This is an optimization exercise on Yosys and OpenROAD, whose aim is a short achievable clock period and few clock cycles, not a production implementation.
RTL that was checked went through simulation tests only; none was proved equivalent to the original.
Some runs may be left out. An edit can pass the tests and still lose a function that they never use.
No functional check of the RTL was part of run 2.

### flow/design.v
module Adder #(
    parameter N = 32
)(
    input [N-1:0] a, b,
    output [N-1:0] out
);
    assign out = a + b;
endmodule
module MUX2to1 #(
    parameter N = 32
)(
    input [N-1:0] input1, input2,
    input sel,
    output [N-1:0] out
);
    assign out = sel ? input2 : input1;
endmodule
module MUX4to1 #(
    parameter N = 32
)(
    input [N-1:0] input00, input01, input10, input11,
    input [1:0] sel,
    output [N-1:0] out
);
    assign out = (sel == 2'b00) ? input00 :
                 (sel == 2'b01) ? input01 :
                 (sel == 2'b10) ? input10 : input11;
endmodule
module Register #(
    parameter N = 32
)(
    input clk, rst,
    input [N-1:0] in,
    input ld,clr,
    output reg [N-1:0] out
);
    always @(posedge clk or posedge rst) begin
        if (rst)
            out <= {N{1'b0}};
        else if(clr)
            out <= {N{1'b0}};
        else if (ld)
            out <= in;
    end
endmodule
module RegisterNegEdge #(
    parameter N = 32
)(
    input clk, rst,
    input [N-1:0] in,
    input ld, clr,
    output reg [N-1:0] out
);
    always @(negedge clk or posedge rst) begin
        if (rst)
            out <= {N{1'b0}};
        else if (clr)
            out <= {N{1'b0}};
        else if (ld)
            out <= in;
    end
endmodule
module ALU #(
    parameter N = 32
)(
    input [N-1:0] a, b,
    input carryIn,
    input [3:0] EXE_CMD,
    output reg [N-1:0] out,
    output [3:0] status
);
    reg c, v;
    wire z, n;
    assign status = {n, z, c, v};
    assign z = ~|out;
    assign n = out[N-1];
    wire [N-1:0] carryExt, nCarryExt;
    assign carryExt = {{(N-1){1'b0}}, carryIn};
    assign nCarryExt = {{(N-1){1'b0}}, ~carryIn};
    always @(EXE_CMD or a or b or carryExt or nCarryExt) begin
        out = {N{1'b0}};
        c = 1'b0;
        case (EXE_CMD)
            4'b0001: out = b;                       
            4'b1001: out = ~b;                      
            4'b0010: {c, out} = a + b;              
            4'b0011: {c, out} = a + b + carryExt;   
            4'b0100: {c, out} = a - b;              
            4'b0101: {c, out} = a - b - nCarryExt;  
            4'b0110: out = a & b;                   
            4'b0111: out = a | b;                   
            4'b1000: out = a ^ b;                   
            default: out = {N{1'b0}};
        endcase
        v = 1'b0;
        if (EXE_CMD[3:1] == 3'b001) begin       
            v = (a[N-1] == b[N-1]) && (a[N-1] != out[N-1]);
        end
        else if (EXE_CMD[3:1] == 3'b010) begin  
            v = (a[N-1] != b[N-1]) && (a[N-1] != out[N-1]);
        end
    end
endmodule
module Val2Generator(
    input memInst, imm,
    input [31:0] valRm,
    input [11:0] shifterOperand,
    output reg [31:0] val2
);
    wire [4:0] immRot = {shifterOperand[11:8], 1'b0};
    wire [4:0] shAmt = shifterOperand[11:7];
    wire [31:0] immVal = {24'd0, shifterOperand[7:0]};
    wire [63:0] immRotated = {immVal, immVal} >> immRot;
    wire [63:0] rmRotated = {valRm, valRm} >> shAmt;
    always @(*) begin
        val2 = 32'd0;
        if (memInst) begin  
            val2 = {{20{shifterOperand[11]}}, shifterOperand};
        end
        else begin
            if (imm) begin  
                val2 = immRotated[31:0];
            end
            else begin  
                case (shifterOperand[6:5])
                    2'b00: val2 = valRm << shAmt;   
                    2'b01: val2 = valRm >> shAmt;   
                    2'b10: val2 = $signed(valRm) >>> shAmt;  
                    2'b11: val2 = rmRotated[31:0];  
                    default: val2 = 32'd0;
                endcase
            end
        end
    end
endmodule
module ConditionCheck(
    input [3:0] cond,
    input [3:0] status,
    output reg result
);
    wire n, z, c, v;
    assign {n, z, c, v} = status;
    always @(cond, n, z, c, v) begin
        result = 1'b0;
        case (cond)
            4'b0000: result = z;              
            4'b0001: result = ~z;             
            4'b0010: result = c;              
            4'b0011: result = ~c;             
            4'b0100: result = n;              
            4'b0101: result = ~n;             
            4'b0110: result = v;              
            4'b0111: result = ~v;             
            4'b1000: result = c & ~z;         
            4'b1001: result = ~c | z;         
            4'b1010: result = (n == v);       
            4'b1011: result = (n != v);       
            4'b1100: result = ~z & (n == v);  
            4'b1101: result = z & (n != v);   
            4'b1110: result = 1'b1;           
            default: result = 1'b0;
        endcase
    end
endmodule
module ControlUnit(
    input [1:0] mode,
    input [3:0] opcode,
    input sIn, 
    output reg [3:0] aluCmd,
    output reg memRead, memWrite,
    output reg wbEn, branch, sOut
);
    always @(mode, opcode, sIn) begin
        aluCmd = 4'd0;
        {memRead, memWrite} = 2'd0;
        {wbEn, branch, sOut} = 3'd0;
        case (opcode)
            4'b1101: aluCmd = 4'b0001;  
            4'b1111: aluCmd = 4'b1001;  
            4'b0100: aluCmd = 4'b0010;  
            4'b0101: aluCmd = 4'b0011;  
            4'b0010: aluCmd = 4'b0100;  
            4'b0110: aluCmd = 4'b0101;  
            4'b0000: aluCmd = 4'b0110;  
            4'b1100: aluCmd = 4'b0111;  
            4'b0001: aluCmd = 4'b1000;  
            4'b1010: aluCmd = 4'b0100;  
            4'b1000: aluCmd = 4'b0110;  
            default: aluCmd = 4'b0001;
        endcase
        case (mode)
            2'b00: begin
                sOut = sIn;
                wbEn = (opcode == 4'b1010 || opcode == 4'b1000 || opcode == 4'b0011) ? 1'b0 : 1'b1;
            end
            2'b01: begin
                wbEn = sIn;
                memRead = sIn;
                memWrite = ~sIn;
            end
            2'b10: branch = 1'b1;
            default:;
        endcase
    end
endmodule
module RegisterFile #(
    parameter WordLen = 32
)(
    input clk, rst,
    input [3:0] readRegister1, readRegister2, writeRegister,
    input [WordLen-1:0] writeData,
    input writeEn,   
    output [WordLen-1:0] readData1, readData2
 );
    reg [WordLen-1:0] regFile [0:14];
    assign readData1 = regFile[readRegister1];
    assign readData2 = regFile[readRegister2];
    integer i;
    always @(negedge clk or posedge rst) begin
        if (rst)
            for (i = 0; i < 15; i = i + 1)
                regFile[i] <= i;
        else if (writeEn && writeRegister != 4'd15)
            regFile[writeRegister] <= writeData;
    end
endmodule
module HazardUnit(
    input [3:0] rn, rdm,
    input twoSrc,
    input [3:0] destEx, destMem,
    input wbEnEx, wbEnMem, memREn,
    input forwardEn,
    output reg hazard
);
    always @(rn, rdm, destEx, destMem, wbEnEx, memREn, wbEnMem, twoSrc, forwardEn) begin
        hazard = 1'b0;
        if (forwardEn) begin
            if (memREn) begin
                if (rn == destEx || (twoSrc && rdm == destEx)) begin
                    hazard = 1'b1;
                end
        end
        end
        else begin
            if(wbEnEx) begin
                if (rn == destEx || (twoSrc && rdm == destEx)) begin
                    hazard = 1'b1;
                end
            end
            if (wbEnMem) begin
                if (rn == destMem || (twoSrc && rdm == destMem)) begin
                    hazard = 1'b1;
                end
            end
        end
    end
endmodule
module ForwardingUnit(
    input forwardEn,
    input [3:0] src1, src2,
    input wbEnMem, wbEnWb,
    input [3:0] destMem, destWb,
    output reg [1:0] selSrc1, selSrc2
);
    always @(forwardEn, src1, wbEnMem, wbEnWb, destMem, destWb) begin
        selSrc1 = 2'b00;
        if (forwardEn) begin
            if (wbEnMem && (destMem == src1)) begin
                selSrc1 = 2'b01;
            end
            else if (wbEnWb && (destWb == src1)) begin
                selSrc1 = 2'b10;
            end
        end
    end
    always @(forwardEn, src2, wbEnMem, wbEnWb, destMem, destWb) begin
        selSrc2 = 2'b00;
        if (forwardEn) begin
            if (wbEnMem && (destMem == src2)) begin
                selSrc2 = 2'b01;
            end
            else if (wbEnWb && (destWb == src2)) begin
                selSrc2 = 2'b10;
            end
        end
    end
endmodule
module SramController(
    input clk, rst,
    input wrEn, rdEn,
    input [31:0] address,
    input [31:0] writeData,
    output [63:0] readData,
    output reg ready,             
    input  [15:0] SRAM_DQ_in,     
    output [15:0] SRAM_DQ_out,    
    output reg [17:0] SRAM_ADDR,  
    output SRAM_UB_N,             
    output SRAM_LB_N,             
    output reg SRAM_WE_N,         
    output SRAM_CE_N,             
    output SRAM_OE_N              
);
    assign {SRAM_UB_N, SRAM_LB_N, SRAM_CE_N, SRAM_OE_N} = 4'b0000;
    wire [31:0] memAddr;
    assign memAddr = address - 32'd1024;
    wire [17:0] sramLowAddr, sramHighAddr, sramUpLowAddess, sramUpHighAddess;
    assign sramLowAddr = {memAddr[18:3], 2'd0};
    assign sramHighAddr = sramLowAddr + 18'd1;
    assign sramUpLowAddess = sramLowAddr + 18'd2;
    assign sramUpHighAddess = sramLowAddr + 18'd3;
    wire [17:0] sramLowAddrWrite, sramHighAddrWrite;
    assign sramLowAddrWrite = {memAddr[18:2], 1'b0};
    assign sramHighAddrWrite = sramLowAddrWrite + 18'd1;
    localparam Idle = 3'd0, DataLow = 3'd1, DataHigh = 3'd2, DataUpLow = 3'd3, DataUpHigh = 3'd4, Done = 3'd5;
    reg [2:0] ps, ns;
    reg [47:0] readBuf;
    assign readData = {SRAM_DQ_in, readBuf};
    assign SRAM_DQ_out = (ps == DataHigh) ? writeData[31:16] : writeData[15:0];
    always @(*) begin
        case (ps)
            Idle: ns = (wrEn == 1'b1 || rdEn == 1'b1) ? DataLow : Idle;
            DataLow: ns = DataHigh;
            DataHigh: ns = DataUpLow;
            DataUpLow: ns = DataUpHigh;
            DataUpHigh: ns = Done;
            Done: ns = Idle;
            default: ns = Idle;
        endcase
    end
    always @(*) begin
        SRAM_ADDR = 18'b0;
        SRAM_WE_N = 1'b1;
        ready = 1'b0;
        case (ps)
            Idle: ready = ~(wrEn | rdEn);
            DataLow: begin
                SRAM_WE_N = ~wrEn;
                if (rdEn)
                    SRAM_ADDR = sramLowAddr;
                else if (wrEn)
                    SRAM_ADDR = sramLowAddrWrite;
            end
            DataHigh: begin
                SRAM_WE_N = ~wrEn;
                if (rdEn)
                    SRAM_ADDR = sramHighAddr;
                else if (wrEn)
                    SRAM_ADDR = sramHighAddrWrite;
            end
            DataUpLow: begin
                if (rdEn)
                    SRAM_ADDR = sramUpLowAddess;
            end
            DataUpHigh: begin
                if (rdEn)
                    SRAM_ADDR = sramUpHighAddess;
            end
            Done: ready = 1'b1;
            default: ;
        endcase
    end
    always @(posedge clk) begin
        case (ps)
            DataHigh:   readBuf[15:0]  <= SRAM_DQ_in;
            DataUpLow:  readBuf[31:16] <= SRAM_DQ_in;
            DataUpHigh: readBuf[47:32] <= SRAM_DQ_in;
            default: ;
        endcase
    end
    always @(posedge clk or posedge rst) begin
        if (rst) ps <= Idle;
        else ps <= ns;
    end
endmodule
module CacheController(
    input clk, rst,
    input rdEn, wrEn,
    input [31:0] address,
    input [31:0] writeData,
    output [31:0] readData,
    output ready,
    input sramReady,
    input [63:0] sramReadData,
    output sramWrEn, sramRdEn
);
    reg [31:0] way0First  [0:15];
    reg [31:0] way0Second [0:15];
    reg [31:0] way1First  [0:15];
    reg [31:0] way1Second [0:15];
    reg [11:0] way0Tag [0:15];
    reg [11:0] way1Tag [0:15];
    reg [15:0] way0Valid;
    reg [15:0] way1Valid;
    reg [15:0] indexLru;
    wire [2:0] offset;
    wire [3:0] index;
    wire [11:0] tag;
    assign offset = address[2:0];
    assign index = address[6:3];
    assign tag = address[18:7];
    wire [31:0] cacheHitDataWay0, cacheHitDataWay1;
    wire [11:0] tagWay0, tagWay1;
    wire validWay0, validWay1;
    assign cacheHitDataWay0 = (offset[2] == 1'b0) ? way0First[index] : way0Second[index];
    assign cacheHitDataWay1 = (offset[2] == 1'b0) ? way1First[index] : way1Second[index];
    assign tagWay0 = way0Tag[index];
    assign tagWay1 = way1Tag[index];
    assign validWay0 = way0Valid[index];
    assign validWay1 = way1Valid[index];
    wire hit;
    wire hitWay0, hitWay1;
    assign hitWay0 = (tagWay0 == tag && validWay0 == 1'b1);
    assign hitWay1 = (tagWay1 == tag && validWay1 == 1'b1);
    assign hit = hitWay0 | hitWay1;
    wire [31:0] cacheHitData;
    wire [31:0] hitData;
    assign cacheHitData = hitWay0 ? cacheHitDataWay0 : cacheHitDataWay1;
    assign hitData = hit ? cacheHitData :
                     (offset[2] == 1'b0 ? sramReadData[31:0] : sramReadData[63:32]);
    assign readData = hitData;
    assign ready = sramReady | (rdEn & hit);
    assign sramRdEn = ~hit & rdEn;
    assign sramWrEn = wrEn;
    wire fill = rdEn & ~hit & sramReady;
    always @(posedge clk) begin
        if (fill) begin
            if (indexLru[index] == 1'b1) begin
                way0First[index] <= sramReadData[31:0];
                way0Second[index] <= sramReadData[63:32];
                way0Tag[index] <= tag;
            end
            else begin
                way1First[index] <= sramReadData[31:0];
                way1Second[index] <= sramReadData[63:32];
                way1Tag[index] <= tag;
            end
        end
    end
    always @(posedge clk or posedge rst) begin
        if (rst) begin
            way0Valid <= 16'd0;
            way1Valid <= 16'd0;
            indexLru <= 16'd0;
        end
        else begin
            if (wrEn) begin
                if (hitWay0) begin
                    way0Valid[index] <= 1'b0;
                    indexLru[index] <= 1'b1;
                end
                else if (hitWay1) begin
                    way1Valid[index] <= 1'b0;
                    indexLru[index] <= 1'b0;
                end
            end
            else if (rdEn) begin
                if (hit) begin
                    indexLru[index] <= hitWay0 ? 1'b0 : 1'b1;
                end
                else if (sramReady) begin
                    if (indexLru[index] == 1'b1) begin
                        way0Valid[index] <= 1'b1;
                        indexLru[index] <= 1'b0;
                    end
                    else begin
                        way1Valid[index] <= 1'b1;
                        indexLru[index] <= 1'b1;
                    end
                end
            end
        end
    end
endmodule
module RegIFID (
    input clk,rst,
    input freeze, flush,
    input [31:0] pcIn, instructionIn,
    output [31:0] pcOut, instructionOut,
    output validOut
);
    Register #(32) pcReg(
        .clk(clk), .rst(rst),
        .in(pcIn), .ld(~freeze), .clr(flush),
        .out(pcOut)
    );
    Register #(32) instReg(
        .clk(clk), .rst(rst),
        .in(instructionIn), .ld(~freeze), .clr(flush),
        .out(instructionOut)
    );
    Register #(1) validReg(
        .clk(clk), .rst(rst),
        .in(1'b1), .ld(~freeze), .clr(flush),
        .out(validOut)
    );
endmodule
module RegIDEX(
    input clk, rst,
    input [31:0] pcIn,
    input [3:0] aluCmdIn,
    input memReadIn, memWriteIn, wbEnIn, branchIn, sIn,
    input [31:0] regRnIn, regRmIn,
    input immIn,
    input [11:0] shiftOperandIn,
    input signed [23:0] imm24In,
    input [3:0] destIn,
    input [3:0] src1In, src2In,
    input flush, freeze,
    output [31:0] pcOut,
    output [3:0] aluCmdOut,
    output memReadOut, memWriteOut, wbEnOut, branchOut, sOut,
    output [31:0] regRnOut, regRmOut,
    output immOut,
    output [11:0] shiftOperandOut,
    output signed [23:0] imm24Out,
    output [3:0] destOut,
    output [3:0] src1Out, src2Out
);
    Register #(32) pcReg(
        .clk(clk), .rst(rst),
        .in(pcIn), .ld(~freeze), .clr(flush),
        .out(pcOut)
    );
    Register #(4) aluCmdReg(
        .clk(clk), .rst(rst),
        .in(aluCmdIn), .ld(~freeze), .clr(flush),
        .out(aluCmdOut)
    );
    Register #(1) memReadReg(
        .clk(clk), .rst(rst),
        .in(memReadIn), .ld(~freeze), .clr(flush),
        .out(memReadOut)
    );
    Register #(1) memWriteReg(
        .clk(clk), .rst(rst),
        .in(memWriteIn), .ld(~freeze), .clr(flush),
        .out(memWriteOut)
    );
    Register #(1) wbEnReg(
        .clk(clk), .rst(rst),
        .in(wbEnIn), .ld(~freeze), .clr(flush),
        .out(wbEnOut)
    );
    Register #(1) branchReg(
        .clk(clk), .rst(rst),
        .in(branchIn), .ld(~freeze), .clr(flush),
        .out(branchOut)
    );
    Register #(1) sReg(
        .clk(clk), .rst(rst),
        .in(sIn), .ld(~freeze), .clr(flush),
        .out(sOut)
    );
    Register #(32) regRn(
        .clk(clk), .rst(rst),
        .in(regRnIn), .ld(~freeze), .clr(flush),
        .out(regRnOut)
    );
    Register #(32) regRm(
        .clk(clk), .rst(rst),
        .in(regRmIn), .ld(~freeze), .clr(flush),
        .out(regRmOut)
    );
    Register #(1) immReg(
        .clk(clk), .rst(rst),
        .in(immIn), .ld(~freeze), .clr(flush),
        .out(immOut)
    );
    Register #(12) shiftOperandReg(
        .clk(clk), .rst(rst),
        .in(shiftOperandIn), .ld(~freeze), .clr(flush),
        .out(shiftOperandOut)
    );
    Register #(24) imm24Reg(
        .clk(clk), .rst(rst),
        .in(imm24In), .ld(~freeze), .clr(flush),
        .out(imm24Out)
    );
    Register #(4) destReg(
        .clk(clk), .rst(rst),
        .in(destIn), .ld(~freeze), .clr(flush),
        .out(destOut)
    );
    Register #(4) src1Reg(
        .clk(clk), .rst(rst),
        .in(src1In), .ld(~freeze), .clr(flush),
        .out(src1Out)
    );
     Register #(4) src2Reg(
        .clk(clk), .rst(rst),
        .in(src2In), .ld(~freeze), .clr(flush),
        .out(src2Out)
    );
endmodule
module RegsExMem(
    input clk, rst,
    input wbEnIn, memREnIn, memWEnIn,
    input [31:0] aluResIn, valRmIn,
    input [3:0] destIn,
    input freeze,
    output wbEnOut, memREnOut, memWEnOut,
    output [31:0] aluResOut, valRmOut,
    output [3:0] destOut
);
    Register #(1) wbEn(
        .clk(clk), .rst(rst),
        .in(wbEnIn), .ld(~freeze), .clr(1'b0),
        .out(wbEnOut)
    );
    Register #(1) memREn(
        .clk(clk), .rst(rst),
        .in(memREnIn), .ld(~freeze), .clr(1'b0),
        .out(memREnOut)
    );
    Register #(1) memWEn(
        .clk(clk), .rst(rst),
        .in(memWEnIn), .ld(~freeze), .clr(1'b0),
        .out(memWEnOut)
    );
    Register #(32) aluRes(
        .clk(clk), .rst(rst),
        .in(aluResIn), .ld(~freeze), .clr(1'b0),
        .out(aluResOut)
    );
    Register #(32) valRm(
        .clk(clk), .rst(rst),
        .in(valRmIn), .ld(~freeze), .clr(1'b0),
        .out(valRmOut)
    );
    Register #(4) dest(
        .clk(clk), .rst(rst),
        .in(destIn), .ld(~freeze), .clr(1'b0),
        .out(destOut)
    );
endmodule
module RegsMemWb(
    input clk, rst,
    input wbEnIn, memREnIn,
    input [31:0] aluResIn, memDataIn,
    input [3:0] destIn,
    input freeze,
    output wbEnOut, memREnOut,
    output [31:0] aluResOut, memDataOut,
    output [3:0] destOut
);
    Register #(1) wbEnReg(
        .clk(clk), .rst(rst),
        .in(wbEnIn), .ld(~freeze), .clr(1'b0),
        .out(wbEnOut)
    );
    Register #(1) memREnReg(
        .clk(clk), .rst(rst),
        .in(memREnIn), .ld(~freeze), .clr(1'b0),
        .out(memREnOut)
    );
    Register #(32) aluResReg(
        .clk(clk), .rst(rst),
        .in(aluResIn), .ld(~freeze), .clr(1'b0),
        .out(aluResOut)
    );
    Register #(32) memDataReg(
        .clk(clk), .rst(rst),
        .in(memDataIn), .ld(~freeze), .clr(1'b0),
        .out(memDataOut)
    );
    Register #(4) destReg(
        .clk(clk), .rst(rst),
        .in(destIn), .ld(~freeze), .clr(1'b0),
        .out(destOut)
    );
endmodule
module StageIF (
    input clk,rst,
    input freeze, branchTaken,
    input[31:0] branchAddr,
    output [31:0] pc, instruction,
    output [31:0] instAddr,
    input [31:0] instData
);
    wire clr = 1'b0;
    wire [31:0] pcRegOut, lastPc, pcAdderOut, instructionOut;
    MUX2to1 #(32) PC_Mux(
        .input1(pcAdderOut),
        .input2(branchAddr),
        .sel(branchTaken),
        .out(lastPc)
    );
    Register #(32) PC_Reg(
        .clk(clk),
        .rst(rst),
        .in(lastPc),
        .ld(~freeze),
        .clr(clr),
        .out(pcRegOut)
    );
    assign instAddr = pcRegOut;
    assign instructionOut = instData;
    Adder #(32) PC_Adder(
        .a(pcRegOut),
        .b(32'd4),
        .out(pcAdderOut)
    );
    assign pc = pcAdderOut;
    assign instruction = instructionOut;
endmodule
module StageId(
    input clk, rst,
    input [31:0] pcIn, inst,
    input instValid,
    input [3:0] status,
    input wbWbEn,
    input [31:0] wbValue,
    input [3:0] wbDest,
    input hazard,
    output [31:0] pcOut,
    output [3:0] aluCmd,
    output memRead, memWriteEn, wbEn, branch, s,
    output [31:0] regRn, regRm,
    output imm,
    output [11:0] shiftOperand,
    output signed [23:0] imm24,
    output [3:0] dest,
    output [3:0] src1, src2,
    output hazardTwoSrc, 
    output [3:0] hazardRn, hazardRdm
);
    wire cond, condFinal;
    wire [3:0] aluCmdCU, rn;
    wire [3:0] regfile2Inp;
    wire memReadCU, memWriteCU, wbEnCU, branchCU, sCU;
    assign pcOut = pcIn;
    assign imm = inst[25];
    assign shiftOperand = inst[11:0];
    assign imm24 = inst[23:0];
    assign dest = inst[15:12];
    assign src1 = inst[19:16];
    assign rn = inst[19:16];
    assign hazardRn = rn;
    assign hazardRdm = regfile2Inp;
    assign src2 = regfile2Inp;
    assign hazardTwoSrc = ~imm | memWriteCU;
    assign condFinal = ~cond | hazard | ~instValid;
    ConditionCheck cc(
        .cond(inst[31:28]),
        .status(status),
        .result(cond)
    );
    ControlUnit cu(
        .mode(inst[27:26]),
        .opcode(inst[24:21]),
        .sIn(inst[20]),
        .aluCmd(aluCmdCU),
        .memRead(memReadCU),
        .memWrite(memWriteCU),
        .wbEn(wbEnCU),
        .branch(branchCU),
        .sOut(sCU)
    );
    RegisterFile rf(
        .clk(clk),
        .rst(rst),
        .readRegister1(rn),
        .readRegister2(regfile2Inp),
        .writeRegister(wbDest),
        .writeData(wbValue),
        .writeEn(wbWbEn),
        .readData1(regRn),
        .readData2(regRm)
    );
    MUX2to1 #(9) muxCtrlUnit(
        .input1({aluCmdCU, memReadCU, memWriteCU, wbEnCU, branchCU, sCU}),
        .input2(9'd0),
        .sel(condFinal),
        .out({aluCmd, memRead, memWriteEn, wbEn, branch, s})
    );
    MUX2to1 #(4) muxRegfile(
        .input1(inst[3:0]),
        .input2(inst[15:12]),
        .sel(memWriteCU),
        .out(regfile2Inp)
    );
endmodule
module StageEx(
    input clk, rst,
    input wbEnIn, memREnIn, memWEnIn, branchTakenIn, ldStatus, imm, carryIn,
    input [3:0] exeCmd,
    input [31:0] val1, valRm, pc,
    input [11:0] shifterOperand,
    input [23:0] signedImm24,
    input [3:0] dest,
    input [1:0] selSrc1, selSrc2,
    input [31:0] valMem, valWb,
    input freeze,
    output wbEnOutEX, memREnOut, memWEnOut, branchTakenOut,
    output [31:0] aluRes, exeValRm, branchAddr,
    output [3:0] exeDest,
    output [3:0] status,
    output [3:0] statusNext
);
    assign wbEnOutEX = wbEnIn;
    assign memREnOut = memREnIn;
    assign memWEnOut = memWEnIn;
    assign branchTakenOut = branchTakenIn;
    assign exeDest = dest;
    wire [31:0] aluSrc1, aluSrc2, val2;
    assign exeValRm = aluSrc2;
    Val2Generator val2Generator(
        .memInst(memREnIn | memWEnIn),
        .imm(imm),
        .valRm(aluSrc2),
        .shifterOperand(shifterOperand),
        .val2(val2)
    );
    wire [3:0] statusBits;
    assign statusNext = statusBits;
    Register #(4) statusRegister(
        .clk(clk),
        .rst(rst),
        .ld(ldStatus & ~freeze),
        .clr(1'b0),
        .in(statusBits),
        .out(status)
    );
    ALU #(32) alu(
        .a(aluSrc1),
        .b(val2),
        .carryIn(carryIn),
        .EXE_CMD(exeCmd),
        .out(aluRes),
        .status(statusBits)
    );
    wire [31:0] imm24SignExt;
    assign imm24SignExt = {{6{signedImm24[23]}}, signedImm24, 2'b00};
    Adder #(32) branchCalculator(
        .a(pc),
        .b(imm24SignExt),
        .out(branchAddr)
    );
    MUX4to1 #(32) muxSrc1(
        .input00(val1),
        .input01(valMem),
        .input10(valWb),
        .input11(32'd0),
        .sel(selSrc1),
        .out(aluSrc1)
    );
    MUX4to1 #(32) muxSrc2(
        .input00(valRm),
        .input01(valMem),
        .input10(valWb),
        .input11(32'd0),
        .sel(selSrc2),
        .out(aluSrc2)
    );
endmodule
module StageMem(
    input clk, rst,
    input wbEnIn, memREnIn, memWEnIn,
    input [31:0] aluResIn, valRm,
    input [3:0] destIn,
    output wbEnOut, memREnOut,
    output [31:0] aluResOut, memOut,
    output [3:0] destOut,
    output freeze,
    input [15:0] SRAM_DQ_in,
    output [15:0] SRAM_DQ_out,
    output [17:0] SRAM_ADDR,
    output SRAM_UB_N,
    output SRAM_LB_N,
    output SRAM_WE_N,
    output SRAM_CE_N,
    output SRAM_OE_N
);
    wire sramReady;
    wire [63:0] sramReadData;
    wire sramWrEn, sramRdEn;
    assign memREnOut = memREnIn;
    assign aluResOut = aluResIn;
    assign destOut = destIn;
    wire ready;
    assign freeze = ~ready;
    SramController sramcontroller(
        .clk(clk), 
        .rst(rst),
        .wrEn(sramWrEn),
        .rdEn(sramRdEn),
        .address(aluResIn),
        .writeData(valRm),
        .readData(sramReadData),
        .ready(sramReady),
        .SRAM_DQ_in(SRAM_DQ_in),
        .SRAM_DQ_out(SRAM_DQ_out),
        .SRAM_ADDR(SRAM_ADDR),
        .SRAM_UB_N(SRAM_UB_N),
        .SRAM_LB_N(SRAM_LB_N),
        .SRAM_WE_N(SRAM_WE_N),
        .SRAM_CE_N(SRAM_CE_N),
        .SRAM_OE_N(SRAM_OE_N)
    );
    CacheController cacheController(
        .clk(clk), 
        .rst(rst),
        .rdEn(memREnIn), 
        .wrEn(memWEnIn),
        .address(aluResIn),
        .writeData(valRm),
        .readData(memOut),
        .ready(ready),
        .sramReady(sramReady),
        .sramReadData(sramReadData),
        .sramWrEn(sramWrEn), 
        .sramRdEn(sramRdEn)
    );
    MUX2to1 #(1) ramWbEn(
        .input1(wbEnIn),
        .input2(1'b0),
        .sel(freeze),
        .out(wbEnOut)
    );
endmodule
module Top(
    input clk, rst,
    input forwardingEn,
    output [31:0] instAddr,
    input [31:0] instData,
    output wbValid,
    output [3:0] wbDest,
    output [31:0] wbData,
    input [15:0] SRAM_DQ_in,
    output [15:0] SRAM_DQ_out,
    output [17:0] SRAM_ADDR,
    output SRAM_UB_N,
    output SRAM_LB_N,
    output SRAM_WE_N,
    output SRAM_CE_N,
    output SRAM_OE_N
);
    wire [31:0] pcOutIf,instOutIF,pcOutIfPipe,instOutIfpipe;
    wire instValidIfId;
    wire [31:0] pcOut,regRn,regRm;
    wire [3:0] aluCmd, dest, hazardRn, hazardRdm;
    wire memRead, memWriteEn, wbEn, branch, s,imm,hazardTwoSrc;
    wire [11:0] shiftOperand;
    wire [23:0] imm24;
    wire [3:0] src1OutId, src2OutId;
    wire [31:0] pcOutIdEx;
    wire [3:0] aluCmdOutIdEx;
    wire memReadOutIdEx, memWriteOutIdEx, wbEnOutIdEx, branchOutIdEx, sOutIdEx;
    wire [31:0] regRnOutIdEx, regRmOutIdEx;
    wire immOutIdEx;
    wire [11:0] shiftOperandOutIdEx;
    wire [23:0] imm24OutIdEx;
    wire [3:0] destOutIdEx;
    wire [3:0] src1OutIdEx, src2OutIdEx;
    wire memReadOutEx, memWriteOutEx, wbEnOutEx;
    wire branchTakenEX;
    wire [31:0] branchAddrEX;
    wire [31:0] aluResOutEx, reg2OutEx;
    wire [3:0] destOutEx;
    wire [3:0] statusEX;  
    wire [3:0] statusNextEX, statusCond;
    wire carryIn;
    assign carryIn = statusEX[1];
    assign statusCond = sOutIdEx ? statusNextEX : statusEX;
    wire memReadOutExMem, memWriteOutExMem, wbEnOutExMem;
    wire [31:0] aluResOutExMem, reg2OutExMem;
    wire [3:0] destOutExMem;
    wire wbEnOutMem, memREnOutMem;
    wire ramFreeze;
    wire [31:0] aluResOutMem, memOutMem;
    wire [3:0] destOutMem;
    wire wbEnOutMemWb, memREnOutMemWb;
    wire [31:0] aluResOutMemWb, memDataOutMemWb;
    wire [3:0] destOutMemWb;
    wire[31:0] WbValue;
    wire hazard;
    wire [1:0] selSrc1, selSrc2;
    wire branchFlush = branchTakenEX & ~ramFreeze;
    StageIF IF(
        .clk(clk),
        .rst(rst),
        .freeze(ramFreeze | (hazard & ~branchTakenEX)),
        .branchTaken(branchTakenEX),
        .branchAddr(branchAddrEX),
        .pc(pcOutIf),
        .instruction(instOutIF),
        .instAddr(instAddr),
        .instData(instData)
    );
    RegIFID regIFID(
        .clk(clk),
        .rst(rst),
        .freeze(hazard  | ramFreeze),
        .flush(branchFlush),
        .pcIn(pcOutIf),
        .instructionIn(instOutIF),
        .pcOut(pcOutIfPipe),
        .instructionOut(instOutIfpipe),
        .validOut(instValidIfId)
    );
    StageId Stageid(
        .clk(clk),
        .rst(rst),
        .pcIn(pcOutIfPipe),
        .inst(instOutIfpipe),
        .instValid(instValidIfId),
        .status(statusCond),
        .wbWbEn(wbEnOutMemWb),
        .wbValue(WbValue),
        .wbDest(destOutMemWb),
        .hazard(hazard),
        .pcOut(pcOut),
        .aluCmd(aluCmd),
        .memRead(memRead),
        .memWriteEn(memWriteEn),
        .wbEn(wbEn),
        .branch(branch),
        .s(s),
        .regRn(regRn),
        .regRm(regRm),
        .imm(imm),
        .shiftOperand(shiftOperand),
        .imm24(imm24),
        .dest(dest),
        .hazardTwoSrc(hazardTwoSrc),
        .hazardRn(hazardRn),
        .hazardRdm(hazardRdm),
        .src1(src1OutId), 
        .src2(src2OutId)
    );
    RegIDEX regIDEX(
        .clk(clk),
        .rst(rst),
        .pcIn(pcOut),
        .aluCmdIn(aluCmd),
        .memReadIn(memRead),
        .memWriteIn(memWriteEn),
        .wbEnIn(wbEn), 
        .branchIn(branch), 
        .sIn(s),
        .regRnIn(regRn), 
        .regRmIn(regRm),
        .immIn(imm), 
        .shiftOperandIn(shiftOperand), 
        .imm24In(imm24), 
        .destIn(dest),
        .src1In(src1OutId), 
        .src2In(src2OutId),
        .flush(branchFlush), 
        .freeze(ramFreeze),
        .pcOut(pcOutIdEx),
        .aluCmdOut(aluCmdOutIdEx), 
        .memReadOut(memReadOutIdEx), 
        .memWriteOut(memWriteOutIdEx),
        .wbEnOut(wbEnOutIdEx), 
        .branchOut(branchOutIdEx), 
        .sOut(sOutIdEx),
        .regRnOut(regRnOutIdEx), 
        .regRmOut(regRmOutIdEx),
        .immOut(immOutIdEx), 
        .shiftOperandOut(shiftOperandOutIdEx), 
        .imm24Out(imm24OutIdEx), 
        .destOut(destOutIdEx),        
        .src1Out(src1OutIdEx), 
        .src2Out(src2OutIdEx)
    );
    StageEx stageEx(
        .clk(clk),
        .rst(rst),
        .wbEnIn(wbEnOutIdEx),
        .memREnIn(memReadOutIdEx),
        .memWEnIn(memWriteOutIdEx),
        .branchTakenIn(branchOutIdEx),
        .ldStatus(sOutIdEx),
        .imm(immOutIdEx),
        .carryIn(carryIn),
        .exeCmd(aluCmdOutIdEx),
        .val1(regRnOutIdEx),
        .valRm(regRmOutIdEx),
        .pc(pcOutIdEx),
        .shifterOperand(shiftOperandOutIdEx),
        .signedImm24(imm24OutIdEx),
        .dest(destOutIdEx),
        .wbEnOutEX(wbEnOutEx),
        .memREnOut(memReadOutEx),
        .memWEnOut(memWriteOutEx),
        .branchTakenOut(branchTakenEX),
        .aluRes(aluResOutEx),
        .exeValRm(reg2OutEx),
        .branchAddr(branchAddrEX),
        .exeDest(destOutEx),
        .status(statusEX),
        .selSrc1(selSrc1), 
        .selSrc2(selSrc2),
        .valMem(aluResOutExMem),
        .valWb(WbValue),
        .freeze(ramFreeze),
        .statusNext(statusNextEX)
    );
    RegsExMem regsExMem(
        .clk(clk),
        .rst(rst),
        .wbEnIn(wbEnOutEx),
        .memREnIn(memReadOutEx),
        .memWEnIn(memWriteOutEx),
        .aluResIn(aluResOutEx),
        .valRmIn(reg2OutEx),
        .destIn(destOutEx),
        .freeze(ramFreeze),
        .wbEnOut(wbEnOutExMem),
        .memREnOut(memReadOutExMem),
        .memWEnOut(memWriteOutExMem),
        .aluResOut(aluResOutExMem),
        .valRmOut(reg2OutExMem),
        .destOut(destOutExMem)
    );
    StageMem stageMem(
        .clk(clk),
        .rst(rst),
        .wbEnIn(wbEnOutExMem),
        .memREnIn(memReadOutExMem),
        .memWEnIn(memWriteOutExMem),
        .aluResIn(aluResOutExMem),
        .valRm(reg2OutExMem),
        .destIn(destOutExMem),
        .wbEnOut(wbEnOutMem),
        .memREnOut(memREnOutMem),
        .aluResOut(aluResOutMem),
        .memOut(memOutMem),
        .destOut(destOutMem),
        .freeze(ramFreeze),
        .SRAM_ADDR(SRAM_ADDR),
        .SRAM_DQ_in(SRAM_DQ_in),
        .SRAM_DQ_out(SRAM_DQ_out),
        .SRAM_UB_N(SRAM_UB_N),
        .SRAM_LB_N(SRAM_LB_N),
        .SRAM_WE_N(SRAM_WE_N),
        .SRAM_CE_N(SRAM_CE_N),
        .SRAM_OE_N(SRAM_OE_N)
    );
    RegsMemWb regsMemWb(
        .clk(clk),
        .rst(rst),
        .wbEnIn(wbEnOutMem),
        .memREnIn(memREnOutMem),
        .aluResIn(aluResOutMem),
        .memDataIn(memOutMem),
        .destIn(destOutMem),
        .freeze(ramFreeze),
        .wbEnOut(wbEnOutMemWb),
        .memREnOut(memREnOutMemWb),
        .aluResOut(aluResOutMemWb),
        .memDataOut(memDataOutMemWb),
        .destOut(destOutMemWb)
    );
    MUX2to1 #(32) writeBackStage(
        .input1(aluResOutMemWb),
        .input2(memDataOutMemWb),
        .sel(memREnOutMemWb),
        .out(WbValue)
    );
    assign wbValid = wbEnOutMemWb & ~ramFreeze;
    assign wbDest = destOutMemWb;
    assign wbData = WbValue;
    HazardUnit hzrd(
        .rn(src1OutId), 
        .rdm(src2OutId),
        .twoSrc(hazardTwoSrc),
        .destEx(destOutEx), 
        .destMem(destOutMem),
        .wbEnEx(wbEnOutEx), 
        .wbEnMem(wbEnOutMem),
        .memREn(memReadOutEx),
        .forwardEn(forwardingEn),
        .hazard(hazard)
    );
    ForwardingUnit forwardUnit(
        .forwardEn(forwardingEn),
        .src1(src1OutIdEx),
        .src2(src2OutIdEx),
        .wbEnMem(wbEnOutExMem),
        .wbEnWb(wbEnOutMemWb),
        .destMem(destOutExMem),
        .destWb(destOutMemWb),
        .selSrc1(selSrc1),
        .selSrc2(selSrc2)
    );
endmodule
### flow/constraint.sdc
create_clock -name core_clock -period 13.0 [get_ports {clk}]
set_input_delay 2.6000 -clock core_clock [delete_from_list [all_inputs] [get_ports {clk}]]
set_output_delay 2.6000 -clock core_clock [all_outputs]
set_load 0.01 [all_outputs]
### flow/config.mk
export PLATFORM = sky130hd
export DESIGN_NAME = Top
export DESIGN_NICKNAME = Top
export VERILOG_FILES = /design/flow/design.v
export SDC_FILE = /design/flow/constraint.sdc
export NUM_CORES = 4
export LEC_CHECK = 0
export CAP_MARGIN = 20
export CORE_MARGIN = 2
export CORE_UTILIZATION = 30
export SLEW_MARGIN = 20
### flow/run.sh
#!/bin/bash
# synth_recipe.tcl (not shown) runs the flow's synth.tcl, then flattens the netlist and writes it again
# the make line also repeats each setting of config.mk as NAME=value (left out here)
make -C /OpenROAD-flow-scripts/flow DESIGN_CONFIG=/design/flow/config.mk WORK_HOME=/design/flow/orfs CLKGATE_MAP_FILE= SYNTH_SCRIPT=/design/flow/synth_recipe.tcl finish
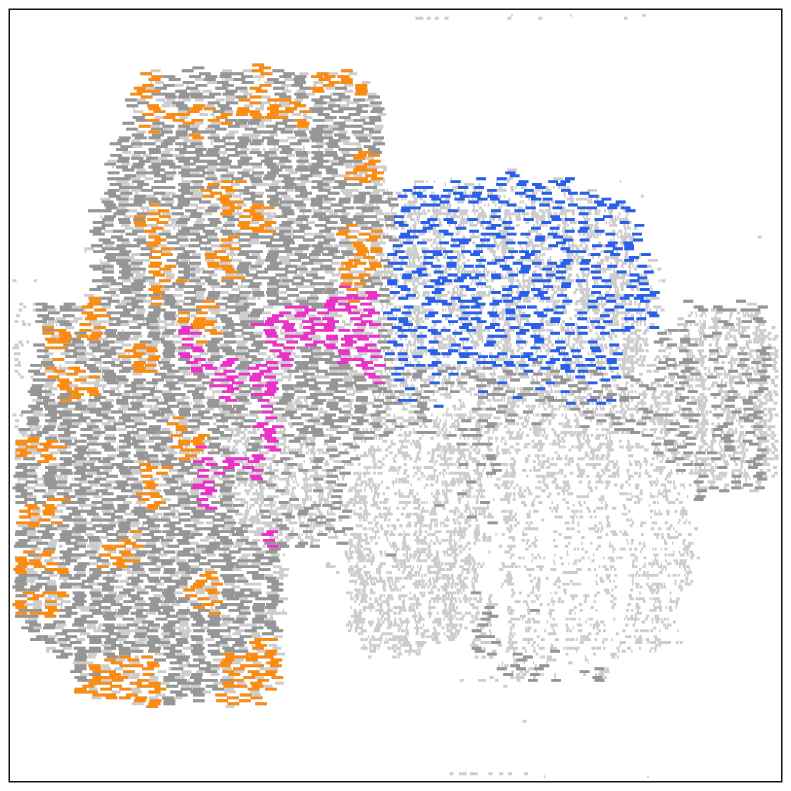
Run 1: sequential cells coloured by netlist name
Other sequential cells in the stronger grey, the rest of the logic in the fainter grey.
legend:
  blue:
    signal: `Stageid.rf.regFile`
    placed_flops: 480
  orange:
    signal: `stageMem.cacheController.way0First`
    placed_flops: 512
  magenta:
    signal: `stageMem.cacheController.way0Tag`
    placed_flops: 192
not coloured: 2203
Register Area: 97240 sq um
Util after Layout: 0.3509

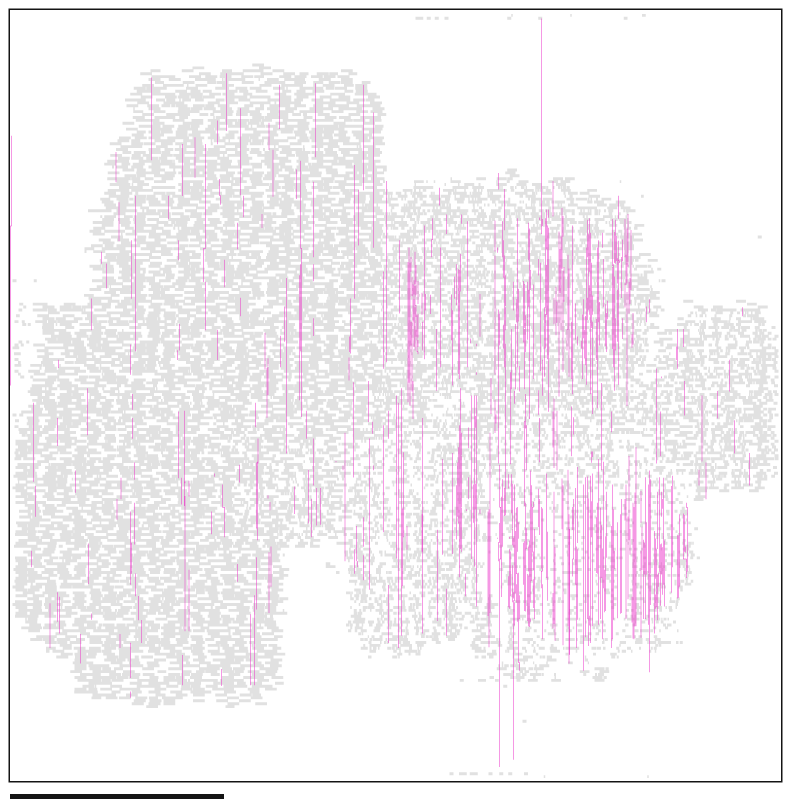
Run 1: signal wires on met4
Scale bar: 200 microns.
nets with wire on the layer: 319
wire length on this layer: 27.3 mm
share of all routed wire: 4.9%
longest straight run: 231 microns
DR vias: 104300
total wire length: 559.6 mm

==> flow_metrics.env, run 1 <==
export IMPL_outcome="finished clean"
export IMPL_nClkBuffers=457
export IMPL_multi_input_area_share=0.2981
export IMPL_inv_count=183
export IMPL_final_hold_viol_count=0
export IMPL_worstHoldStart="Stageid.rf.regFile[0][6]"
export IMPL_initial_core_util=0.3012
export IMPL_use_met3=0.04340
export IMPL_final_cell_mix="2480 x edfxtp_1, 915 x nand2_1, 850 x nor2_1, 813 x mux4_2, 742 x buf_4"
export IMPL_cts_max_path_buffers=4
export IMPL_final_cells=18350
export IMPL_signal_buffers=932
export IMPL_n_antenna_cell=7
export IMPL_ys_ff_latch=3387
export IMPL_wl_per_cell_microns=30.49
export IMPL_grt_max_degree=180
export IMPL_overflow=0
export IMPL_synth_warning_count=15
export IMPL_multiInputGateArea_sq_um=53250
export IMPL_sh_seq_area=0.5443
export IMPL_syn_cell_area_sq_um=153400
export IMPL_maxSlewViolCount=0
export IMPL_synth_top_cell_by_area="edfxtp_1"
export IMPL_required_ns=13.77
export IMPL_yosysTopAreaCellShare=0.4856
Testbench counts for the RTL of run 1, summed over its fixed seeds: cycles 31,201.
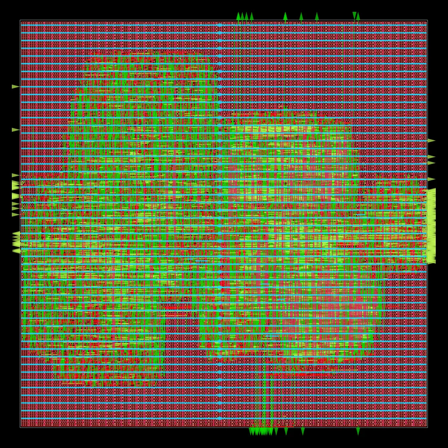
Run 1: final layout
Die Wd: 719.0 microns
die height: 719.0 microns

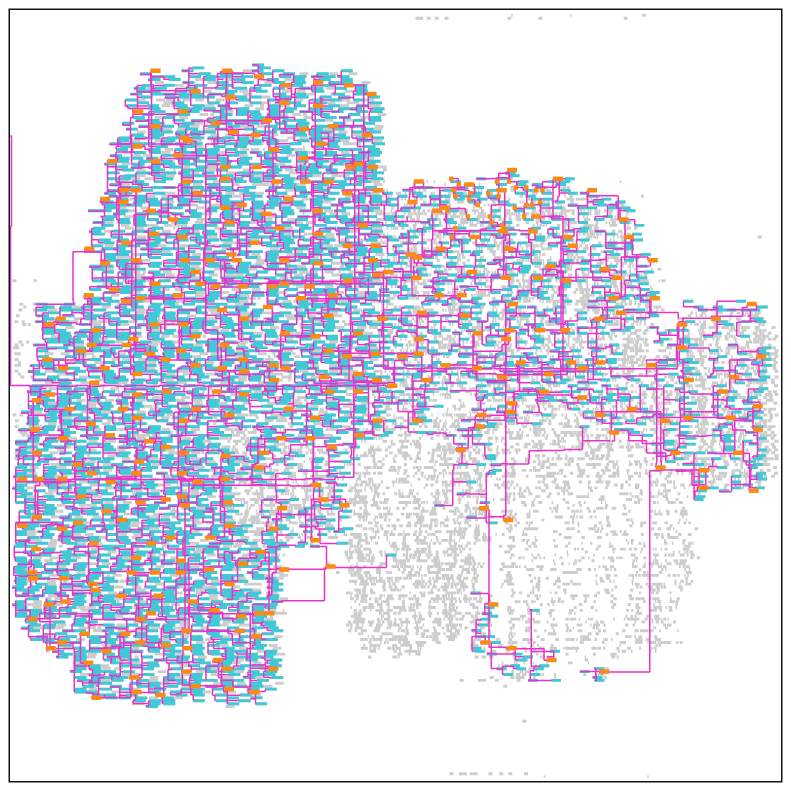
Run 1: clock distribution
legend:
  magenta:
    item: clock wires
    length: 41.6 mm
  cyan:
    item: flip-flops
    count: 3387
  orange:
    item: cells driving clock nets
    count: 373
routed clock nets: 374
clk_skew: 0.1577 ns
Clk Latency, worst-skew pair: 1.00 ns

-- run 1: registers in the layout, summed over array words and instances, names as in the netlist, 48 cells and up, named ones only --
signal and count:
stageMem.cacheController.way1First 512, stageMem.cacheController.way1Tag 192, Stageid.rf.regFile 480, stageMem.cacheController.way0Tag 192, stageMem.cacheController.way0First 512, stageMem.cacheController.way0Second 512, stageMem.sramcontroller.readBuf 48, stageMem.cacheController.way1Second 512
-- run 1: cell families (layout without fill, tap and decap cells) --
| logic type | count (synthesis) | after routing | synth area share |
|---|---|---|---|
| other | 1 | 11 | 0.00002445 |
| multiplexers | 964 | 964 | 0.1296 |
| AO/OA/AOI/OAI | 2476 | 2476 | 0.1094 |
| AND/OR/NAND/NOR | 2635 | 2635 | 0.07709 |
| XOR/XNOR | 237 | 237 | 0.01354 |
| adder cells (fa/ha/maj) | 140 | 140 | 0.01157 |
| flip-flops | 3387 | 3387 | 0.6338 |
| buffers and inverters | 985 | 1770 | 0.02492 |
--- run 2 (changed files replaced; the others as in run 1) ---
removed: flow/run.sh
==> flow/design.v <==
module Top(
    input clk, rst,
    input forwardingEn,
    output [31:0] instAddr,
    input [31:0] instData,
    output wbValid,
    output [3:0] wbDest,
    output [31:0] wbData,
    input [15:0] SRAM_DQ_in,
    output [15:0] SRAM_DQ_out,
    output [17:0] SRAM_ADDR,
    output SRAM_UB_N,
    output SRAM_LB_N,
    output SRAM_WE_N,
    output SRAM_CE_N,
    output SRAM_OE_N
);
    localparam CW = 4;               
    localparam CN = 1 << CW;         
    localparam TW = 17 - CW;         
    assign {SRAM_UB_N, SRAM_LB_N, SRAM_CE_N, SRAM_OE_N} = 4'b0000;
    localparam R_ARI = 3'd0, R_AND = 3'd1, R_ORR = 3'd2, R_EOR = 3'd3,
               R_MOV = 3'd4, R_MVN = 3'd5;
    function condPass(input [3:0] c, input [3:0] f);
        reg n, z, cf, v;
        begin
            {n, z, cf, v} = f;
            case (c)
                4'b0000: condPass = z;
                4'b0001: condPass = ~z;
                4'b0010: condPass = cf;
                4'b0011: condPass = ~cf;
                4'b0100: condPass = n;
                4'b0101: condPass = ~n;
                4'b0110: condPass = v;
                4'b0111: condPass = ~v;
                4'b1000: condPass = cf & ~z;
                4'b1001: condPass = ~cf | z;
                4'b1010: condPass = (n == v);
                4'b1011: condPass = (n != v);
                4'b1100: condPass = ~z & (n == v);
                4'b1101: condPass = z & (n != v);
                4'b1110: condPass = 1'b1;
                default: condPass = 1'b0;
            endcase
        end
    endfunction
    function [32:0] ksCarry(input [32:0] g, input [32:0] p);
        integer l, j;
        reg [32:0] gg, pp, ng, np;
        begin
            gg = g; pp = p;
            for (l = 1; l < 33; l = l * 2) begin
                ng = gg; np = pp;
                for (j = l; j < 33; j = j + 1) begin
                    ng[j] = gg[j] | (pp[j] & gg[j-l]);
                    np[j] = pp[j] & pp[j-l];
                end
                gg = ng; pp = np;
            end
            ksCarry = gg;
        end
    endfunction
    reg [31:0] pc;
    reg [31:0] ir, pcD;
    reg vD, dBtb;        
    reg vE;
    reg [3:0] eCond, eDest;
    reg eS, eWb, eLoad, eStore, eBr, ePred;
    reg [2:0] eRes;
    reg eSub, eUseC, eArith;
    reg [31:0] eA, eR, eImm, eTgt, eP4;
    reg eBadTgt;
    reg [11:0] eBpc;
    reg eUseImm;
    reg [1:0] eShT;
    reg [4:0] eShA;
    reg eFwdMA, eFwdWA, eFwdMR, eFwdWR;
    reg mWbV, mLoad, mStore;
    reg [3:0] mDest;
    reg [31:0] mRes, mSD;
    reg wV;
    reg [3:0] wDest;
    reg [31:0] wData;
    reg [3:0] flags;
    reg [31:0] rf [0:14];
    reg [14:0] rfW;      
    assign instAddr = pc;
    assign wbValid = wV;
    assign wbDest = wDest;
    assign wbData = wData;
    wire memStall;
    wire idStall;
    localparam BW = 3;
    localparam BN = 1 << BW;
    localparam BT = 12 - BW;
    reg [BN-1:0] bV;
    reg [BT-1:0] bTag [0:BN-1];
    reg [31:0] bTgt [0:BN-1];
    wire [BW-1:0] fIdx = pc[BW+1:2];
    wire fHit = bV[fIdx] & (bTag[fIdx] == pc[13:BW+2]);
    wire [BW-1:0] eBIdx = eBpc[BW-1:0];
    wire bUpd = vE & eBr & ~memStall;
    always @(posedge clk or posedge rst) begin
        if (rst) bV <= {BN{1'b0}};
        else if (bUpd) begin
            if (ePass) bV[eBIdx] <= 1'b1;
            else if (bTag[eBIdx] == eBpc[11:BW]) bV[eBIdx] <= 1'b0;
        end
    end
    always @(posedge clk) begin
        if (bUpd && ePass) begin
            bTag[eBIdx] <= eBpc[11:BW];
            bTgt[eBIdx] <= eTgt;
        end
    end
    wire [3:0] dCond = ir[31:28];
    wire [1:0] dMode = ir[27:26];
    wire dI = ir[25];
    wire [3:0] dOpc = ir[24:21];
    wire dSb = ir[20];
    wire [3:0] dRn = ir[19:16];
    wire [3:0] dRd = ir[15:12];
    wire dIsDP = (dMode == 2'b00);
    wire dIsMem = (dMode == 2'b01);
    wire dIsBr = (dMode == 2'b10);
    wire dLoad = dIsMem & dSb;
    wire dStore = dIsMem & ~dSb;
    wire [3:0] dRs2 = dStore ? dRd : ir[3:0];
    reg [2:0] dRes;
    reg dSub, dUseC, dArith, dUsesA;
    always @(*) begin
        dRes = R_MOV; dSub = 1'b0; dUseC = 1'b0; dArith = 1'b0; dUsesA = 1'b1;
        if (dIsMem) begin
            dRes = R_ARI; dArith = 1'b1;
        end else begin
            case (dOpc)
                4'b0100: begin dRes = R_ARI; dArith = 1'b1; end                         
                4'b0101: begin dRes = R_ARI; dArith = 1'b1; dUseC = 1'b1; end           
                4'b0010, 4'b1010: begin dRes = R_ARI; dArith = 1'b1; dSub = 1'b1; end   
                4'b0110: begin dRes = R_ARI; dArith = 1'b1; dSub = 1'b1; dUseC = 1'b1; end  
                4'b0000, 4'b1000: dRes = R_AND;                                          
                4'b1100: dRes = R_ORR;
                4'b0001: dRes = R_EOR;
                4'b1111: begin dRes = R_MVN; dUsesA = 1'b0; end
                default: begin dRes = R_MOV; dUsesA = 1'b0; end                          
            endcase
        end
    end
    wire dWb = (dIsDP & ~(dOpc == 4'b1010 || dOpc == 4'b1000 || dOpc == 4'b0011)) | dLoad;
    wire dS = dIsDP & dSb;
    wire useA = vD & (dIsMem | (dIsDP & dUsesA));
    wire useR = vD & ((dIsDP & ~dI) | dStore);
    function [31:0] rfRead(input [3:0] r);
        rfRead = (r == 4'd15) ? 32'd0 : (rfW[r] ? rf[r] : {28'd0, r});
    endfunction
    wire [31:0] dA = (wV && wDest == dRn) ? wData : rfRead(dRn);
    wire [31:0] dR = (wV && wDest == dRs2) ? wData : rfRead(dRs2);
    wire [63:0] dRotD = {24'd0, ir[7:0], 24'd0, ir[7:0]} >> {ir[11:8], 1'b0};
    wire [31:0] dMemImm = {{20{ir[11]}}, ir[11:0]} - 32'd1024;
    wire [31:0] dImm = dIsMem ? dMemImm : dRotD[31:0];
    wire eWbCand = vE & eWb;
    wire dFwdMA = eWbCand & (eDest == dRn);
    wire dFwdMR = eWbCand & (eDest == dRs2);
    wire dFwdWA = mWbV & (mDest == dRn);
    wire dFwdWR = mWbV & (mDest == dRs2);
    wire hzE = vE & (eLoad | (~forwardingEn & eWb));
    wire hzM = ~forwardingEn & mWbV;
    assign idStall = (useA & ((hzE & eDest == dRn) | (hzM & mDest == dRn))) |
                     (useR & ((hzE & eDest == dRs2) | (hzM & mDest == dRs2)));
    wire flagsStable = ~(vE & eS);
    wire [31:0] dPcP4 = pcD + 32'd4;
    wire [31:0] dTarget = dPcP4 + {{6{ir[23]}}, ir[23:0], 2'b00};
    wire dPred = flagsStable ? condPass(dCond, flags)
                             : (dCond == 4'b1110 || ((ir[23] || dBtb) && dCond != 4'b1111));
    wire dTaken = vD & dIsBr & dPred;
    wire idRedirect = vD & (dTaken ? ~dBtb : dBtb);
    wire [31:0] idRedirPc = dTaken ? dTarget : dPcP4;
    wire dBadTgt = (pc != dTarget);
    wire [31:0] fa = (eFwdMA & mWbV) ? mRes : (eFwdWA & wV) ? wData : eA;
    wire [31:0] fr = (eFwdMR & mWbV) ? mRes : (eFwdWR & wV) ? wData : eR;
    reg [31:0] shv;
    wire [63:0] rorD = {fr, fr} >> eShA;
    always @(*) begin
        case (eShT)
            2'b00: shv = fr << eShA;
            2'b01: shv = fr >> eShA;
            2'b10: shv = $signed(fr) >>> eShA;
            default: shv = rorD[31:0];
        endcase
    end
    wire [31:0] b = eUseImm ? eImm : shv;
    wire [31:0] bx = eSub ? ~b : b;
    wire cin = eUseC ? flags[1] : eSub;
    wire [32:0] kc = ksCarry({fa & bx, cin}, {fa ^ bx, 1'b0});
    wire [31:0] px = fa ^ bx;
    wire [32:0] sum = {kc[32], px ^ kc[31:0]};
    wire zAri = &(~(px ^ {fa[30:0] | bx[30:0], cin}));
    reg [31:0] res;
    always @(*) begin
        case (eRes)
            R_ARI: res = sum[31:0];
            R_AND: res = fa & b;
            R_ORR: res = fa | b;
            R_EOR: res = fa ^ b;
            R_MVN: res = ~b;
            default: res = b;
        endcase
    end
    wire fN = res[31];
    wire fZ = (eRes == R_ARI) ? zAri : (res == 32'd0);
    wire fC = eArith & (sum[32] ^ eSub);
    wire fV = eArith & (fa[31] == bx[31]) & (res[31] != fa[31]);
    wire ePass = condPass(eCond, flags);
    wire eExec = vE & ePass;
    wire exRedirect = vE & eBr & ((ePass ^ ePred) | (ePass & eBadTgt)) & ~memStall;
    wire [31:0] exRedirPc = ePass ? eTgt : eP4;
    wire exLoadGo = eExec & eLoad & ~memStall;    
    reg [31:0] cData [0:CN-1];
    reg [TW-1:0] cTag [0:CN-1];
    reg [CN-1:0] cValid;
    wire [16:0] mWord = mRes[18:2];
    wire [CW-1:0] mIdx = mWord[CW-1:0];
    wire [TW-1:0] mTag = mWord[16:CW];
    wire hit = cValid[mIdx] & (cTag[mIdx] == mTag);
    localparam SBN = 4;
    reg [16:0] sbAddr [0:SBN-1];
    reg [31:0] sbData [0:SBN-1];
    reg [1:0] sbHead, sbTail;
    reg [2:0] sbCount;
    reg wrHalf;
    wire sbFull = (sbCount == SBN);
    reg [SBN-1:0] sbValid;
    reg conflict;
    integer k;
    always @(*) begin
        conflict = 1'b0;
        for (k = 0; k < SBN; k = k + 1)
            if (sbValid[k] && sbAddr[k] == mWord)
                conflict = 1'b1;
    end
    reg [1:0] ldStep;
    reg specLo;           
    reg [15:0] loLatch;
    wire ldMiss0 = mLoad & (ldStep == 2'd0) & ~hit;
    assign memStall = (ldMiss0) | (mLoad & (ldStep == 2'd1 || ldStep == 2'd2)) |
                      (mStore & sbFull);
    wire ldDone = mLoad & ((ldStep == 2'd0 & hit) | ldStep == 2'd3);
    wire [31:0] ldData = (ldStep == 2'd3) ? {SRAM_DQ_in, loLatch} : cData[mIdx];
    wire ldIssue0 = ldMiss0 & ~conflict;            
    wire ldPortReq = ldIssue0 | (ldStep == 2'd1);
    wire ldPortHi = (ldIssue0 & specLo) | (ldStep == 2'd1);
    wire sbPush = mStore & ~sbFull;
    wire sbPop = ~ldPortReq & ~exLoadGo & (sbCount != 0) & wrHalf;
    reg [17:0] sAddr;
    reg [15:0] sDq;
    reg sWeN;
    assign SRAM_ADDR = sAddr;
    assign SRAM_DQ_out = sDq;
    assign SRAM_WE_N = sWeN;
    always @(posedge clk or posedge rst) begin
        if (rst) begin
            sWeN <= 1'b1;
            wrHalf <= 1'b0;
            ldStep <= 2'd0;
            specLo <= 1'b0;
            sbHead <= 2'd0;
            sbTail <= 2'd0;
            sbCount <= 3'd0;
            sbValid <= {SBN{1'b0}};
        end else begin
            specLo <= 1'b0;
            sWeN <= 1'b1;
            if (ldPortReq) begin
            end else if (exLoadGo) begin
                specLo <= 1'b1;
            end else if (sbCount != 0) begin
                sWeN <= 1'b0;
                wrHalf <= ~wrHalf;
            end
            if (mLoad) begin
                case (ldStep)
                    2'd0: if (ldIssue0) ldStep <= specLo ? 2'd2 : 2'd1;
                    2'd1: ldStep <= 2'd2;
                    2'd2: ldStep <= 2'd3;
                    default: ldStep <= 2'd0;
                endcase
            end
            if (sbPop) begin
                sbHead <= sbHead + 2'd1;
                sbValid[sbHead] <= 1'b0;
            end
            if (sbPush) begin
                sbTail <= sbTail + 2'd1;
                sbValid[sbTail] <= 1'b1;
            end
            sbCount <= sbCount + {2'd0, sbPush} - {2'd0, sbPop};
        end
    end
    always @(posedge clk) begin
        if (ldPortReq) begin
            sAddr <= {mWord, ldPortHi};
        end else if (exLoadGo) begin
            sAddr <= {res[18:2], 1'b0};
        end else if (sbCount != 0) begin
            sAddr <= {sbAddr[sbHead], wrHalf};
            sDq <= wrHalf ? sbData[sbHead][31:16] : sbData[sbHead][15:0];
        end
        if (mLoad && ldStep == 2'd2) loLatch <= SRAM_DQ_in;
        if (sbPush) begin
            sbAddr[sbTail] <= mWord;
            sbData[sbTail] <= mSD;
        end
        if (sbPush) begin
            cData[mIdx] <= mSD;
            cTag[mIdx] <= mTag;
        end else if (mLoad && ldStep == 2'd3) begin
            cData[mIdx] <= ldData;
            cTag[mIdx] <= mTag;
        end
    end
    always @(posedge clk or posedge rst) begin
        if (rst) cValid <= {CN{1'b0}};
        else if (sbPush || (mLoad && ldStep == 2'd3)) cValid[mIdx] <= 1'b1;
    end
    always @(posedge clk or posedge rst) begin
        if (rst) begin
            pc <= 32'd0;
            vD <= 1'b0;
            vE <= 1'b0;
            mWbV <= 1'b0;
            mLoad <= 1'b0;
            mStore <= 1'b0;
            wV <= 1'b0;
            flags <= 4'd0;
        end else begin
            if (exRedirect) begin
                pc <= exRedirPc;
                vD <= 1'b0;
            end else if (!(memStall || idStall)) begin
                if (idRedirect) begin
                    pc <= idRedirPc;
                    vD <= 1'b0;
                end else begin
                    pc <= fHit ? bTgt[fIdx] : pc + 32'd4;
                    vD <= 1'b1;
                end
            end
            if (!memStall) vE <= vD & ~idStall & ~exRedirect;
            if (!memStall) begin
                mWbV <= eExec & eWb;
                mLoad <= eExec & eLoad;
                mStore <= eExec & eStore;
            end
            if (eExec && eS && !memStall) flags <= {fN, fZ, fC, fV};
            wV <= mWbV & ~memStall;
        end
    end
    always @(posedge clk) begin
        if (!(memStall || idStall) && !exRedirect) begin
            ir <= instData;
            pcD <= pc;
            dBtb <= fHit;
        end
        if (!memStall) begin
            eCond <= dCond;
            eDest <= dRd;
            eS <= dS;
            eWb <= dWb;
            eLoad <= dLoad;
            eStore <= dStore;
            eBr <= dIsBr;
            ePred <= dPred;
            eRes <= dRes;
            eSub <= dSub;
            eUseC <= dUseC;
            eArith <= dArith;
            eA <= dA;
            eR <= dR;
            eImm <= dImm;
            eUseImm <= dI | dIsMem;
            eShT <= ir[6:5];
            eShA <= ir[11:7];
            eFwdMA <= dFwdMA;
            eFwdWA <= dFwdWA;
            eFwdMR <= dFwdMR;
            eFwdWR <= dFwdWR;
            eTgt <= dTarget;
            eP4 <= dPcP4;
            eBadTgt <= dBadTgt & dBtb;
            eBpc <= pcD[13:2];
        end else begin
            eA <= fa;
            eR <= fr;
            eFwdMA <= 1'b0;
            eFwdWA <= 1'b0;
            eFwdMR <= 1'b0;
            eFwdWR <= 1'b0;
        end
        if (!memStall) begin
            mDest <= eDest;
            mRes <= res;
            mSD <= fr;
        end
        wDest <= mDest;
        wData <= mLoad ? ldData : mRes;
    end
    always @(posedge clk) begin
        if (wV && wDest != 4'd15) rf[wDest] <= wData;
    end
    always @(posedge clk or posedge rst) begin
        if (rst) rfW <= 15'd0;
        else if (wV && wDest != 4'd15) rfW[wDest] <= 1'b1;
    end
endmodule
==> flow/flow/run.sh <==
#!/bin/bash
# The standard layout (standard.sh: standard synthesis, ORFS floorplan to
# finish), with ORFS's timing repair aimed below the clock period. The SDC and
# the clock period are unchanged; only repair_timing's setup margin is raised.
set -euo pipefail
bash standard.sh SETUP_SLACK_MARGIN=9 TNS_END_PERCENT=100 finish > standard_flow.log 2>&1
==> flow/standard.sh <==
#!/bin/bash
# synth_recipe.tcl (not shown) runs the flow's synth.tcl, then flattens the netlist and writes it again
# the make line also repeats each setting of config.mk as NAME=value (left out here)
make -C /OpenROAD-flow-scripts/flow DESIGN_CONFIG=/design/flow/config.mk WORK_HOME=/design/flow/orfs CLKGATE_MAP_FILE= SYNTH_SCRIPT=/design/flow/synth_recipe.tcl "${@:-finish}"
==> flow/config.mk <==
export PLATFORM = sky130hd
export DESIGN_NAME = Top
export DESIGN_NICKNAME = Top
export VERILOG_FILES = /design/flow/design.v
export SDC_FILE = /design/flow/constraint.sdc
export NUM_CORES = 4
export LEC_CHECK = 0
export CAP_MARGIN = 20
export CORE_MARGIN = 2
export CORE_UTILIZATION = 40
export SLEW_MARGIN = 20
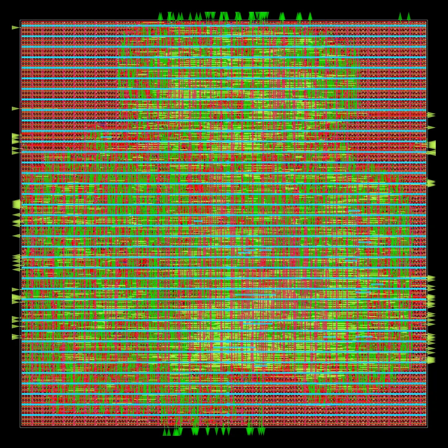
Run 2: final layout
Die ar.: 277700 sq um
post-route cell area: 139400 sq um
Die Wd: 527.0 microns
Std-Cell Rows: 192

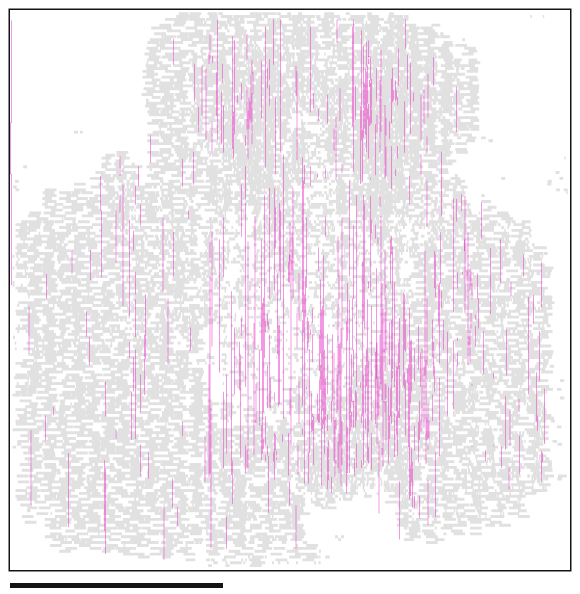
Run 2: signal wires on met4
Scale bar: 200 microns.
main direction: vertical
share of all routed wire: 5.1%
longest straight run: 248 microns
wire length on this layer: 21.5 mm
DR vias: 78130
total wire length: 422.9 mm

==> flow_metrics.env, run 2 <==
export IMPL_largest_registers="cData: 512 flops, rf: 480 flops, bTgt: 256 flops"
export IMPL_synth_top_cell_by_area="edfxtp_1"
export IMPL_multiInputGateArea_sq_um=44380
export IMPL_final_cells=12320
export IMPL_use_met3=0.08384
export IMPL_synth_top_family_by_area="multiplexers"
export IMPL_nClkBuffers=308
export IMPL_final_cell_mix="2042 x edfxtp_1, 668 x nand2_1, 608 x mux4_2, 544 x buf_4, 319 x a21oi_1"
export IMPL_synth_warning_count=1
export IMPL_yosysTopAreaCellShare=0.5605
export IMPL_syn_cell_area_sq_um=109400
export IMPL_initial_core_util=0.4009
export IMPL_outcome="finished clean"
export IMPL_inv_count=221
export IMPL_fin_skew_ns=0.1523
export IMPL_largest_reg_flops=512
export IMPL_n_antenna_cell=15
export IMPL_fin_util=0.5110
export IMPL_required_ns=13.82
export IMPL_synth_compound_area_frac=0.08501
export IMPL_synth_fa_ha_area_frac=0.02354
export IMPL_drtAntennaViolNets=0
export IMPL_yosys_area_share_xor_xnor=0.02818
export IMPL_synth_simple_area_share=0.07120
export IMPL_seq_cells=2261
export IMPL_synth_edf_count=2042
export IMPL_signal_buffers=1157
export IMPL_maxSlewViolCount=0
export IMPL_gr_max_usage_layer="met2"
export IMPL_wl_per_cell_microns=34.32
export IMPL_grtUsageMet2=0.4422
export IMPL_ys_ff_latch=2261
export IMPL_top_register="cData"
export IMPL_multi_input_area_share=0.3183
export IMPL_r2r_cells=25
export IMPL_grt_max_degree=107
export IMPL_overflow=0
export IMPL_muxShareOfSynthArea=0.1601
export IMPL_drt_iter0_markers=11100
export IMPL_grtUsageTotal=0.2942
export IMPL_final_hold_viol_count=0
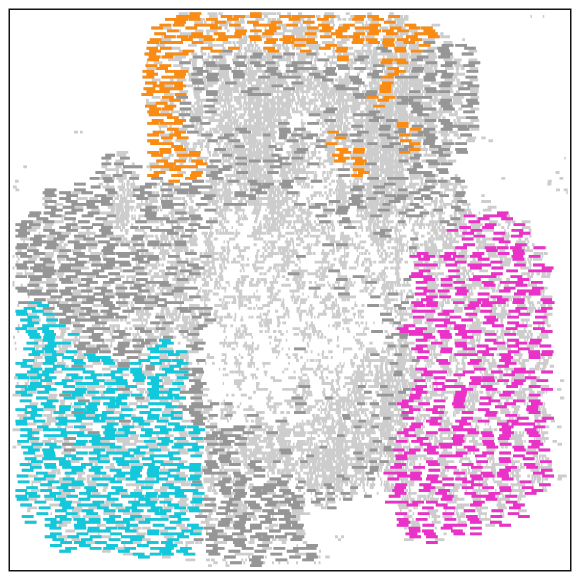
Run 2: sequential cells coloured by netlist name
Other sequential cells in the stronger grey, the rest of the logic in the fainter grey.
legend:
  magenta:
    signal: `rf`
    placed_flops: 480
  orange:
    signal: `bTgt`
    placed_flops: 256
  cyan:
    signal: `cData`
    placed_flops: 512
    where: lower left
not coloured: 1013
Register Area: 66400 sq um
sequential share of cell area: 0.4762

==> run 2: cell types whose count changed after synthesis, moves of 249 or more <==
cell      change
a21oi_1     -283
a22oi_1     -273
clkbuf_1    -271
dfrtn_1     -452
dfrtp_1     -331
edfxtp_1    -438
nor2_1      -539
o21ai_0     -249
==> run 2: final timing paths <==
path | start | to
worst max-delay path | wV | flags[2]
worst min-delay path | mDest[0] | wDest[0]
worst max register to register | wV | flags[2]
worst min register to register | mDest[0] | wDest[0]
max in group asynchronous | rst | pc[3]
min in group asynchronous | rst | pc[9]
==> run 2: kinds of logic (layout without fill, tap and decap cells) <==
| group | count (synthesis) | count (layout) |
|---|---|---|
| AO/OA/AOI/OAI | 1385 | 1385 |
| XOR/XNOR | 352 | 352 |
| adder cells (fa/ha/maj) | 204 | 204 |
| buffers and inverters | 744 | 1824 |
| flip-flops | 2261 | 2261 |
| multiplexers | 977 | 979 |
| other | 1 | 19 |
| AND/OR/NAND/NOR | 1709 | 1710 |
==> run 2: repair_timing <==
action,in CTS,in global routing
setup endpoints to repair,947,973
endpoints found under the hold margin,0,0
gates cloned,142,18
pin swaps,167,134
gates resized for setup,1533,262
setup buffers,514,120
Run 2, clock distribution:
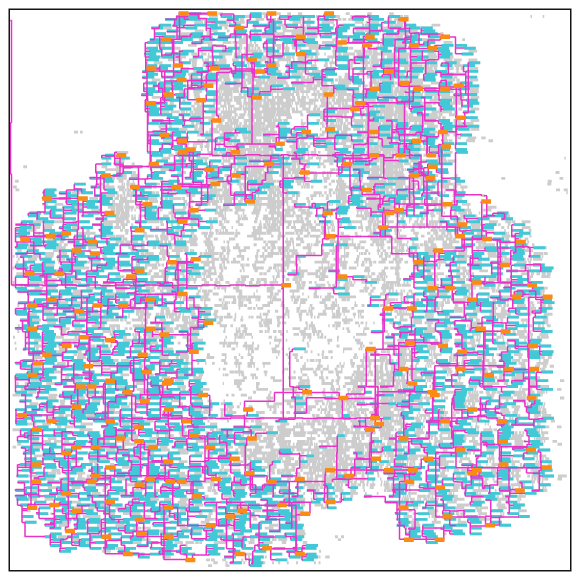

==> run 3: a larger rewrite; changed files in full <==
removed: flow/flow/run.sh
removed: flow/standard.sh
==> flow/design.v <==
module Top(
    input clk, rst,
    input forwardingEn,
    output [31:0] instAddr,
    input [31:0] instData,
    output wbValid,
    output [3:0] wbDest,
    output [31:0] wbData,
    input [15:0] SRAM_DQ_in,
    output [15:0] SRAM_DQ_out,
    output [17:0] SRAM_ADDR,
    output SRAM_UB_N,
    output SRAM_LB_N,
    output SRAM_WE_N,
    output SRAM_CE_N,
    output SRAM_OE_N
);
    localparam CW = 6;               
    localparam CN = 1 << CW;         
    localparam TW = 17 - CW;         
    assign {SRAM_UB_N, SRAM_LB_N, SRAM_CE_N, SRAM_OE_N} = 4'b0000;
    localparam R_ARI = 3'd0, R_AND = 3'd1, R_ORR = 3'd2, R_EOR = 3'd3,
               R_MOV = 3'd4, R_MVN = 3'd5;
    function condPass(input [3:0] c, input [3:0] f);
        reg n, z, cf, v;
        begin
            {n, z, cf, v} = f;
            case (c)
                4'b0000: condPass = z;
                4'b0001: condPass = ~z;
                4'b0010: condPass = cf;
                4'b0011: condPass = ~cf;
                4'b0100: condPass = n;
                4'b0101: condPass = ~n;
                4'b0110: condPass = v;
                4'b0111: condPass = ~v;
                4'b1000: condPass = cf & ~z;
                4'b1001: condPass = ~cf | z;
                4'b1010: condPass = (n == v);
                4'b1011: condPass = (n != v);
                4'b1100: condPass = ~z & (n == v);
                4'b1101: condPass = z & (n != v);
                4'b1110: condPass = 1'b1;
                default: condPass = 1'b0;
            endcase
        end
    endfunction
    reg [31:0] pc;
    reg [31:0] ir, pcD;
    reg vD;
    reg vE;
    reg [3:0] eCond, eDest;
    reg eS, eWb, eLoad, eStore, eBr, ePred;
    reg [2:0] eRes;
    reg eSub, eUseC, eArith;
    reg [31:0] eA, eR, eImm, eAltPc;
    reg eUseImm;
    reg [1:0] eShT;
    reg [4:0] eShA;
    reg eFwdMA, eFwdWA, eFwdMR, eFwdWR;
    reg mWbV, mLoad, mStore;
    reg [3:0] mDest;
    reg [31:0] mRes, mSD;
    reg wV;
    reg [3:0] wDest;
    reg [31:0] wData;
    reg [3:0] flags;
    reg [31:0] rf [0:14];
    assign instAddr = pc;
    assign wbValid = wV;
    assign wbDest = wDest;
    assign wbData = wData;
    wire memStall;
    wire idStall;
    wire [3:0] dCond = ir[31:28];
    wire [1:0] dMode = ir[27:26];
    wire dI = ir[25];
    wire [3:0] dOpc = ir[24:21];
    wire dSb = ir[20];
    wire [3:0] dRn = ir[19:16];
    wire [3:0] dRd = ir[15:12];
    wire dIsDP = (dMode == 2'b00);
    wire dIsMem = (dMode == 2'b01);
    wire dIsBr = (dMode == 2'b10);
    wire dLoad = dIsMem & dSb;
    wire dStore = dIsMem & ~dSb;
    wire [3:0] dRs2 = dStore ? dRd : ir[3:0];
    reg [2:0] dRes;
    reg dSub, dUseC, dArith, dUsesA;
    always @(*) begin
        dRes = R_MOV; dSub = 1'b0; dUseC = 1'b0; dArith = 1'b0; dUsesA = 1'b1;
        if (dIsMem) begin
            dRes = R_ARI; dArith = 1'b1;
        end else begin
            case (dOpc)
                4'b0100: begin dRes = R_ARI; dArith = 1'b1; end                         
                4'b0101: begin dRes = R_ARI; dArith = 1'b1; dUseC = 1'b1; end           
                4'b0010, 4'b1010: begin dRes = R_ARI; dArith = 1'b1; dSub = 1'b1; end   
                4'b0110: begin dRes = R_ARI; dArith = 1'b1; dSub = 1'b1; dUseC = 1'b1; end  
                4'b0000, 4'b1000: dRes = R_AND;                                          
                4'b1100: dRes = R_ORR;
                4'b0001: dRes = R_EOR;
                4'b1111: begin dRes = R_MVN; dUsesA = 1'b0; end
                default: begin dRes = R_MOV; dUsesA = 1'b0; end                          
            endcase
        end
    end
    wire dWb = (dIsDP & ~(dOpc == 4'b1010 || dOpc == 4'b1000 || dOpc == 4'b0011)) | dLoad;
    wire dS = dIsDP & dSb;
    wire useA = vD & (dIsMem | (dIsDP & dUsesA));
    wire useR = vD & ((dIsDP & ~dI) | dStore);
    function [31:0] rfRead(input [3:0] r);
        rfRead = (r == 4'd15) ? 32'd0 : rf[r];
    endfunction
    wire [31:0] dA = (wV && wDest == dRn) ? wData : rfRead(dRn);
    wire [31:0] dR = (wV && wDest == dRs2) ? wData : rfRead(dRs2);
    wire [63:0] dRotD = {24'd0, ir[7:0], 24'd0, ir[7:0]} >> {ir[11:8], 1'b0};
    wire [31:0] dMemImm = {{20{ir[11]}}, ir[11:0]} - 32'd1024;
    wire [31:0] dImm = dIsMem ? dMemImm : dRotD[31:0];
    wire eWbCand = vE & eWb;
    wire dFwdMA = eWbCand & (eDest == dRn);
    wire dFwdMR = eWbCand & (eDest == dRs2);
    wire dFwdWA = mWbV & (mDest == dRn);
    wire dFwdWR = mWbV & (mDest == dRs2);
    wire hzE = vE & (eLoad | (~forwardingEn & eWb));
    wire hzM = ~forwardingEn & mWbV;
    assign idStall = (useA & ((hzE & eDest == dRn) | (hzM & mDest == dRn))) |
                     (useR & ((hzE & eDest == dRs2) | (hzM & mDest == dRs2)));
    wire flagsStable = ~(vE & eS);
    wire [31:0] dPcP4 = pcD + 32'd4;
    wire [31:0] dTarget = dPcP4 + {{6{ir[23]}}, ir[23:0], 2'b00};
    wire dPred = flagsStable ? condPass(dCond, flags)
                             : (dCond == 4'b1110 || (ir[23] && dCond != 4'b1111));
    wire dTaken = vD & dIsBr & dPred;
    wire [31:0] fa = (eFwdMA & mWbV) ? mRes : (eFwdWA & wV) ? wData : eA;
    wire [31:0] fr = (eFwdMR & mWbV) ? mRes : (eFwdWR & wV) ? wData : eR;
    reg [31:0] shv;
    wire [63:0] rorD = {fr, fr} >> eShA;
    always @(*) begin
        case (eShT)
            2'b00: shv = fr << eShA;
            2'b01: shv = fr >> eShA;
            2'b10: shv = $signed(fr) >>> eShA;
            default: shv = rorD[31:0];
        endcase
    end
    wire [31:0] b = eUseImm ? eImm : shv;
    wire [31:0] bx = eSub ? ~b : b;
    wire cin = eUseC ? flags[1] : eSub;
    wire [32:0] sum = {1'b0, fa} + {1'b0, bx} + {32'd0, cin};
    reg [31:0] res;
    always @(*) begin
        case (eRes)
            R_ARI: res = sum[31:0];
            R_AND: res = fa & b;
            R_ORR: res = fa | b;
            R_EOR: res = fa ^ b;
            R_MVN: res = ~b;
            default: res = b;
        endcase
    end
    wire fN = res[31];
    wire fZ = (res == 32'd0);
    wire fC = eArith & (sum[32] ^ eSub);
    wire fV = eArith & (fa[31] == bx[31]) & (res[31] != fa[31]);
    wire ePass = condPass(eCond, flags);
    wire eExec = vE & ePass;
    wire exRedirect = vE & eBr & (ePass ^ ePred) & ~memStall;
    wire exLoadGo = eExec & eLoad & ~memStall;    
    reg [31:0] cData [0:CN-1];
    reg [TW-1:0] cTag [0:CN-1];
    reg [CN-1:0] cValid;
    wire [16:0] mWord = mRes[18:2];
    wire [CW-1:0] mIdx = mWord[CW-1:0];
    wire [TW-1:0] mTag = mWord[16:CW];
    wire hit = cValid[mIdx] & (cTag[mIdx] == mTag);
    localparam SBN = 4;
    reg [16:0] sbAddr [0:SBN-1];
    reg [31:0] sbData [0:SBN-1];
    reg [1:0] sbHead, sbTail;
    reg [2:0] sbCount;
    reg wrHalf;
    wire sbFull = (sbCount == SBN);
    reg [SBN-1:0] sbValid;
    reg conflict;
    integer k;
    always @(*) begin
        conflict = 1'b0;
        for (k = 0; k < SBN; k = k + 1)
            if (sbValid[k] && sbAddr[k] == mWord)
                conflict = 1'b1;
    end
    reg [1:0] ldStep;
    reg specLo;           
    reg [15:0] loLatch;
    wire ldMiss0 = mLoad & (ldStep == 2'd0) & ~hit;
    assign memStall = (ldMiss0) | (mLoad & (ldStep == 2'd1 || ldStep == 2'd2)) |
                      (mStore & sbFull);
    wire ldDone = mLoad & ((ldStep == 2'd0 & hit) | ldStep == 2'd3);
    wire [31:0] ldData = (ldStep == 2'd3) ? {SRAM_DQ_in, loLatch} : cData[mIdx];
    wire ldIssue0 = ldMiss0 & ~conflict;            
    wire ldPortReq = ldIssue0 | (ldStep == 2'd1);
    wire ldPortHi = (ldIssue0 & specLo) | (ldStep == 2'd1);
    wire sbPush = mStore & ~sbFull;
    wire sbPop = ~ldPortReq & ~exLoadGo & (sbCount != 0) & wrHalf;
    reg [17:0] sAddr;
    reg [15:0] sDq;
    reg sWeN;
    assign SRAM_ADDR = sAddr;
    assign SRAM_DQ_out = sDq;
    assign SRAM_WE_N = sWeN;
    always @(posedge clk or posedge rst) begin
        if (rst) begin
            sWeN <= 1'b1;
            wrHalf <= 1'b0;
            ldStep <= 2'd0;
            specLo <= 1'b0;
            sbHead <= 2'd0;
            sbTail <= 2'd0;
            sbCount <= 3'd0;
            sbValid <= {SBN{1'b0}};
        end else begin
            specLo <= 1'b0;
            sWeN <= 1'b1;
            if (ldPortReq) begin
                sAddr <= {mWord, ldPortHi};
            end else if (exLoadGo) begin
                sAddr <= {res[18:2], 1'b0};
                specLo <= 1'b1;
            end else if (sbCount != 0) begin
                sAddr <= {sbAddr[sbHead], wrHalf};
                sDq <= wrHalf ? sbData[sbHead][31:16] : sbData[sbHead][15:0];
                sWeN <= 1'b0;
                wrHalf <= ~wrHalf;
            end
            if (mLoad) begin
                case (ldStep)
                    2'd0: if (ldIssue0) ldStep <= specLo ? 2'd2 : 2'd1;
                    2'd1: ldStep <= 2'd2;
                    2'd2: ldStep <= 2'd3;
                    default: ldStep <= 2'd0;
                endcase
            end
            if (sbPop) begin
                sbHead <= sbHead + 2'd1;
                sbValid[sbHead] <= 1'b0;
            end
            if (sbPush) begin
                sbTail <= sbTail + 2'd1;
                sbValid[sbTail] <= 1'b1;
            end
            sbCount <= sbCount + {2'd0, sbPush} - {2'd0, sbPop};
        end
    end
    always @(posedge clk) begin
        if (mLoad && ldStep == 2'd2) loLatch <= SRAM_DQ_in;
        if (sbPush) begin
            sbAddr[sbTail] <= mWord;
            sbData[sbTail] <= mSD;
        end
        if (sbPush) begin
            cData[mIdx] <= mSD;
            cTag[mIdx] <= mTag;
        end else if (mLoad && ldStep == 2'd3) begin
            cData[mIdx] <= ldData;
            cTag[mIdx] <= mTag;
        end
    end
    always @(posedge clk or posedge rst) begin
        if (rst) cValid <= {CN{1'b0}};
        else if (sbPush || (mLoad && ldStep == 2'd3)) cValid[mIdx] <= 1'b1;
    end
    always @(posedge clk or posedge rst) begin
        if (rst) begin
            pc <= 32'd0;
            vD <= 1'b0;
            vE <= 1'b0;
            mWbV <= 1'b0;
            mLoad <= 1'b0;
            mStore <= 1'b0;
            wV <= 1'b0;
            flags <= 4'd0;
        end else begin
            if (exRedirect) begin
                pc <= eAltPc;
                vD <= 1'b0;
            end else if (!(memStall || idStall)) begin
                if (dTaken) begin
                    pc <= dTarget;
                    vD <= 1'b0;
                end else begin
                    pc <= pc + 32'd4;
                    vD <= 1'b1;
                end
            end
            if (!memStall) vE <= vD & ~idStall & ~exRedirect;
            if (!memStall) begin
                mWbV <= eExec & eWb;
                mLoad <= eExec & eLoad;
                mStore <= eExec & eStore;
            end
            if (eExec && eS && !memStall) flags <= {fN, fZ, fC, fV};
            wV <= mWbV & ~memStall;
        end
    end
    always @(posedge clk) begin
        if (!(memStall || idStall) && !exRedirect) begin
            ir <= instData;
            pcD <= pc;
        end
        if (!memStall) begin
            eCond <= dCond;
            eDest <= dRd;
            eS <= dS;
            eWb <= dWb;
            eLoad <= dLoad;
            eStore <= dStore;
            eBr <= dIsBr;
            ePred <= dPred;
            eRes <= dRes;
            eSub <= dSub;
            eUseC <= dUseC;
            eArith <= dArith;
            eA <= dA;
            eR <= dR;
            eImm <= dImm;
            eUseImm <= dI | dIsMem;
            eShT <= ir[6:5];
            eShA <= ir[11:7];
            eFwdMA <= dFwdMA;
            eFwdWA <= dFwdWA;
            eFwdMR <= dFwdMR;
            eFwdWR <= dFwdWR;
            eAltPc <= dPred ? dPcP4 : dTarget;
        end else begin
            eA <= fa;
            eR <= fr;
            eFwdMA <= 1'b0;
            eFwdWA <= 1'b0;
            eFwdMR <= 1'b0;
            eFwdWR <= 1'b0;
        end
        if (!memStall) begin
            mDest <= eDest;
            mRes <= res;
            mSD <= fr;
        end
        wDest <= mDest;
        wData <= mLoad ? ldData : mRes;
    end
    integer i;
    always @(posedge clk or posedge rst) begin
        if (rst) begin
            for (i = 0; i < 15; i = i + 1)
                rf[i] <= i;
        end else if (wV && wDest != 4'd15) begin
            rf[wDest] <= wData;
        end
    end
endmodule
==> flow/run.sh <==
#!/bin/bash
# synth_recipe.tcl (not shown) runs the flow's synth.tcl, then flattens the netlist and writes it again
# the make line also repeats each setting of config.mk as NAME=value (left out here)
make -C /OpenROAD-flow-scripts/flow DESIGN_CONFIG=/design/flow/config.mk WORK_HOME=/design/flow/orfs CLKGATE_MAP_FILE= SYNTH_SCRIPT=/design/flow/synth_recipe.tcl finish
==> flow/config.mk <==
export PLATFORM = sky130hd
export DESIGN_NAME = Top
export DESIGN_NICKNAME = Top
export VERILOG_FILES = /design/flow/design.v
export SDC_FILE = /design/flow/constraint.sdc
export NUM_CORES = 4
export LEC_CHECK = 0
export ABC_CLOCK_PERIOD_IN_PS = 3000
export CAP_MARGIN = 20
export CORE_MARGIN = 2
export CORE_UTILIZATION = 30
export SETUP_SLACK_MARGIN = 5
export SLEW_MARGIN = 20
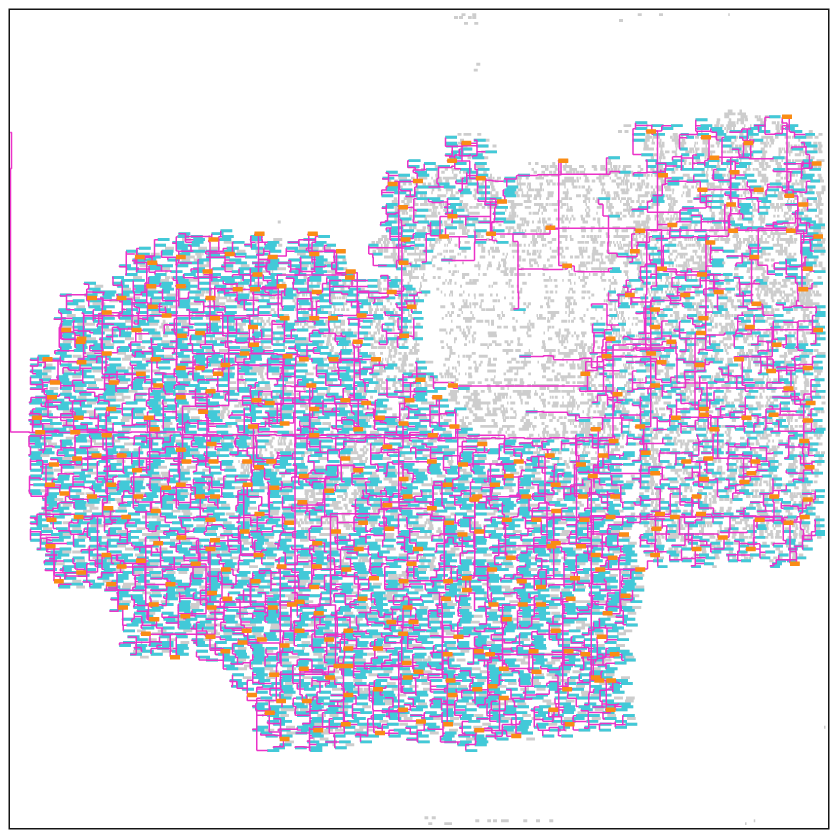
Run 3: clock distribution
legend:
  cyan:
    item: flip-flops
    count: 3941
  magenta:
    item: clock wires
    length: 48.0 mm
  orange:
    item: cells driving clock nets
    count: 386
routed clock nets: 387
Clk Latency, worst-skew pair: 1.04 ns
clk_skew: 0.06898 ns

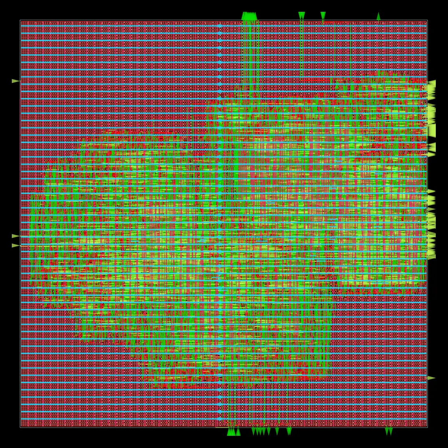
Run 3: final layout
Util after Layout: 0.3439
post-route cell area: 196900 sq um
I/O pins: 159
die height: 761.8 microns

==> flow_metrics.env, run 3 <==
export IMPL_outcome="finished clean"
export IMPL_top_register="cData"
export IMPL_synth_fa_ha_area_frac=0.01187
export IMPL_r2r_cells=26
export IMPL_maxSlewViolCount=0
export IMPL_muxShareOfSynthArea=0.1730
export IMPL_min_path_type="reg2reg"
export IMPL_synth_warning_count=2
export IMPL_r2r_end="flags[2]"
export IMPL_syn_cell_area_sq_um=172300
export IMPL_overflow=0
export IMPL_drt_met1_wl_mm=243.8
export IMPL_wl_per_cell_microns=33.05
export IMPL_final_cells=18540
export IMPL_grtUsageTotal=0.2034
export IMPL_drt_iter0_markers=15870
export IMPL_largest_reg_flops=2048
export IMPL_final_hold_viol_count=0
export IMPL_die_w_microns=761.8
export IMPL_crit_start="mWbV"
export IMPL_critPathSlowestCell="mux4_2"
export IMPL_num_rows=278
export IMPL_yosys_area_share_xor_xnor=0.01352
export IMPL_yosysTopAreaCellShare=0.5616
export IMPL_synth_top_cell_by_area="edfxtp_1"
export IMPL_synth_simple_area_share=0.04487
export IMPL_synth_edf_count=3222
export IMPL_final_cell_mix="3222 x edfxtp_1, 916 x mux4_2, 569 x dfrtp_1, 566 x mux2_2, 466 x nand2_1"
export IMPL_grt_max_degree=155
export IMPL_worstReg2RegStart="mWbV"
export IMPL_synth_top_family_by_area="multiplexers"
export IMPL_die_area_sq_um=580300
export IMPL_ys_ff_latch=3941
export IMPL_endpoint="flags[2]"
export IMPL_cts_buffers=386
export IMPL_drtAntennaViolNets=0
export IMPL_largest_registers="cData: 2048 flops, cTag: 704 flops, rf: 480 flops"
export IMPL_synth_compound_area_frac=0.07255
Testbench counts for the RTL of run 3, summed over its fixed seeds: cycles 20,440.
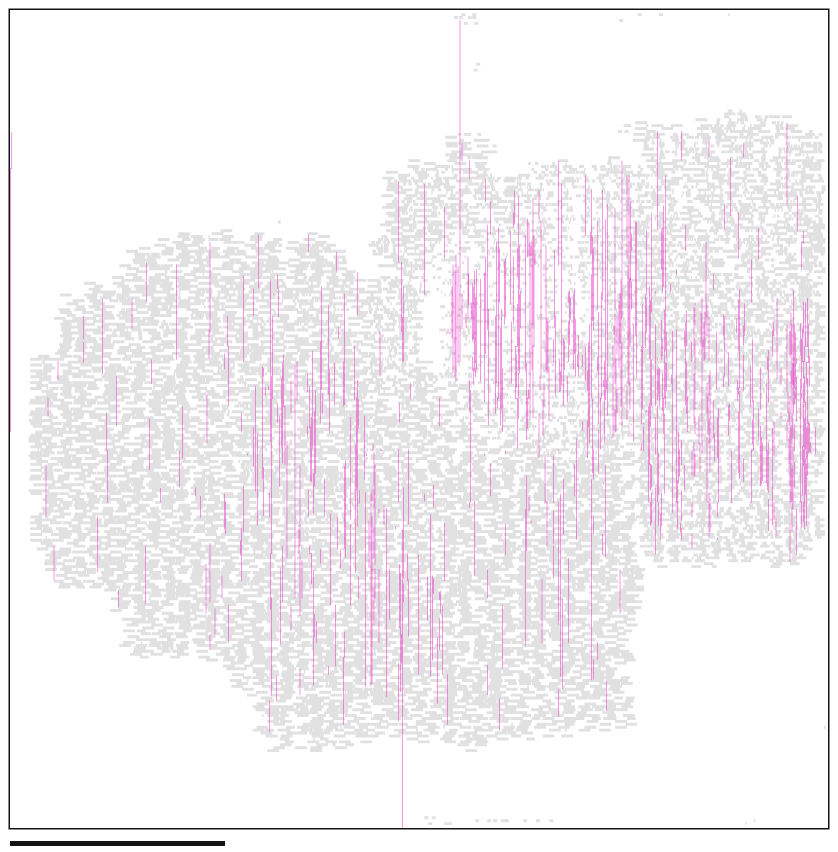
Run 3: signal wires on met4
Scale bar: 200 microns.
wire length on this layer: 29.6 mm
main direction: vertical
longest straight run: 318 microns
nets with wire on the layer: 323
total wire length: 612.8 mm
DR vias: 107000

run 3: cell types whose count changed after synthesis, sizes merged, moves of 132 or more:
cell	previous run	this run
a22oi	39	377
buf	148	280
dfrtp	96	573
edfxtp	2042	3222
mux2	96	591
mux4	608	916
nand2	714	470
run 3: area by class of cell:
class,count,area (sq um)
diodes,19,47.55
clock buffers,516,10420
clock inverters,192,1832
fillers,54130,375600
inverters,161,623.1
multi-input cells,5614,55450
flip-flops and latches,3941,114200
well taps,7560,9459
repair buffers,538,4826
run 3: what timing repair did:
item,in CTS,in global routing
setup endpoints to repair,85,18
gates cloned,2,1
resized for setup,7,19
endpoints found under the hold margin,0,0
buffers inserted,2,8
pin swaps,1,2
run 3: worst min-delay path by stage:
stage                      endpoint  startpoint  cells past startpoint
after floorplan            wDest[0]    mDest[0]                      0
after global placement    eAltPc[1]      pcD[1]                      0
after detailed placement  eAltPc[0]      pcD[0]                      0
after CTS                 eAltPc[0]      pcD[0]                      0
after global routing      eAltPc[0]      pcD[0]                      0
final                     eAltPc[0]      pcD[0]                      0
run 3: routing by layer:
metal,vias up,track usage
li1,42420,-
met1,56670,0.2798
met2,6501,0.3111
met3,1389,0.04643
met4,36,0.08248
met5,-,0.0006553
Run 3, sequential cells coloured by netlist name:
Other sequential cells in the stronger grey, the rest of the logic in the fainter grey.
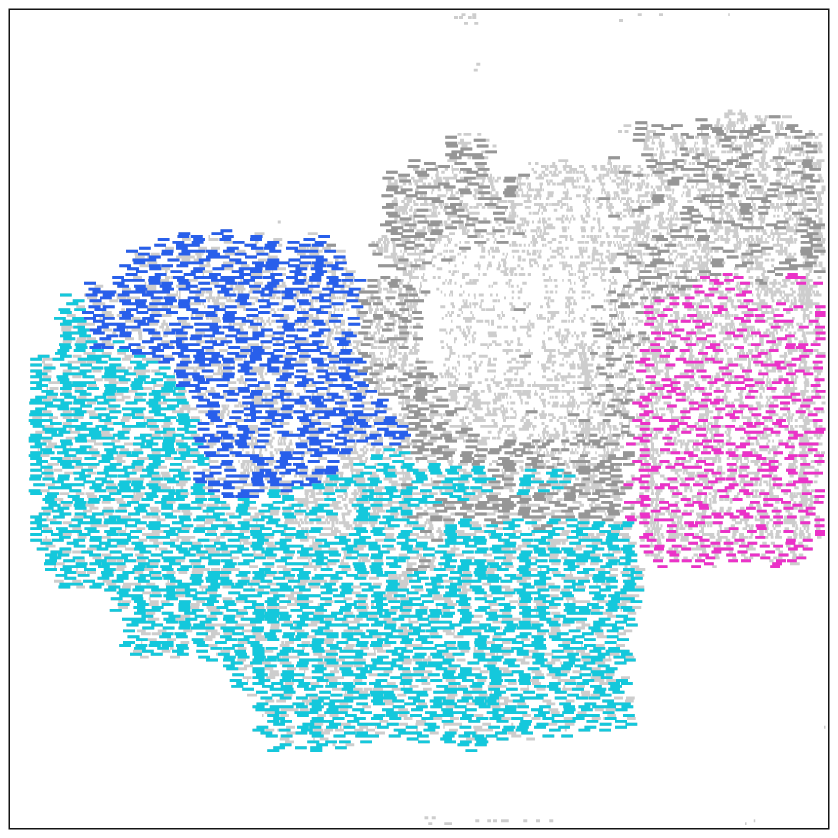

--- run 4: outline of the changes from run 3 ---
flow/design.v: 360 -> 450 lines; modules unchanged: 0
  Top: edited, 360 -> 450 lines
==> flow/flow/run.sh (new file) <==
#!/bin/bash
# The standard layout (standard.sh: standard synthesis, ORFS floorplan to
# finish), with ORFS's timing repair aimed below the clock period. The SDC and
# the clock period are unchanged; only repair_timing's setup margin is raised.
set -euo pipefail
bash standard.sh SETUP_SLACK_MARGIN=9 TNS_END_PERCENT=100 finish > standard_flow.log 2>&1
==> flow/standard.sh (new file) <==
#!/bin/bash
# synth_recipe.tcl (not shown) runs the flow's synth.tcl, then flattens the netlist and writes it again
# the make line also repeats each setting of config.mk as NAME=value (left out here)
make -C /OpenROAD-flow-scripts/flow DESIGN_CONFIG=/design/flow/config.mk WORK_HOME=/design/flow/orfs CLKGATE_MAP_FILE= SYNTH_SCRIPT=/design/flow/synth_recipe.tcl "${@:-finish}"
--- a/flow/config.mk
+++ b/flow/config.mk
@@ -6,8 +6,6 @@
 export NUM_CORES = 4
 export LEC_CHECK = 0
-export ABC_CLOCK_PERIOD_IN_PS = 3000
 export CAP_MARGIN = 20
 export CORE_MARGIN = 2
-export CORE_UTILIZATION = 30
-export SETUP_SLACK_MARGIN = 5
+export CORE_UTILIZATION = 40
 export SLEW_MARGIN = 20
removed: flow/run.sh
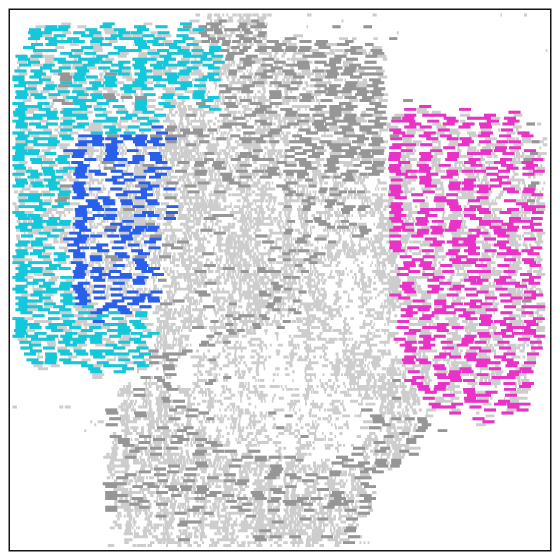
Run 4: sequential cells coloured by netlist name
Other sequential cells in the stronger grey, the rest of the logic in the fainter grey.
legend:
  magenta:
    signal: `rf`
    placed_flops: 480
  cyan:
    signal: `cData`
    placed_flops: 512
  blue:
    signal: `cTag`
    placed_flops: 208
Register Area: 56790 sq um
sequential share of cell area: 0.4709
Util after Layout: 0.4963

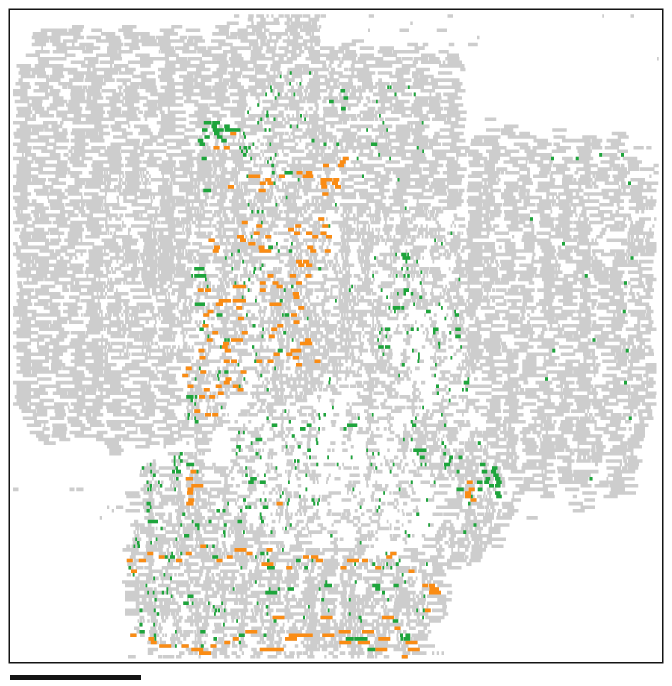
Run 4: selected gate families
Scale bar: 100 microns.
legend:
  green:
    family: NOR gates
    cells: 588
  orange:
    family: adder and majority cells
    cells: 197
leading cell type in the layout, fill and taps excluded: edfxtp_1
post-route insts no fill: 11470

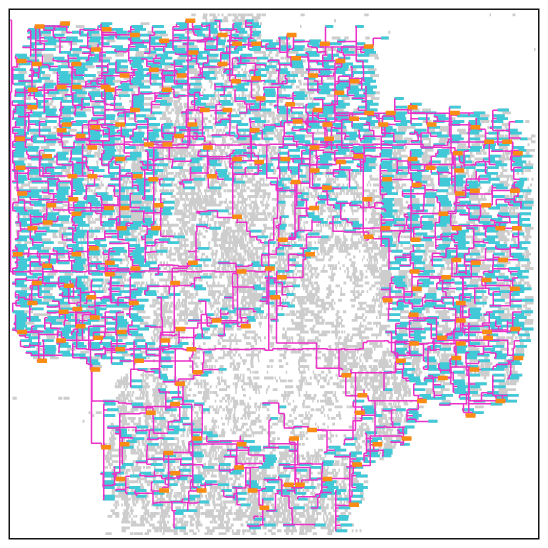
Run 4: clock distribution
legend:
  orange:
    item: cells driving clock nets
    count: 207
  magenta:
    item: clock wires
    length: 24.8 mm
  cyan:
    item: flip-flops
    count: 1965
flops lie: all over the die
Clk Latency, worst-skew pair: 0.94 ns
clk_skew: 0.09829 ns

==> flow_metrics.env, run 4 <==
export IMPL_outcome="finished clean"
export IMPL_vias=72570
export IMPL_top_register="cData"
export IMPL_largestClassByArea="flip-flops and latches"
export IMPL_num_rows=181
export IMPL_hold_path_cell_count=1
export IMPL_io_pin_count=159
export IMPL_synth_top_cell_by_area="edfxtp_1"
export IMPL_largest_registers="cData: 512 flops, rf: 480 flops, cTag: 208 flops"
export IMPL_use_met1=0.3864
export IMPL_inv_count=174
export IMPL_nMultiInputCombCells=4856
export IMPL_synth_simple_area_share=0.08936
export IMPL_min_path_type="reg2reg"
export IMPL_clock_cell_area_share=0.05979
export IMPL_syn_cell_area_sq_um=97740
export IMPL_wl_per_cell_microns=32.69
export IMPL_die_area_sq_um=248300
export IMPL_largest_reg_flops=512
export IMPL_cts_buffers=207
export IMPL_multi_input_area_share=0.3581
export IMPL_maxSlewViolCount=0
export IMPL_cts_max_path_buffers=3
export IMPL_yosys_area_share_xor_xnor=0.02747
export IMPL_ys_ff_latch=1965
export IMPL_finalWirelength_mm=374.9
export IMPL_final_cell_area_sq_um=120600
export IMPL_drt_iter0_markers=9385
export IMPL_synth_compound_area_frac=0.1061
Testbench counts for the RTL of run 4, summed over its fixed seeds: cycles 19,094.
[run 4: cell types whose count changed after synthesis, moves of 58 or more]
cell	previous run	this run
a22oi_1	376	65
buf_2	121	21
dfrtp_1	573	92
dfxtp_1	117	192
edfxtp_1	3222	1681
mux2_2	591	103
mux4_2	916	477
nand2_1	469	857
nand4_1	110	52
nor2_1	489	411
o211ai_1	32	128
o21ai_0	179	315
o221ai_1	89	15
xnor2_1	167	232
[run 4: worst paths after layout]
check	end	startpoint	slack [ns]
max	mCTag[6]	wV	8.38
min	cValid[12]	cValid[12]	0.46
max reg2reg	mCTag[6]	wV	8.38
min reg2reg	cValid[12]	cValid[12]	0.46
max in group asynchronous	wV	rst	9.25
min in group asynchronous	mWbV	rst	2.26
[run 4: what timing repair did]
item	4_1_cts	5_1_grt
gates resized for setup	1337	322
buffers inserted	307	147
setup endpoints to repair	937	330
pin swaps	206	194
gates cloned	34	13
[run 4: metal layers]
layer,vias to the layer above,routed length (microns)
li1,30140,-
met1,37020,143900
met2,4382,165400
met3,1015,41900
met4,14,23360
met5,-,296
Run 4, signal wires on met4:
Scale bar: 100 microns.
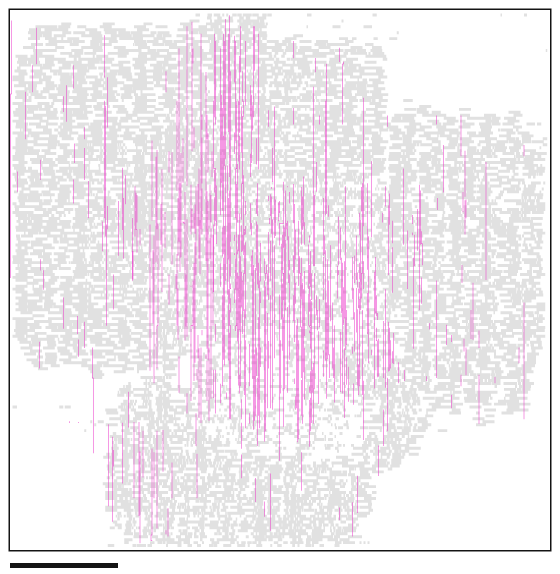

## Run 5: what changed since run 4
--- a/flow/design.v
+++ b/flow/design.v
@@ -15,9 +15,7 @@
     output SRAM_CE_N,
     output SRAM_OE_N
 );
-    localparam CW = 4;               
-    localparam CN = 1 << CW;         
-    localparam TW = 17 - CW;         
+    localparam CN = 16;              
     assign {SRAM_UB_N, SRAM_LB_N, SRAM_CE_N, SRAM_OE_N} = 4'b0000;
     localparam R_ARI = 3'd0, R_AND = 3'd1, R_ORR = 3'd2, R_EOR = 3'd3,
                R_MOV = 3'd4, R_MVN = 3'd5;
@@ -86,22 +84,28 @@
     wire [3:0] flags = {fN_q, zNow, fC_q, fV_q};
     reg [31:0] rf [0:14];
     reg [14:0] rfW;      
-    reg [31:0] pcO;
-    assign instAddr = pcO;
+    assign instAddr = pc;
     assign wbValid = oV;
     assign wbDest = oDest;
     assign wbData = oData;
     wire memStall;
     wire idStall;
-    wire [31:0] pcNext;
+    wire eExecWb;
     wire [3:0] fCond = instData[31:28];
     wire fIsBr = (instData[27:26] == 2'b10);
     wire fStable = ~(vE & eS) & ~(vD & dS);
-    wire fTaken = fIsBr & (fStable ? condPass(fCond, flags)
-                                   : (fCond == 4'b1110 || (instData[23] && fCond != 4'b1111)));
-    wire [29:0] fOff = {{6{instData[23]}}, instData[23:0]};
-    wire [32:0] fCy = ksCarry({3'b0, pc[31:2] & fOff, 1'b1}, {3'b0, pc[31:2] ^ fOff, 1'b0});
-    wire [31:0] fTarget = {pc[31:2] ^ fOff ^ fCy[29:0], pc[1:0]};
+    wire fNear = (instData[23:7] == 17'h00000) | (instData[23:7] == 17'h1ffff);
+    reg [31:0] fTab;
+    integer fk;
+    always @(*) begin
+        for (fk = 0; fk < 16; fk = fk + 1) begin
+            fTab[fk] = fStable ? condPass(fk[3:0], flags) : (fk == 14);           
+            fTab[fk + 16] = fStable ? condPass(fk[3:0], flags) : (fk != 15);      
+        end
+    end
+    wire fTaken = fIsBr & fNear & fTab[{instData[23], fCond}];
+    wire [7:0] fLow = pc[9:2] + instData[7:0] + 8'd1;
+    wire [31:0] fTarget = {pc[31:10], fLow, pc[1:0]};
     wire [3:0] dCond = ir[31:28];
     wire [1:0] dMode = ir[27:26];
     wire dI = ir[25];
@@ -163,11 +167,10 @@
     wire dUseImm = dI | dIsMem;
     wire [31:0] dB = dUseImm ? dImm : dShv;
     wire dShifted = dIsDP & ~dI & (dShA != 5'd0);
-    wire eWbCand = vE & eWb;
-    wire dFwdMA = eWbCand & (eDest == dRn);
-    wire dFwdMR = eWbCand & (eDest == dRs2);
-    wire dFwdWA = mWbV & mLoad & (mDest == dRn);
-    wire dFwdWR = mWbV & mLoad & (mDest == dRs2);
+    wire dFwdMA = eExecWb & (eDest == dRn);
+    wire dFwdMR = eExecWb & (eDest == dRs2);
+    wire dFwdWA = mWbV & mLoad & (mDest == dRn) & (mDest != 4'd15);
+    wire dFwdWR = mWbV & mLoad & (mDest == dRs2) & (mDest != 4'd15);
     wire dFwdMB = dFwdMR & ~dUseImm;
     wire dFwdWB = dFwdWR & ~dUseImm;
     reg fwdEn;
@@ -178,15 +181,19 @@
                      (useR & ((hzE & eDest == dRs2) | (hzM & mDest == dRs2))) |
                      (vD & dShifted & (dFwdMR | dFwdWR));
     wire [31:0] dPcP4 = pcD + 32'd4;
-    wire [31:0] dTarget = dPcP4 + {{6{ir[23]}}, ir[23:0], 2'b00};
+    wire [29:0] dOff = {{6{ir[23]}}, ir[23:0]};
+    wire [32:0] dCy = ksCarry({3'b0, pcD[31:2] & dOff, 1'b1}, {3'b0, pcD[31:2] ^ dOff, 1'b0});
+    wire [31:0] dTarget = {pcD[31:2] ^ dOff ^ dCy[29:0], pcD[1:0]};
     wire dStable = ~(vE & eS);
-    wire dExact = condPass(dCond, flags);
-    wire idRedirect = vD & dIsBr & dStable & (dExact != dPred);
-    wire [31:0] idRedirPc = dExact ? dTarget : dPcP4;
-    wire dPredF = dStable ? dExact : dPred;
-    wire [31:0] fa = (eFwdMA & mWbV) ? mRes : (eFwdWA & wV) ? wData : eA;
-    wire [31:0] fr = (eFwdMR & mWbV) ? mRes : (eFwdWR & wV) ? wData : eR;
-    wire [31:0] b = (eFwdMB & mWbV) ? mRes : (eFwdWB & wV) ? wData : eB;
+    wire dPredF = dStable ? condPass(dCond, flags)
+                          : (dCond == 4'b1110 || (ir[23] && dCond != 4'b1111));
+    wire [8:0] dLow = {1'b0, pcD[9:2]} + {1'b0, ir[7:0]} + 9'd1;
+    wire dPageX = (dLow[8] != ir[7]);
+    wire idRedirect = vD & dIsBr & ((dPredF != dPred) | (dPred & dPageX));
+    wire [31:0] idRedirPc = dPredF ? dTarget : dPcP4;
+    wire [31:0] fa = eFwdMA ? mRes : eFwdWA ? wData : eA;
+    wire [31:0] fr = eFwdMR ? mRes : eFwdWR ? wData : eR;
+    wire [31:0] b = eFwdMB ? mRes : eFwdWB ? wData : eB;
     wire [31:0] bx = eSub ? ~b : b;
     wire cin = eUseC ? flags[1] : eSub;
     wire [32:0] kc = ksCarry({fa & bx, cin}, {fa ^ bx, 1'b0});
@@ -208,18 +215,26 @@
     wire fV = eArith & (fa[31] == bx[31]) & (res[31] != fa[31]);
     wire ePass = condPass(eCond, flags);
     wire eExec = vE & ePass;
+    assign eExecWb = eExec & eWb;
     wire exRedirect = vE & eBr & (ePass ^ ePred) & ~memStall;
     wire [31:0] exRedirPc = ePass ? eTgt : eP4;
     wire exLoadGo = eExec & eLoad & ~memStall;    
     reg [31:0] cData [0:CN-1];
-    reg [TW-1:0] cTag [0:CN-1];
+    reg [16:0] cTag [0:CN-1];        
     reg [CN-1:0] cValid;
+    reg [3:0] cPtr;                  
     wire [16:0] mWord = mRes[18:2];
-    wire [CW-1:0] mIdx = mWord[CW-1:0];
-    wire [TW-1:0] mTag = mWord[16:CW];
-    reg mCV;
-    reg [TW-1:0] mCTag;
-    wire hit = mCV & (mCTag == mTag);
+    reg [CN-1:0] cMatch;
+    reg [31:0] cHitData;
+    integer ci;
+    always @(*) begin
+        cHitData = 32'd0;
+        for (ci = 0; ci < CN; ci = ci + 1) begin
+            cMatch[ci] = cValid[ci] & (cTag[ci] == mWord);
+            cHitData = cHitData | ({32{cMatch[ci]}} & cData[ci]);
+        end
+    end
+    wire hit = |cMatch;
     localparam SBN = 4;
     reg [16:0] sbAddr [0:SBN-1];
     reg [31:0] sbData [0:SBN-1];
@@ -243,21 +258,20 @@
     assign memStall = (ldMiss0) | (mLoad & (ldStep == 2'd1 || ldStep == 2'd2)) |
                       (mStore & sbFull);
     wire ldDone = mLoad & ((ldStep == 2'd0 & hit) | ldStep == 2'd3);
-    wire [31:0] ldData = (ldStep == 2'd3) ? {SRAM_DQ_in, loLatch} : cData[mIdx];
+    wire [31:0] ldData = (ldStep == 2'd3) ? {SRAM_DQ_in, loLatch} : cHitData;
     wire cFill = mLoad & (ldStep == 2'd3);
     wire cWr = sbPush | cFill;
     wire [31:0] cWrData = sbPush ? mSD : ldData;
-    wire [CW-1:0] xIdx = res[CW+1:2];
-    wire xByp = cWr & (mIdx == xIdx);
-    wire xCV = xByp | cValid[xIdx];
-    wire [TW-1:0] xCTag = xByp ? mTag : cTag[xIdx];
-    wire ldIssue0 = ldMiss0 & ~conflict;            
+    wire [CN-1:0] cWrSel = hit ? cMatch : ({{(CN-1){1'b0}}, 1'b1} << cPtr);
+    wire ldIssue0 = ldMiss0 & ~conflict & ~ldWait;   
     wire ldPortReq = ldIssue0 | (ldStep == 2'd1);
     wire ldPortHi = (ldIssue0 & specLo) | (ldStep == 2'd1);
     wire sbPush = mStore & ~sbFull;
     reg ldWait;
     wire exLoadCand = vE & eLoad & ~ldWait & ~(mStore & sbFull);
-    wire sbPop = ~ldPortReq & ~exLoadCand & (sbCount != 0) & wrHalf;
+    wire ldReserve = (mLoad & (ldStep == 2'd0) & ~ldWait) | (ldStep == 2'd1);
+    wire drain = ~ldReserve & ~exLoadCand & (sbCount != 0);
+    wire sbPop = drain & wrHalf;
     reg [17:0] sAddr;
     reg [15:0] sDq;
     reg sWe;             
@@ -279,10 +293,8 @@
             specLo <= 1'b0;
             sWe <= 1'b0;
             ldWait <= ldMiss0 & conflict;
-            if (ldPortReq) begin
-            end else if (exLoadCand) begin
-                specLo <= exLoadGo;
-            end else if (sbCount != 0) begin
+            specLo <= exLoadGo;
+            if (drain) begin
                 sWe <= 1'b1;
                 wrHalf <= ~wrHalf;
             end
@@ -321,24 +333,25 @@
             sbAddr[sbTail] <= mWord;
             sbData[sbTail] <= mSD;
         end
-        if (cWr) begin
-            cData[mIdx] <= cWrData;
-            cTag[mIdx] <= mTag;
-        end
+        for (ci = 0; ci < CN; ci = ci + 1)
+            if (cWr && cWrSel[ci]) begin
+                cData[ci] <= cWrData;
+                cTag[ci] <= mWord;
+            end
     end
     always @(posedge clk or posedge rst) begin
-        if (rst) cValid <= {CN{1'b0}};
-        else if (cWr) cValid[mIdx] <= 1'b1;
+        if (rst) begin
+            cValid <= {CN{1'b0}};
+            cPtr <= 4'd0;
+        end else if (cWr) begin
+            cValid <= cValid | cWrSel;
+            cPtr <= cPtr + 4'd1;
+        end
     end
     wire [31:0] pcP4 = pc + 32'd4;
-    assign pcNext = exRedirect ? exRedirPc :
-                    (memStall || idStall) ? pc :
-                    idRedirect ? idRedirPc :
-                    fTaken ? fTarget : pcP4;
     always @(posedge clk or posedge rst) begin
         if (rst) begin
             pc <= 32'd0;
-            pcO <= 32'd0;
             vD <= 1'b0;
             vE <= 1'b0;
             mWbV <= 1'b0;
@@ -352,7 +365,6 @@
             zReg <= 1'b0;
             zPend <= 1'b0;
         end else begin
-            pcO <= pcNext;
             if (exRedirect) begin
                 pc <= exRedirPc;
                 vD <= 1'b0;
@@ -430,8 +442,6 @@
             mDest <= eDest;
             mRes <= res;
             mSD <= fr;
-            mCV <= xCV;
-            mCTag <= xCTag;
         end
         if (mWbV && !memStall) begin
             wDest <= mDest;
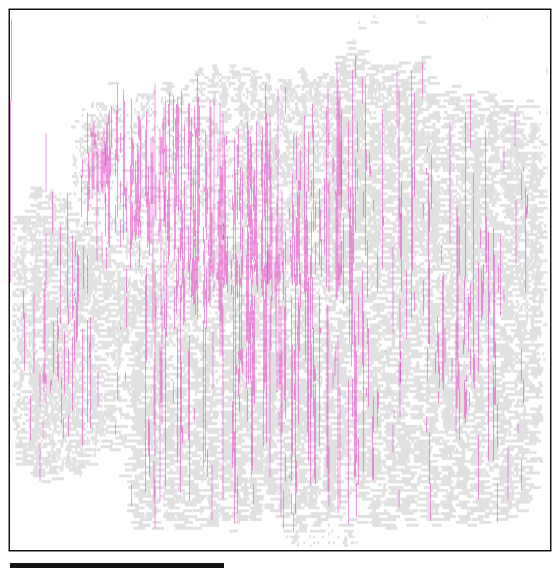
Run 5: signal wires on met4
Scale bar: 200 microns.
wire length on this layer: 34.3 mm
longest straight run: 299 microns
main direction: vertical
share of all routed wire: 8.1%
total wire length: 425.4 mm
DR vias: 77330

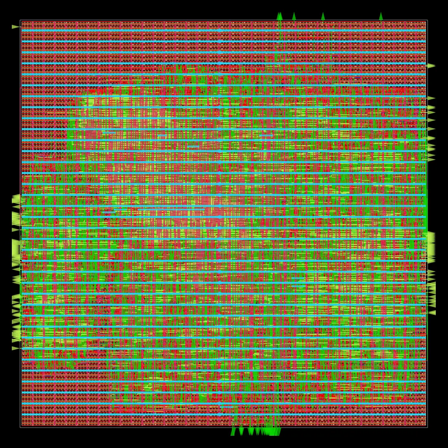
Run 5: final layout
die height: 505.2 microns
Util after Layout: 0.4967
Std-Cell Rows: 184

==> flow_metrics.env, run 5 <==
export IMPL_n_antenna_cell=12
export IMPL_largest_registers="cData: 512 flops, rf: 480 flops, cTag: 272 flops"
export IMPL_required_ns=13.70
export IMPL_largestClassByArea="flip-flops and latches"
export IMPL_grt_max_degree=65
export IMPL_worstReg2RegStart="mRes[16]"
export IMPL_multi_input_area_share=0.3520
export IMPL_nClkBuffers=288
export IMPL_drt_iter0_markers=11570
export IMPL_seq_cells=2015
export IMPL_maxSlewViolCount=0
export IMPL_buf_share=0.08123
export IMPL_critPathSlowestCell="nor4_4"
export IMPL_grtUsageTotal=0.3171
export IMPL_die_w_microns=505.2
export IMPL_synth_top_cell_by_area="edfxtp_1"
export IMPL_cts_setup_buffers=286
export IMPL_drt_met1_wl_mm=155.4
export IMPL_largest_reg_flops=512
export IMPL_final_cells=11880
export IMPL_r2r_slack_ns=8.54
export IMPL_worstHoldStart="pcD[1]"
export IMPL_syn_cell_area_sq_um=100500
export IMPL_dr_wl_met3_mm=47.53
export IMPL_synth_cells=7750
export IMPL_use_met1=0.4068
export IMPL_final_hold_viol_count=0
export IMPL_fin_skew_ns=0.09280
export IMPL_wl_per_cell_microns=35.82
export IMPL_io_pin_count=159
export IMPL_cts_max_path_buffers=3
export IMPL_ys_ff_latch=2015
export IMPL_synth_edf_count=1731
export IMPL_clock_cell_area_share=0.05856
export IMPL_top_register="cData"
export IMPL_outcome="finished clean"
export IMPL_final_common_cell="edfxtp_1"
export IMPL_clock_latency_ns=0.91
export IMPL_grtUsageMet2=0.4869
export IMPL_multiInputGateArea_sq_um=43790
export IMPL_overflow=0
export IMPL_final_cell_mix="1731 x edfxtp_1, 603 x nand2_1, 464 x buf_4, 404 x xnor2_1, 303 x nor2_1"
export IMPL_initial_core_util=0.4012
export IMPL_yosysTopAreaCellShare=0.5173
export IMPL_final_cell_area_sq_um=124400
export IMPL_inv_count=173
export IMPL_n_tap_cell=3348
Testbench counts for the RTL of run 5, summed over its fixed seeds: cycles 18,893.
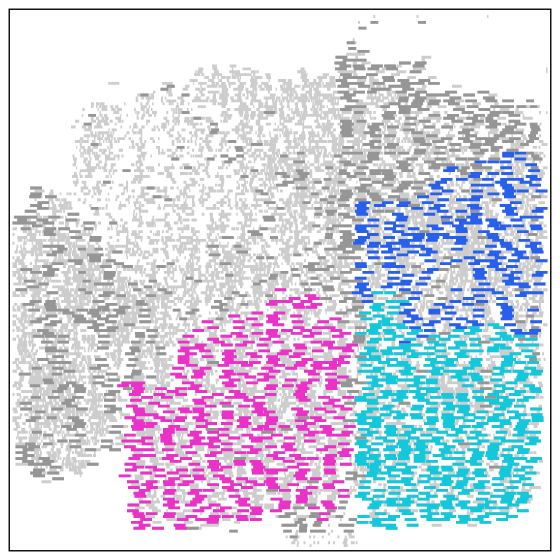
Run 5: sequential cells coloured by netlist name
Other sequential cells in the stronger grey, the rest of the logic in the fainter grey.
legend:
  magenta:
    signal: `rf`
    placed_flops: 480
    where: bottom centre
  blue:
    signal: `cTag`
    placed_flops: 272
    where: middle right
  cyan:
    signal: `cData`
    placed_flops: 512
    where: lower right
not coloured: 751
Register Area: 58300 sq um
sequential share of cell area: 0.4686

==> run 5: changes by cell type in the layout (fill, tap and decap cells not counted), sizes merged, moves of 50 or more <==
cell and delta:
nor2 -55, mux2i +75, edfxtp +50, a22o +143, xnor2 +207, nand2 -210
mux2 +62, nand3 -101, a221oi +117, mux4 -195, a21oi -88, nand4 +141
==> run 5: cell families (layout without fill, tap and decap cells) <==
kind of cell               Yosys count  in the layout  synth area share
and+or+nand+nor                   1829           1834           0.08910
buffers and inverters              698           1454           0.02946
muxes                              739            740            0.1109
adders and majority gates          177            177           0.02234
xor gates and xnor gates           550            550           0.04794
AOI/OAI and AO/OA                 1741           1742            0.1217
other                                1             16        0.00003732
DFF                               2015           2015            0.5786
==> run 5: path summary, 6_finish.rpt <==
| check | to | cells after the start |
|---|---|---|
| setup / recovery | flop | 18 |
| hold / removal | eP4[1] | 0 |
| setup reg to reg | flop | 18 |
| hold reg to reg | eP4[1] | 0 |
| max in group asynchronous | pc[29] | 4 |
| min in group asynchronous | oV | 3 |

==> what the ideal ports hide <==
The results above use ideal ports. As a check the final layouts listed here were re-extracted and re-timed, cells and wires unchanged.
Step 1, drivers: a clkbuf_16 drives clk and a buf_2 each remaining input, both assumed.
Step 2 moves the port delays by t, midway between the first and last clock arrival at a register: inputs arrive t later, outputs are due t later. That takes back most of the time a late clock gives input paths.
Three values: ideal ports, drivers, drivers and shift; two values: the first two.
run | t, ns | setup slack, ns | worst setup path after step 2 | clock arrival spread, ns | worst register clock-pin slew, ns
run 2 | 1.002 | 6.439 / 6.439 / 6.439 | register to register | 0.152 / 0.153 | 0.07 / 0.07
run 3 | 1.114 | 5.231 / 5.231 / 5.231 | register to register | 0.091 / 0.091 | 0.08 / 0.08
run 4 | 0.994 | 8.377 / 8.377 / 7.607 | input to register | 0.114 / 0.114 | 0.07 / 0.07
run 5 | 0.967 | 8.539 / 8.539 / 7.691 | input to register | 0.093 / 0.092 | 0.07 / 0.07
After both steps every run listed still meets setup and hold. For run 5, which loses most, drivers alone change the setup slack by 0.000 ns; drivers and shift together by -0.848 ns.
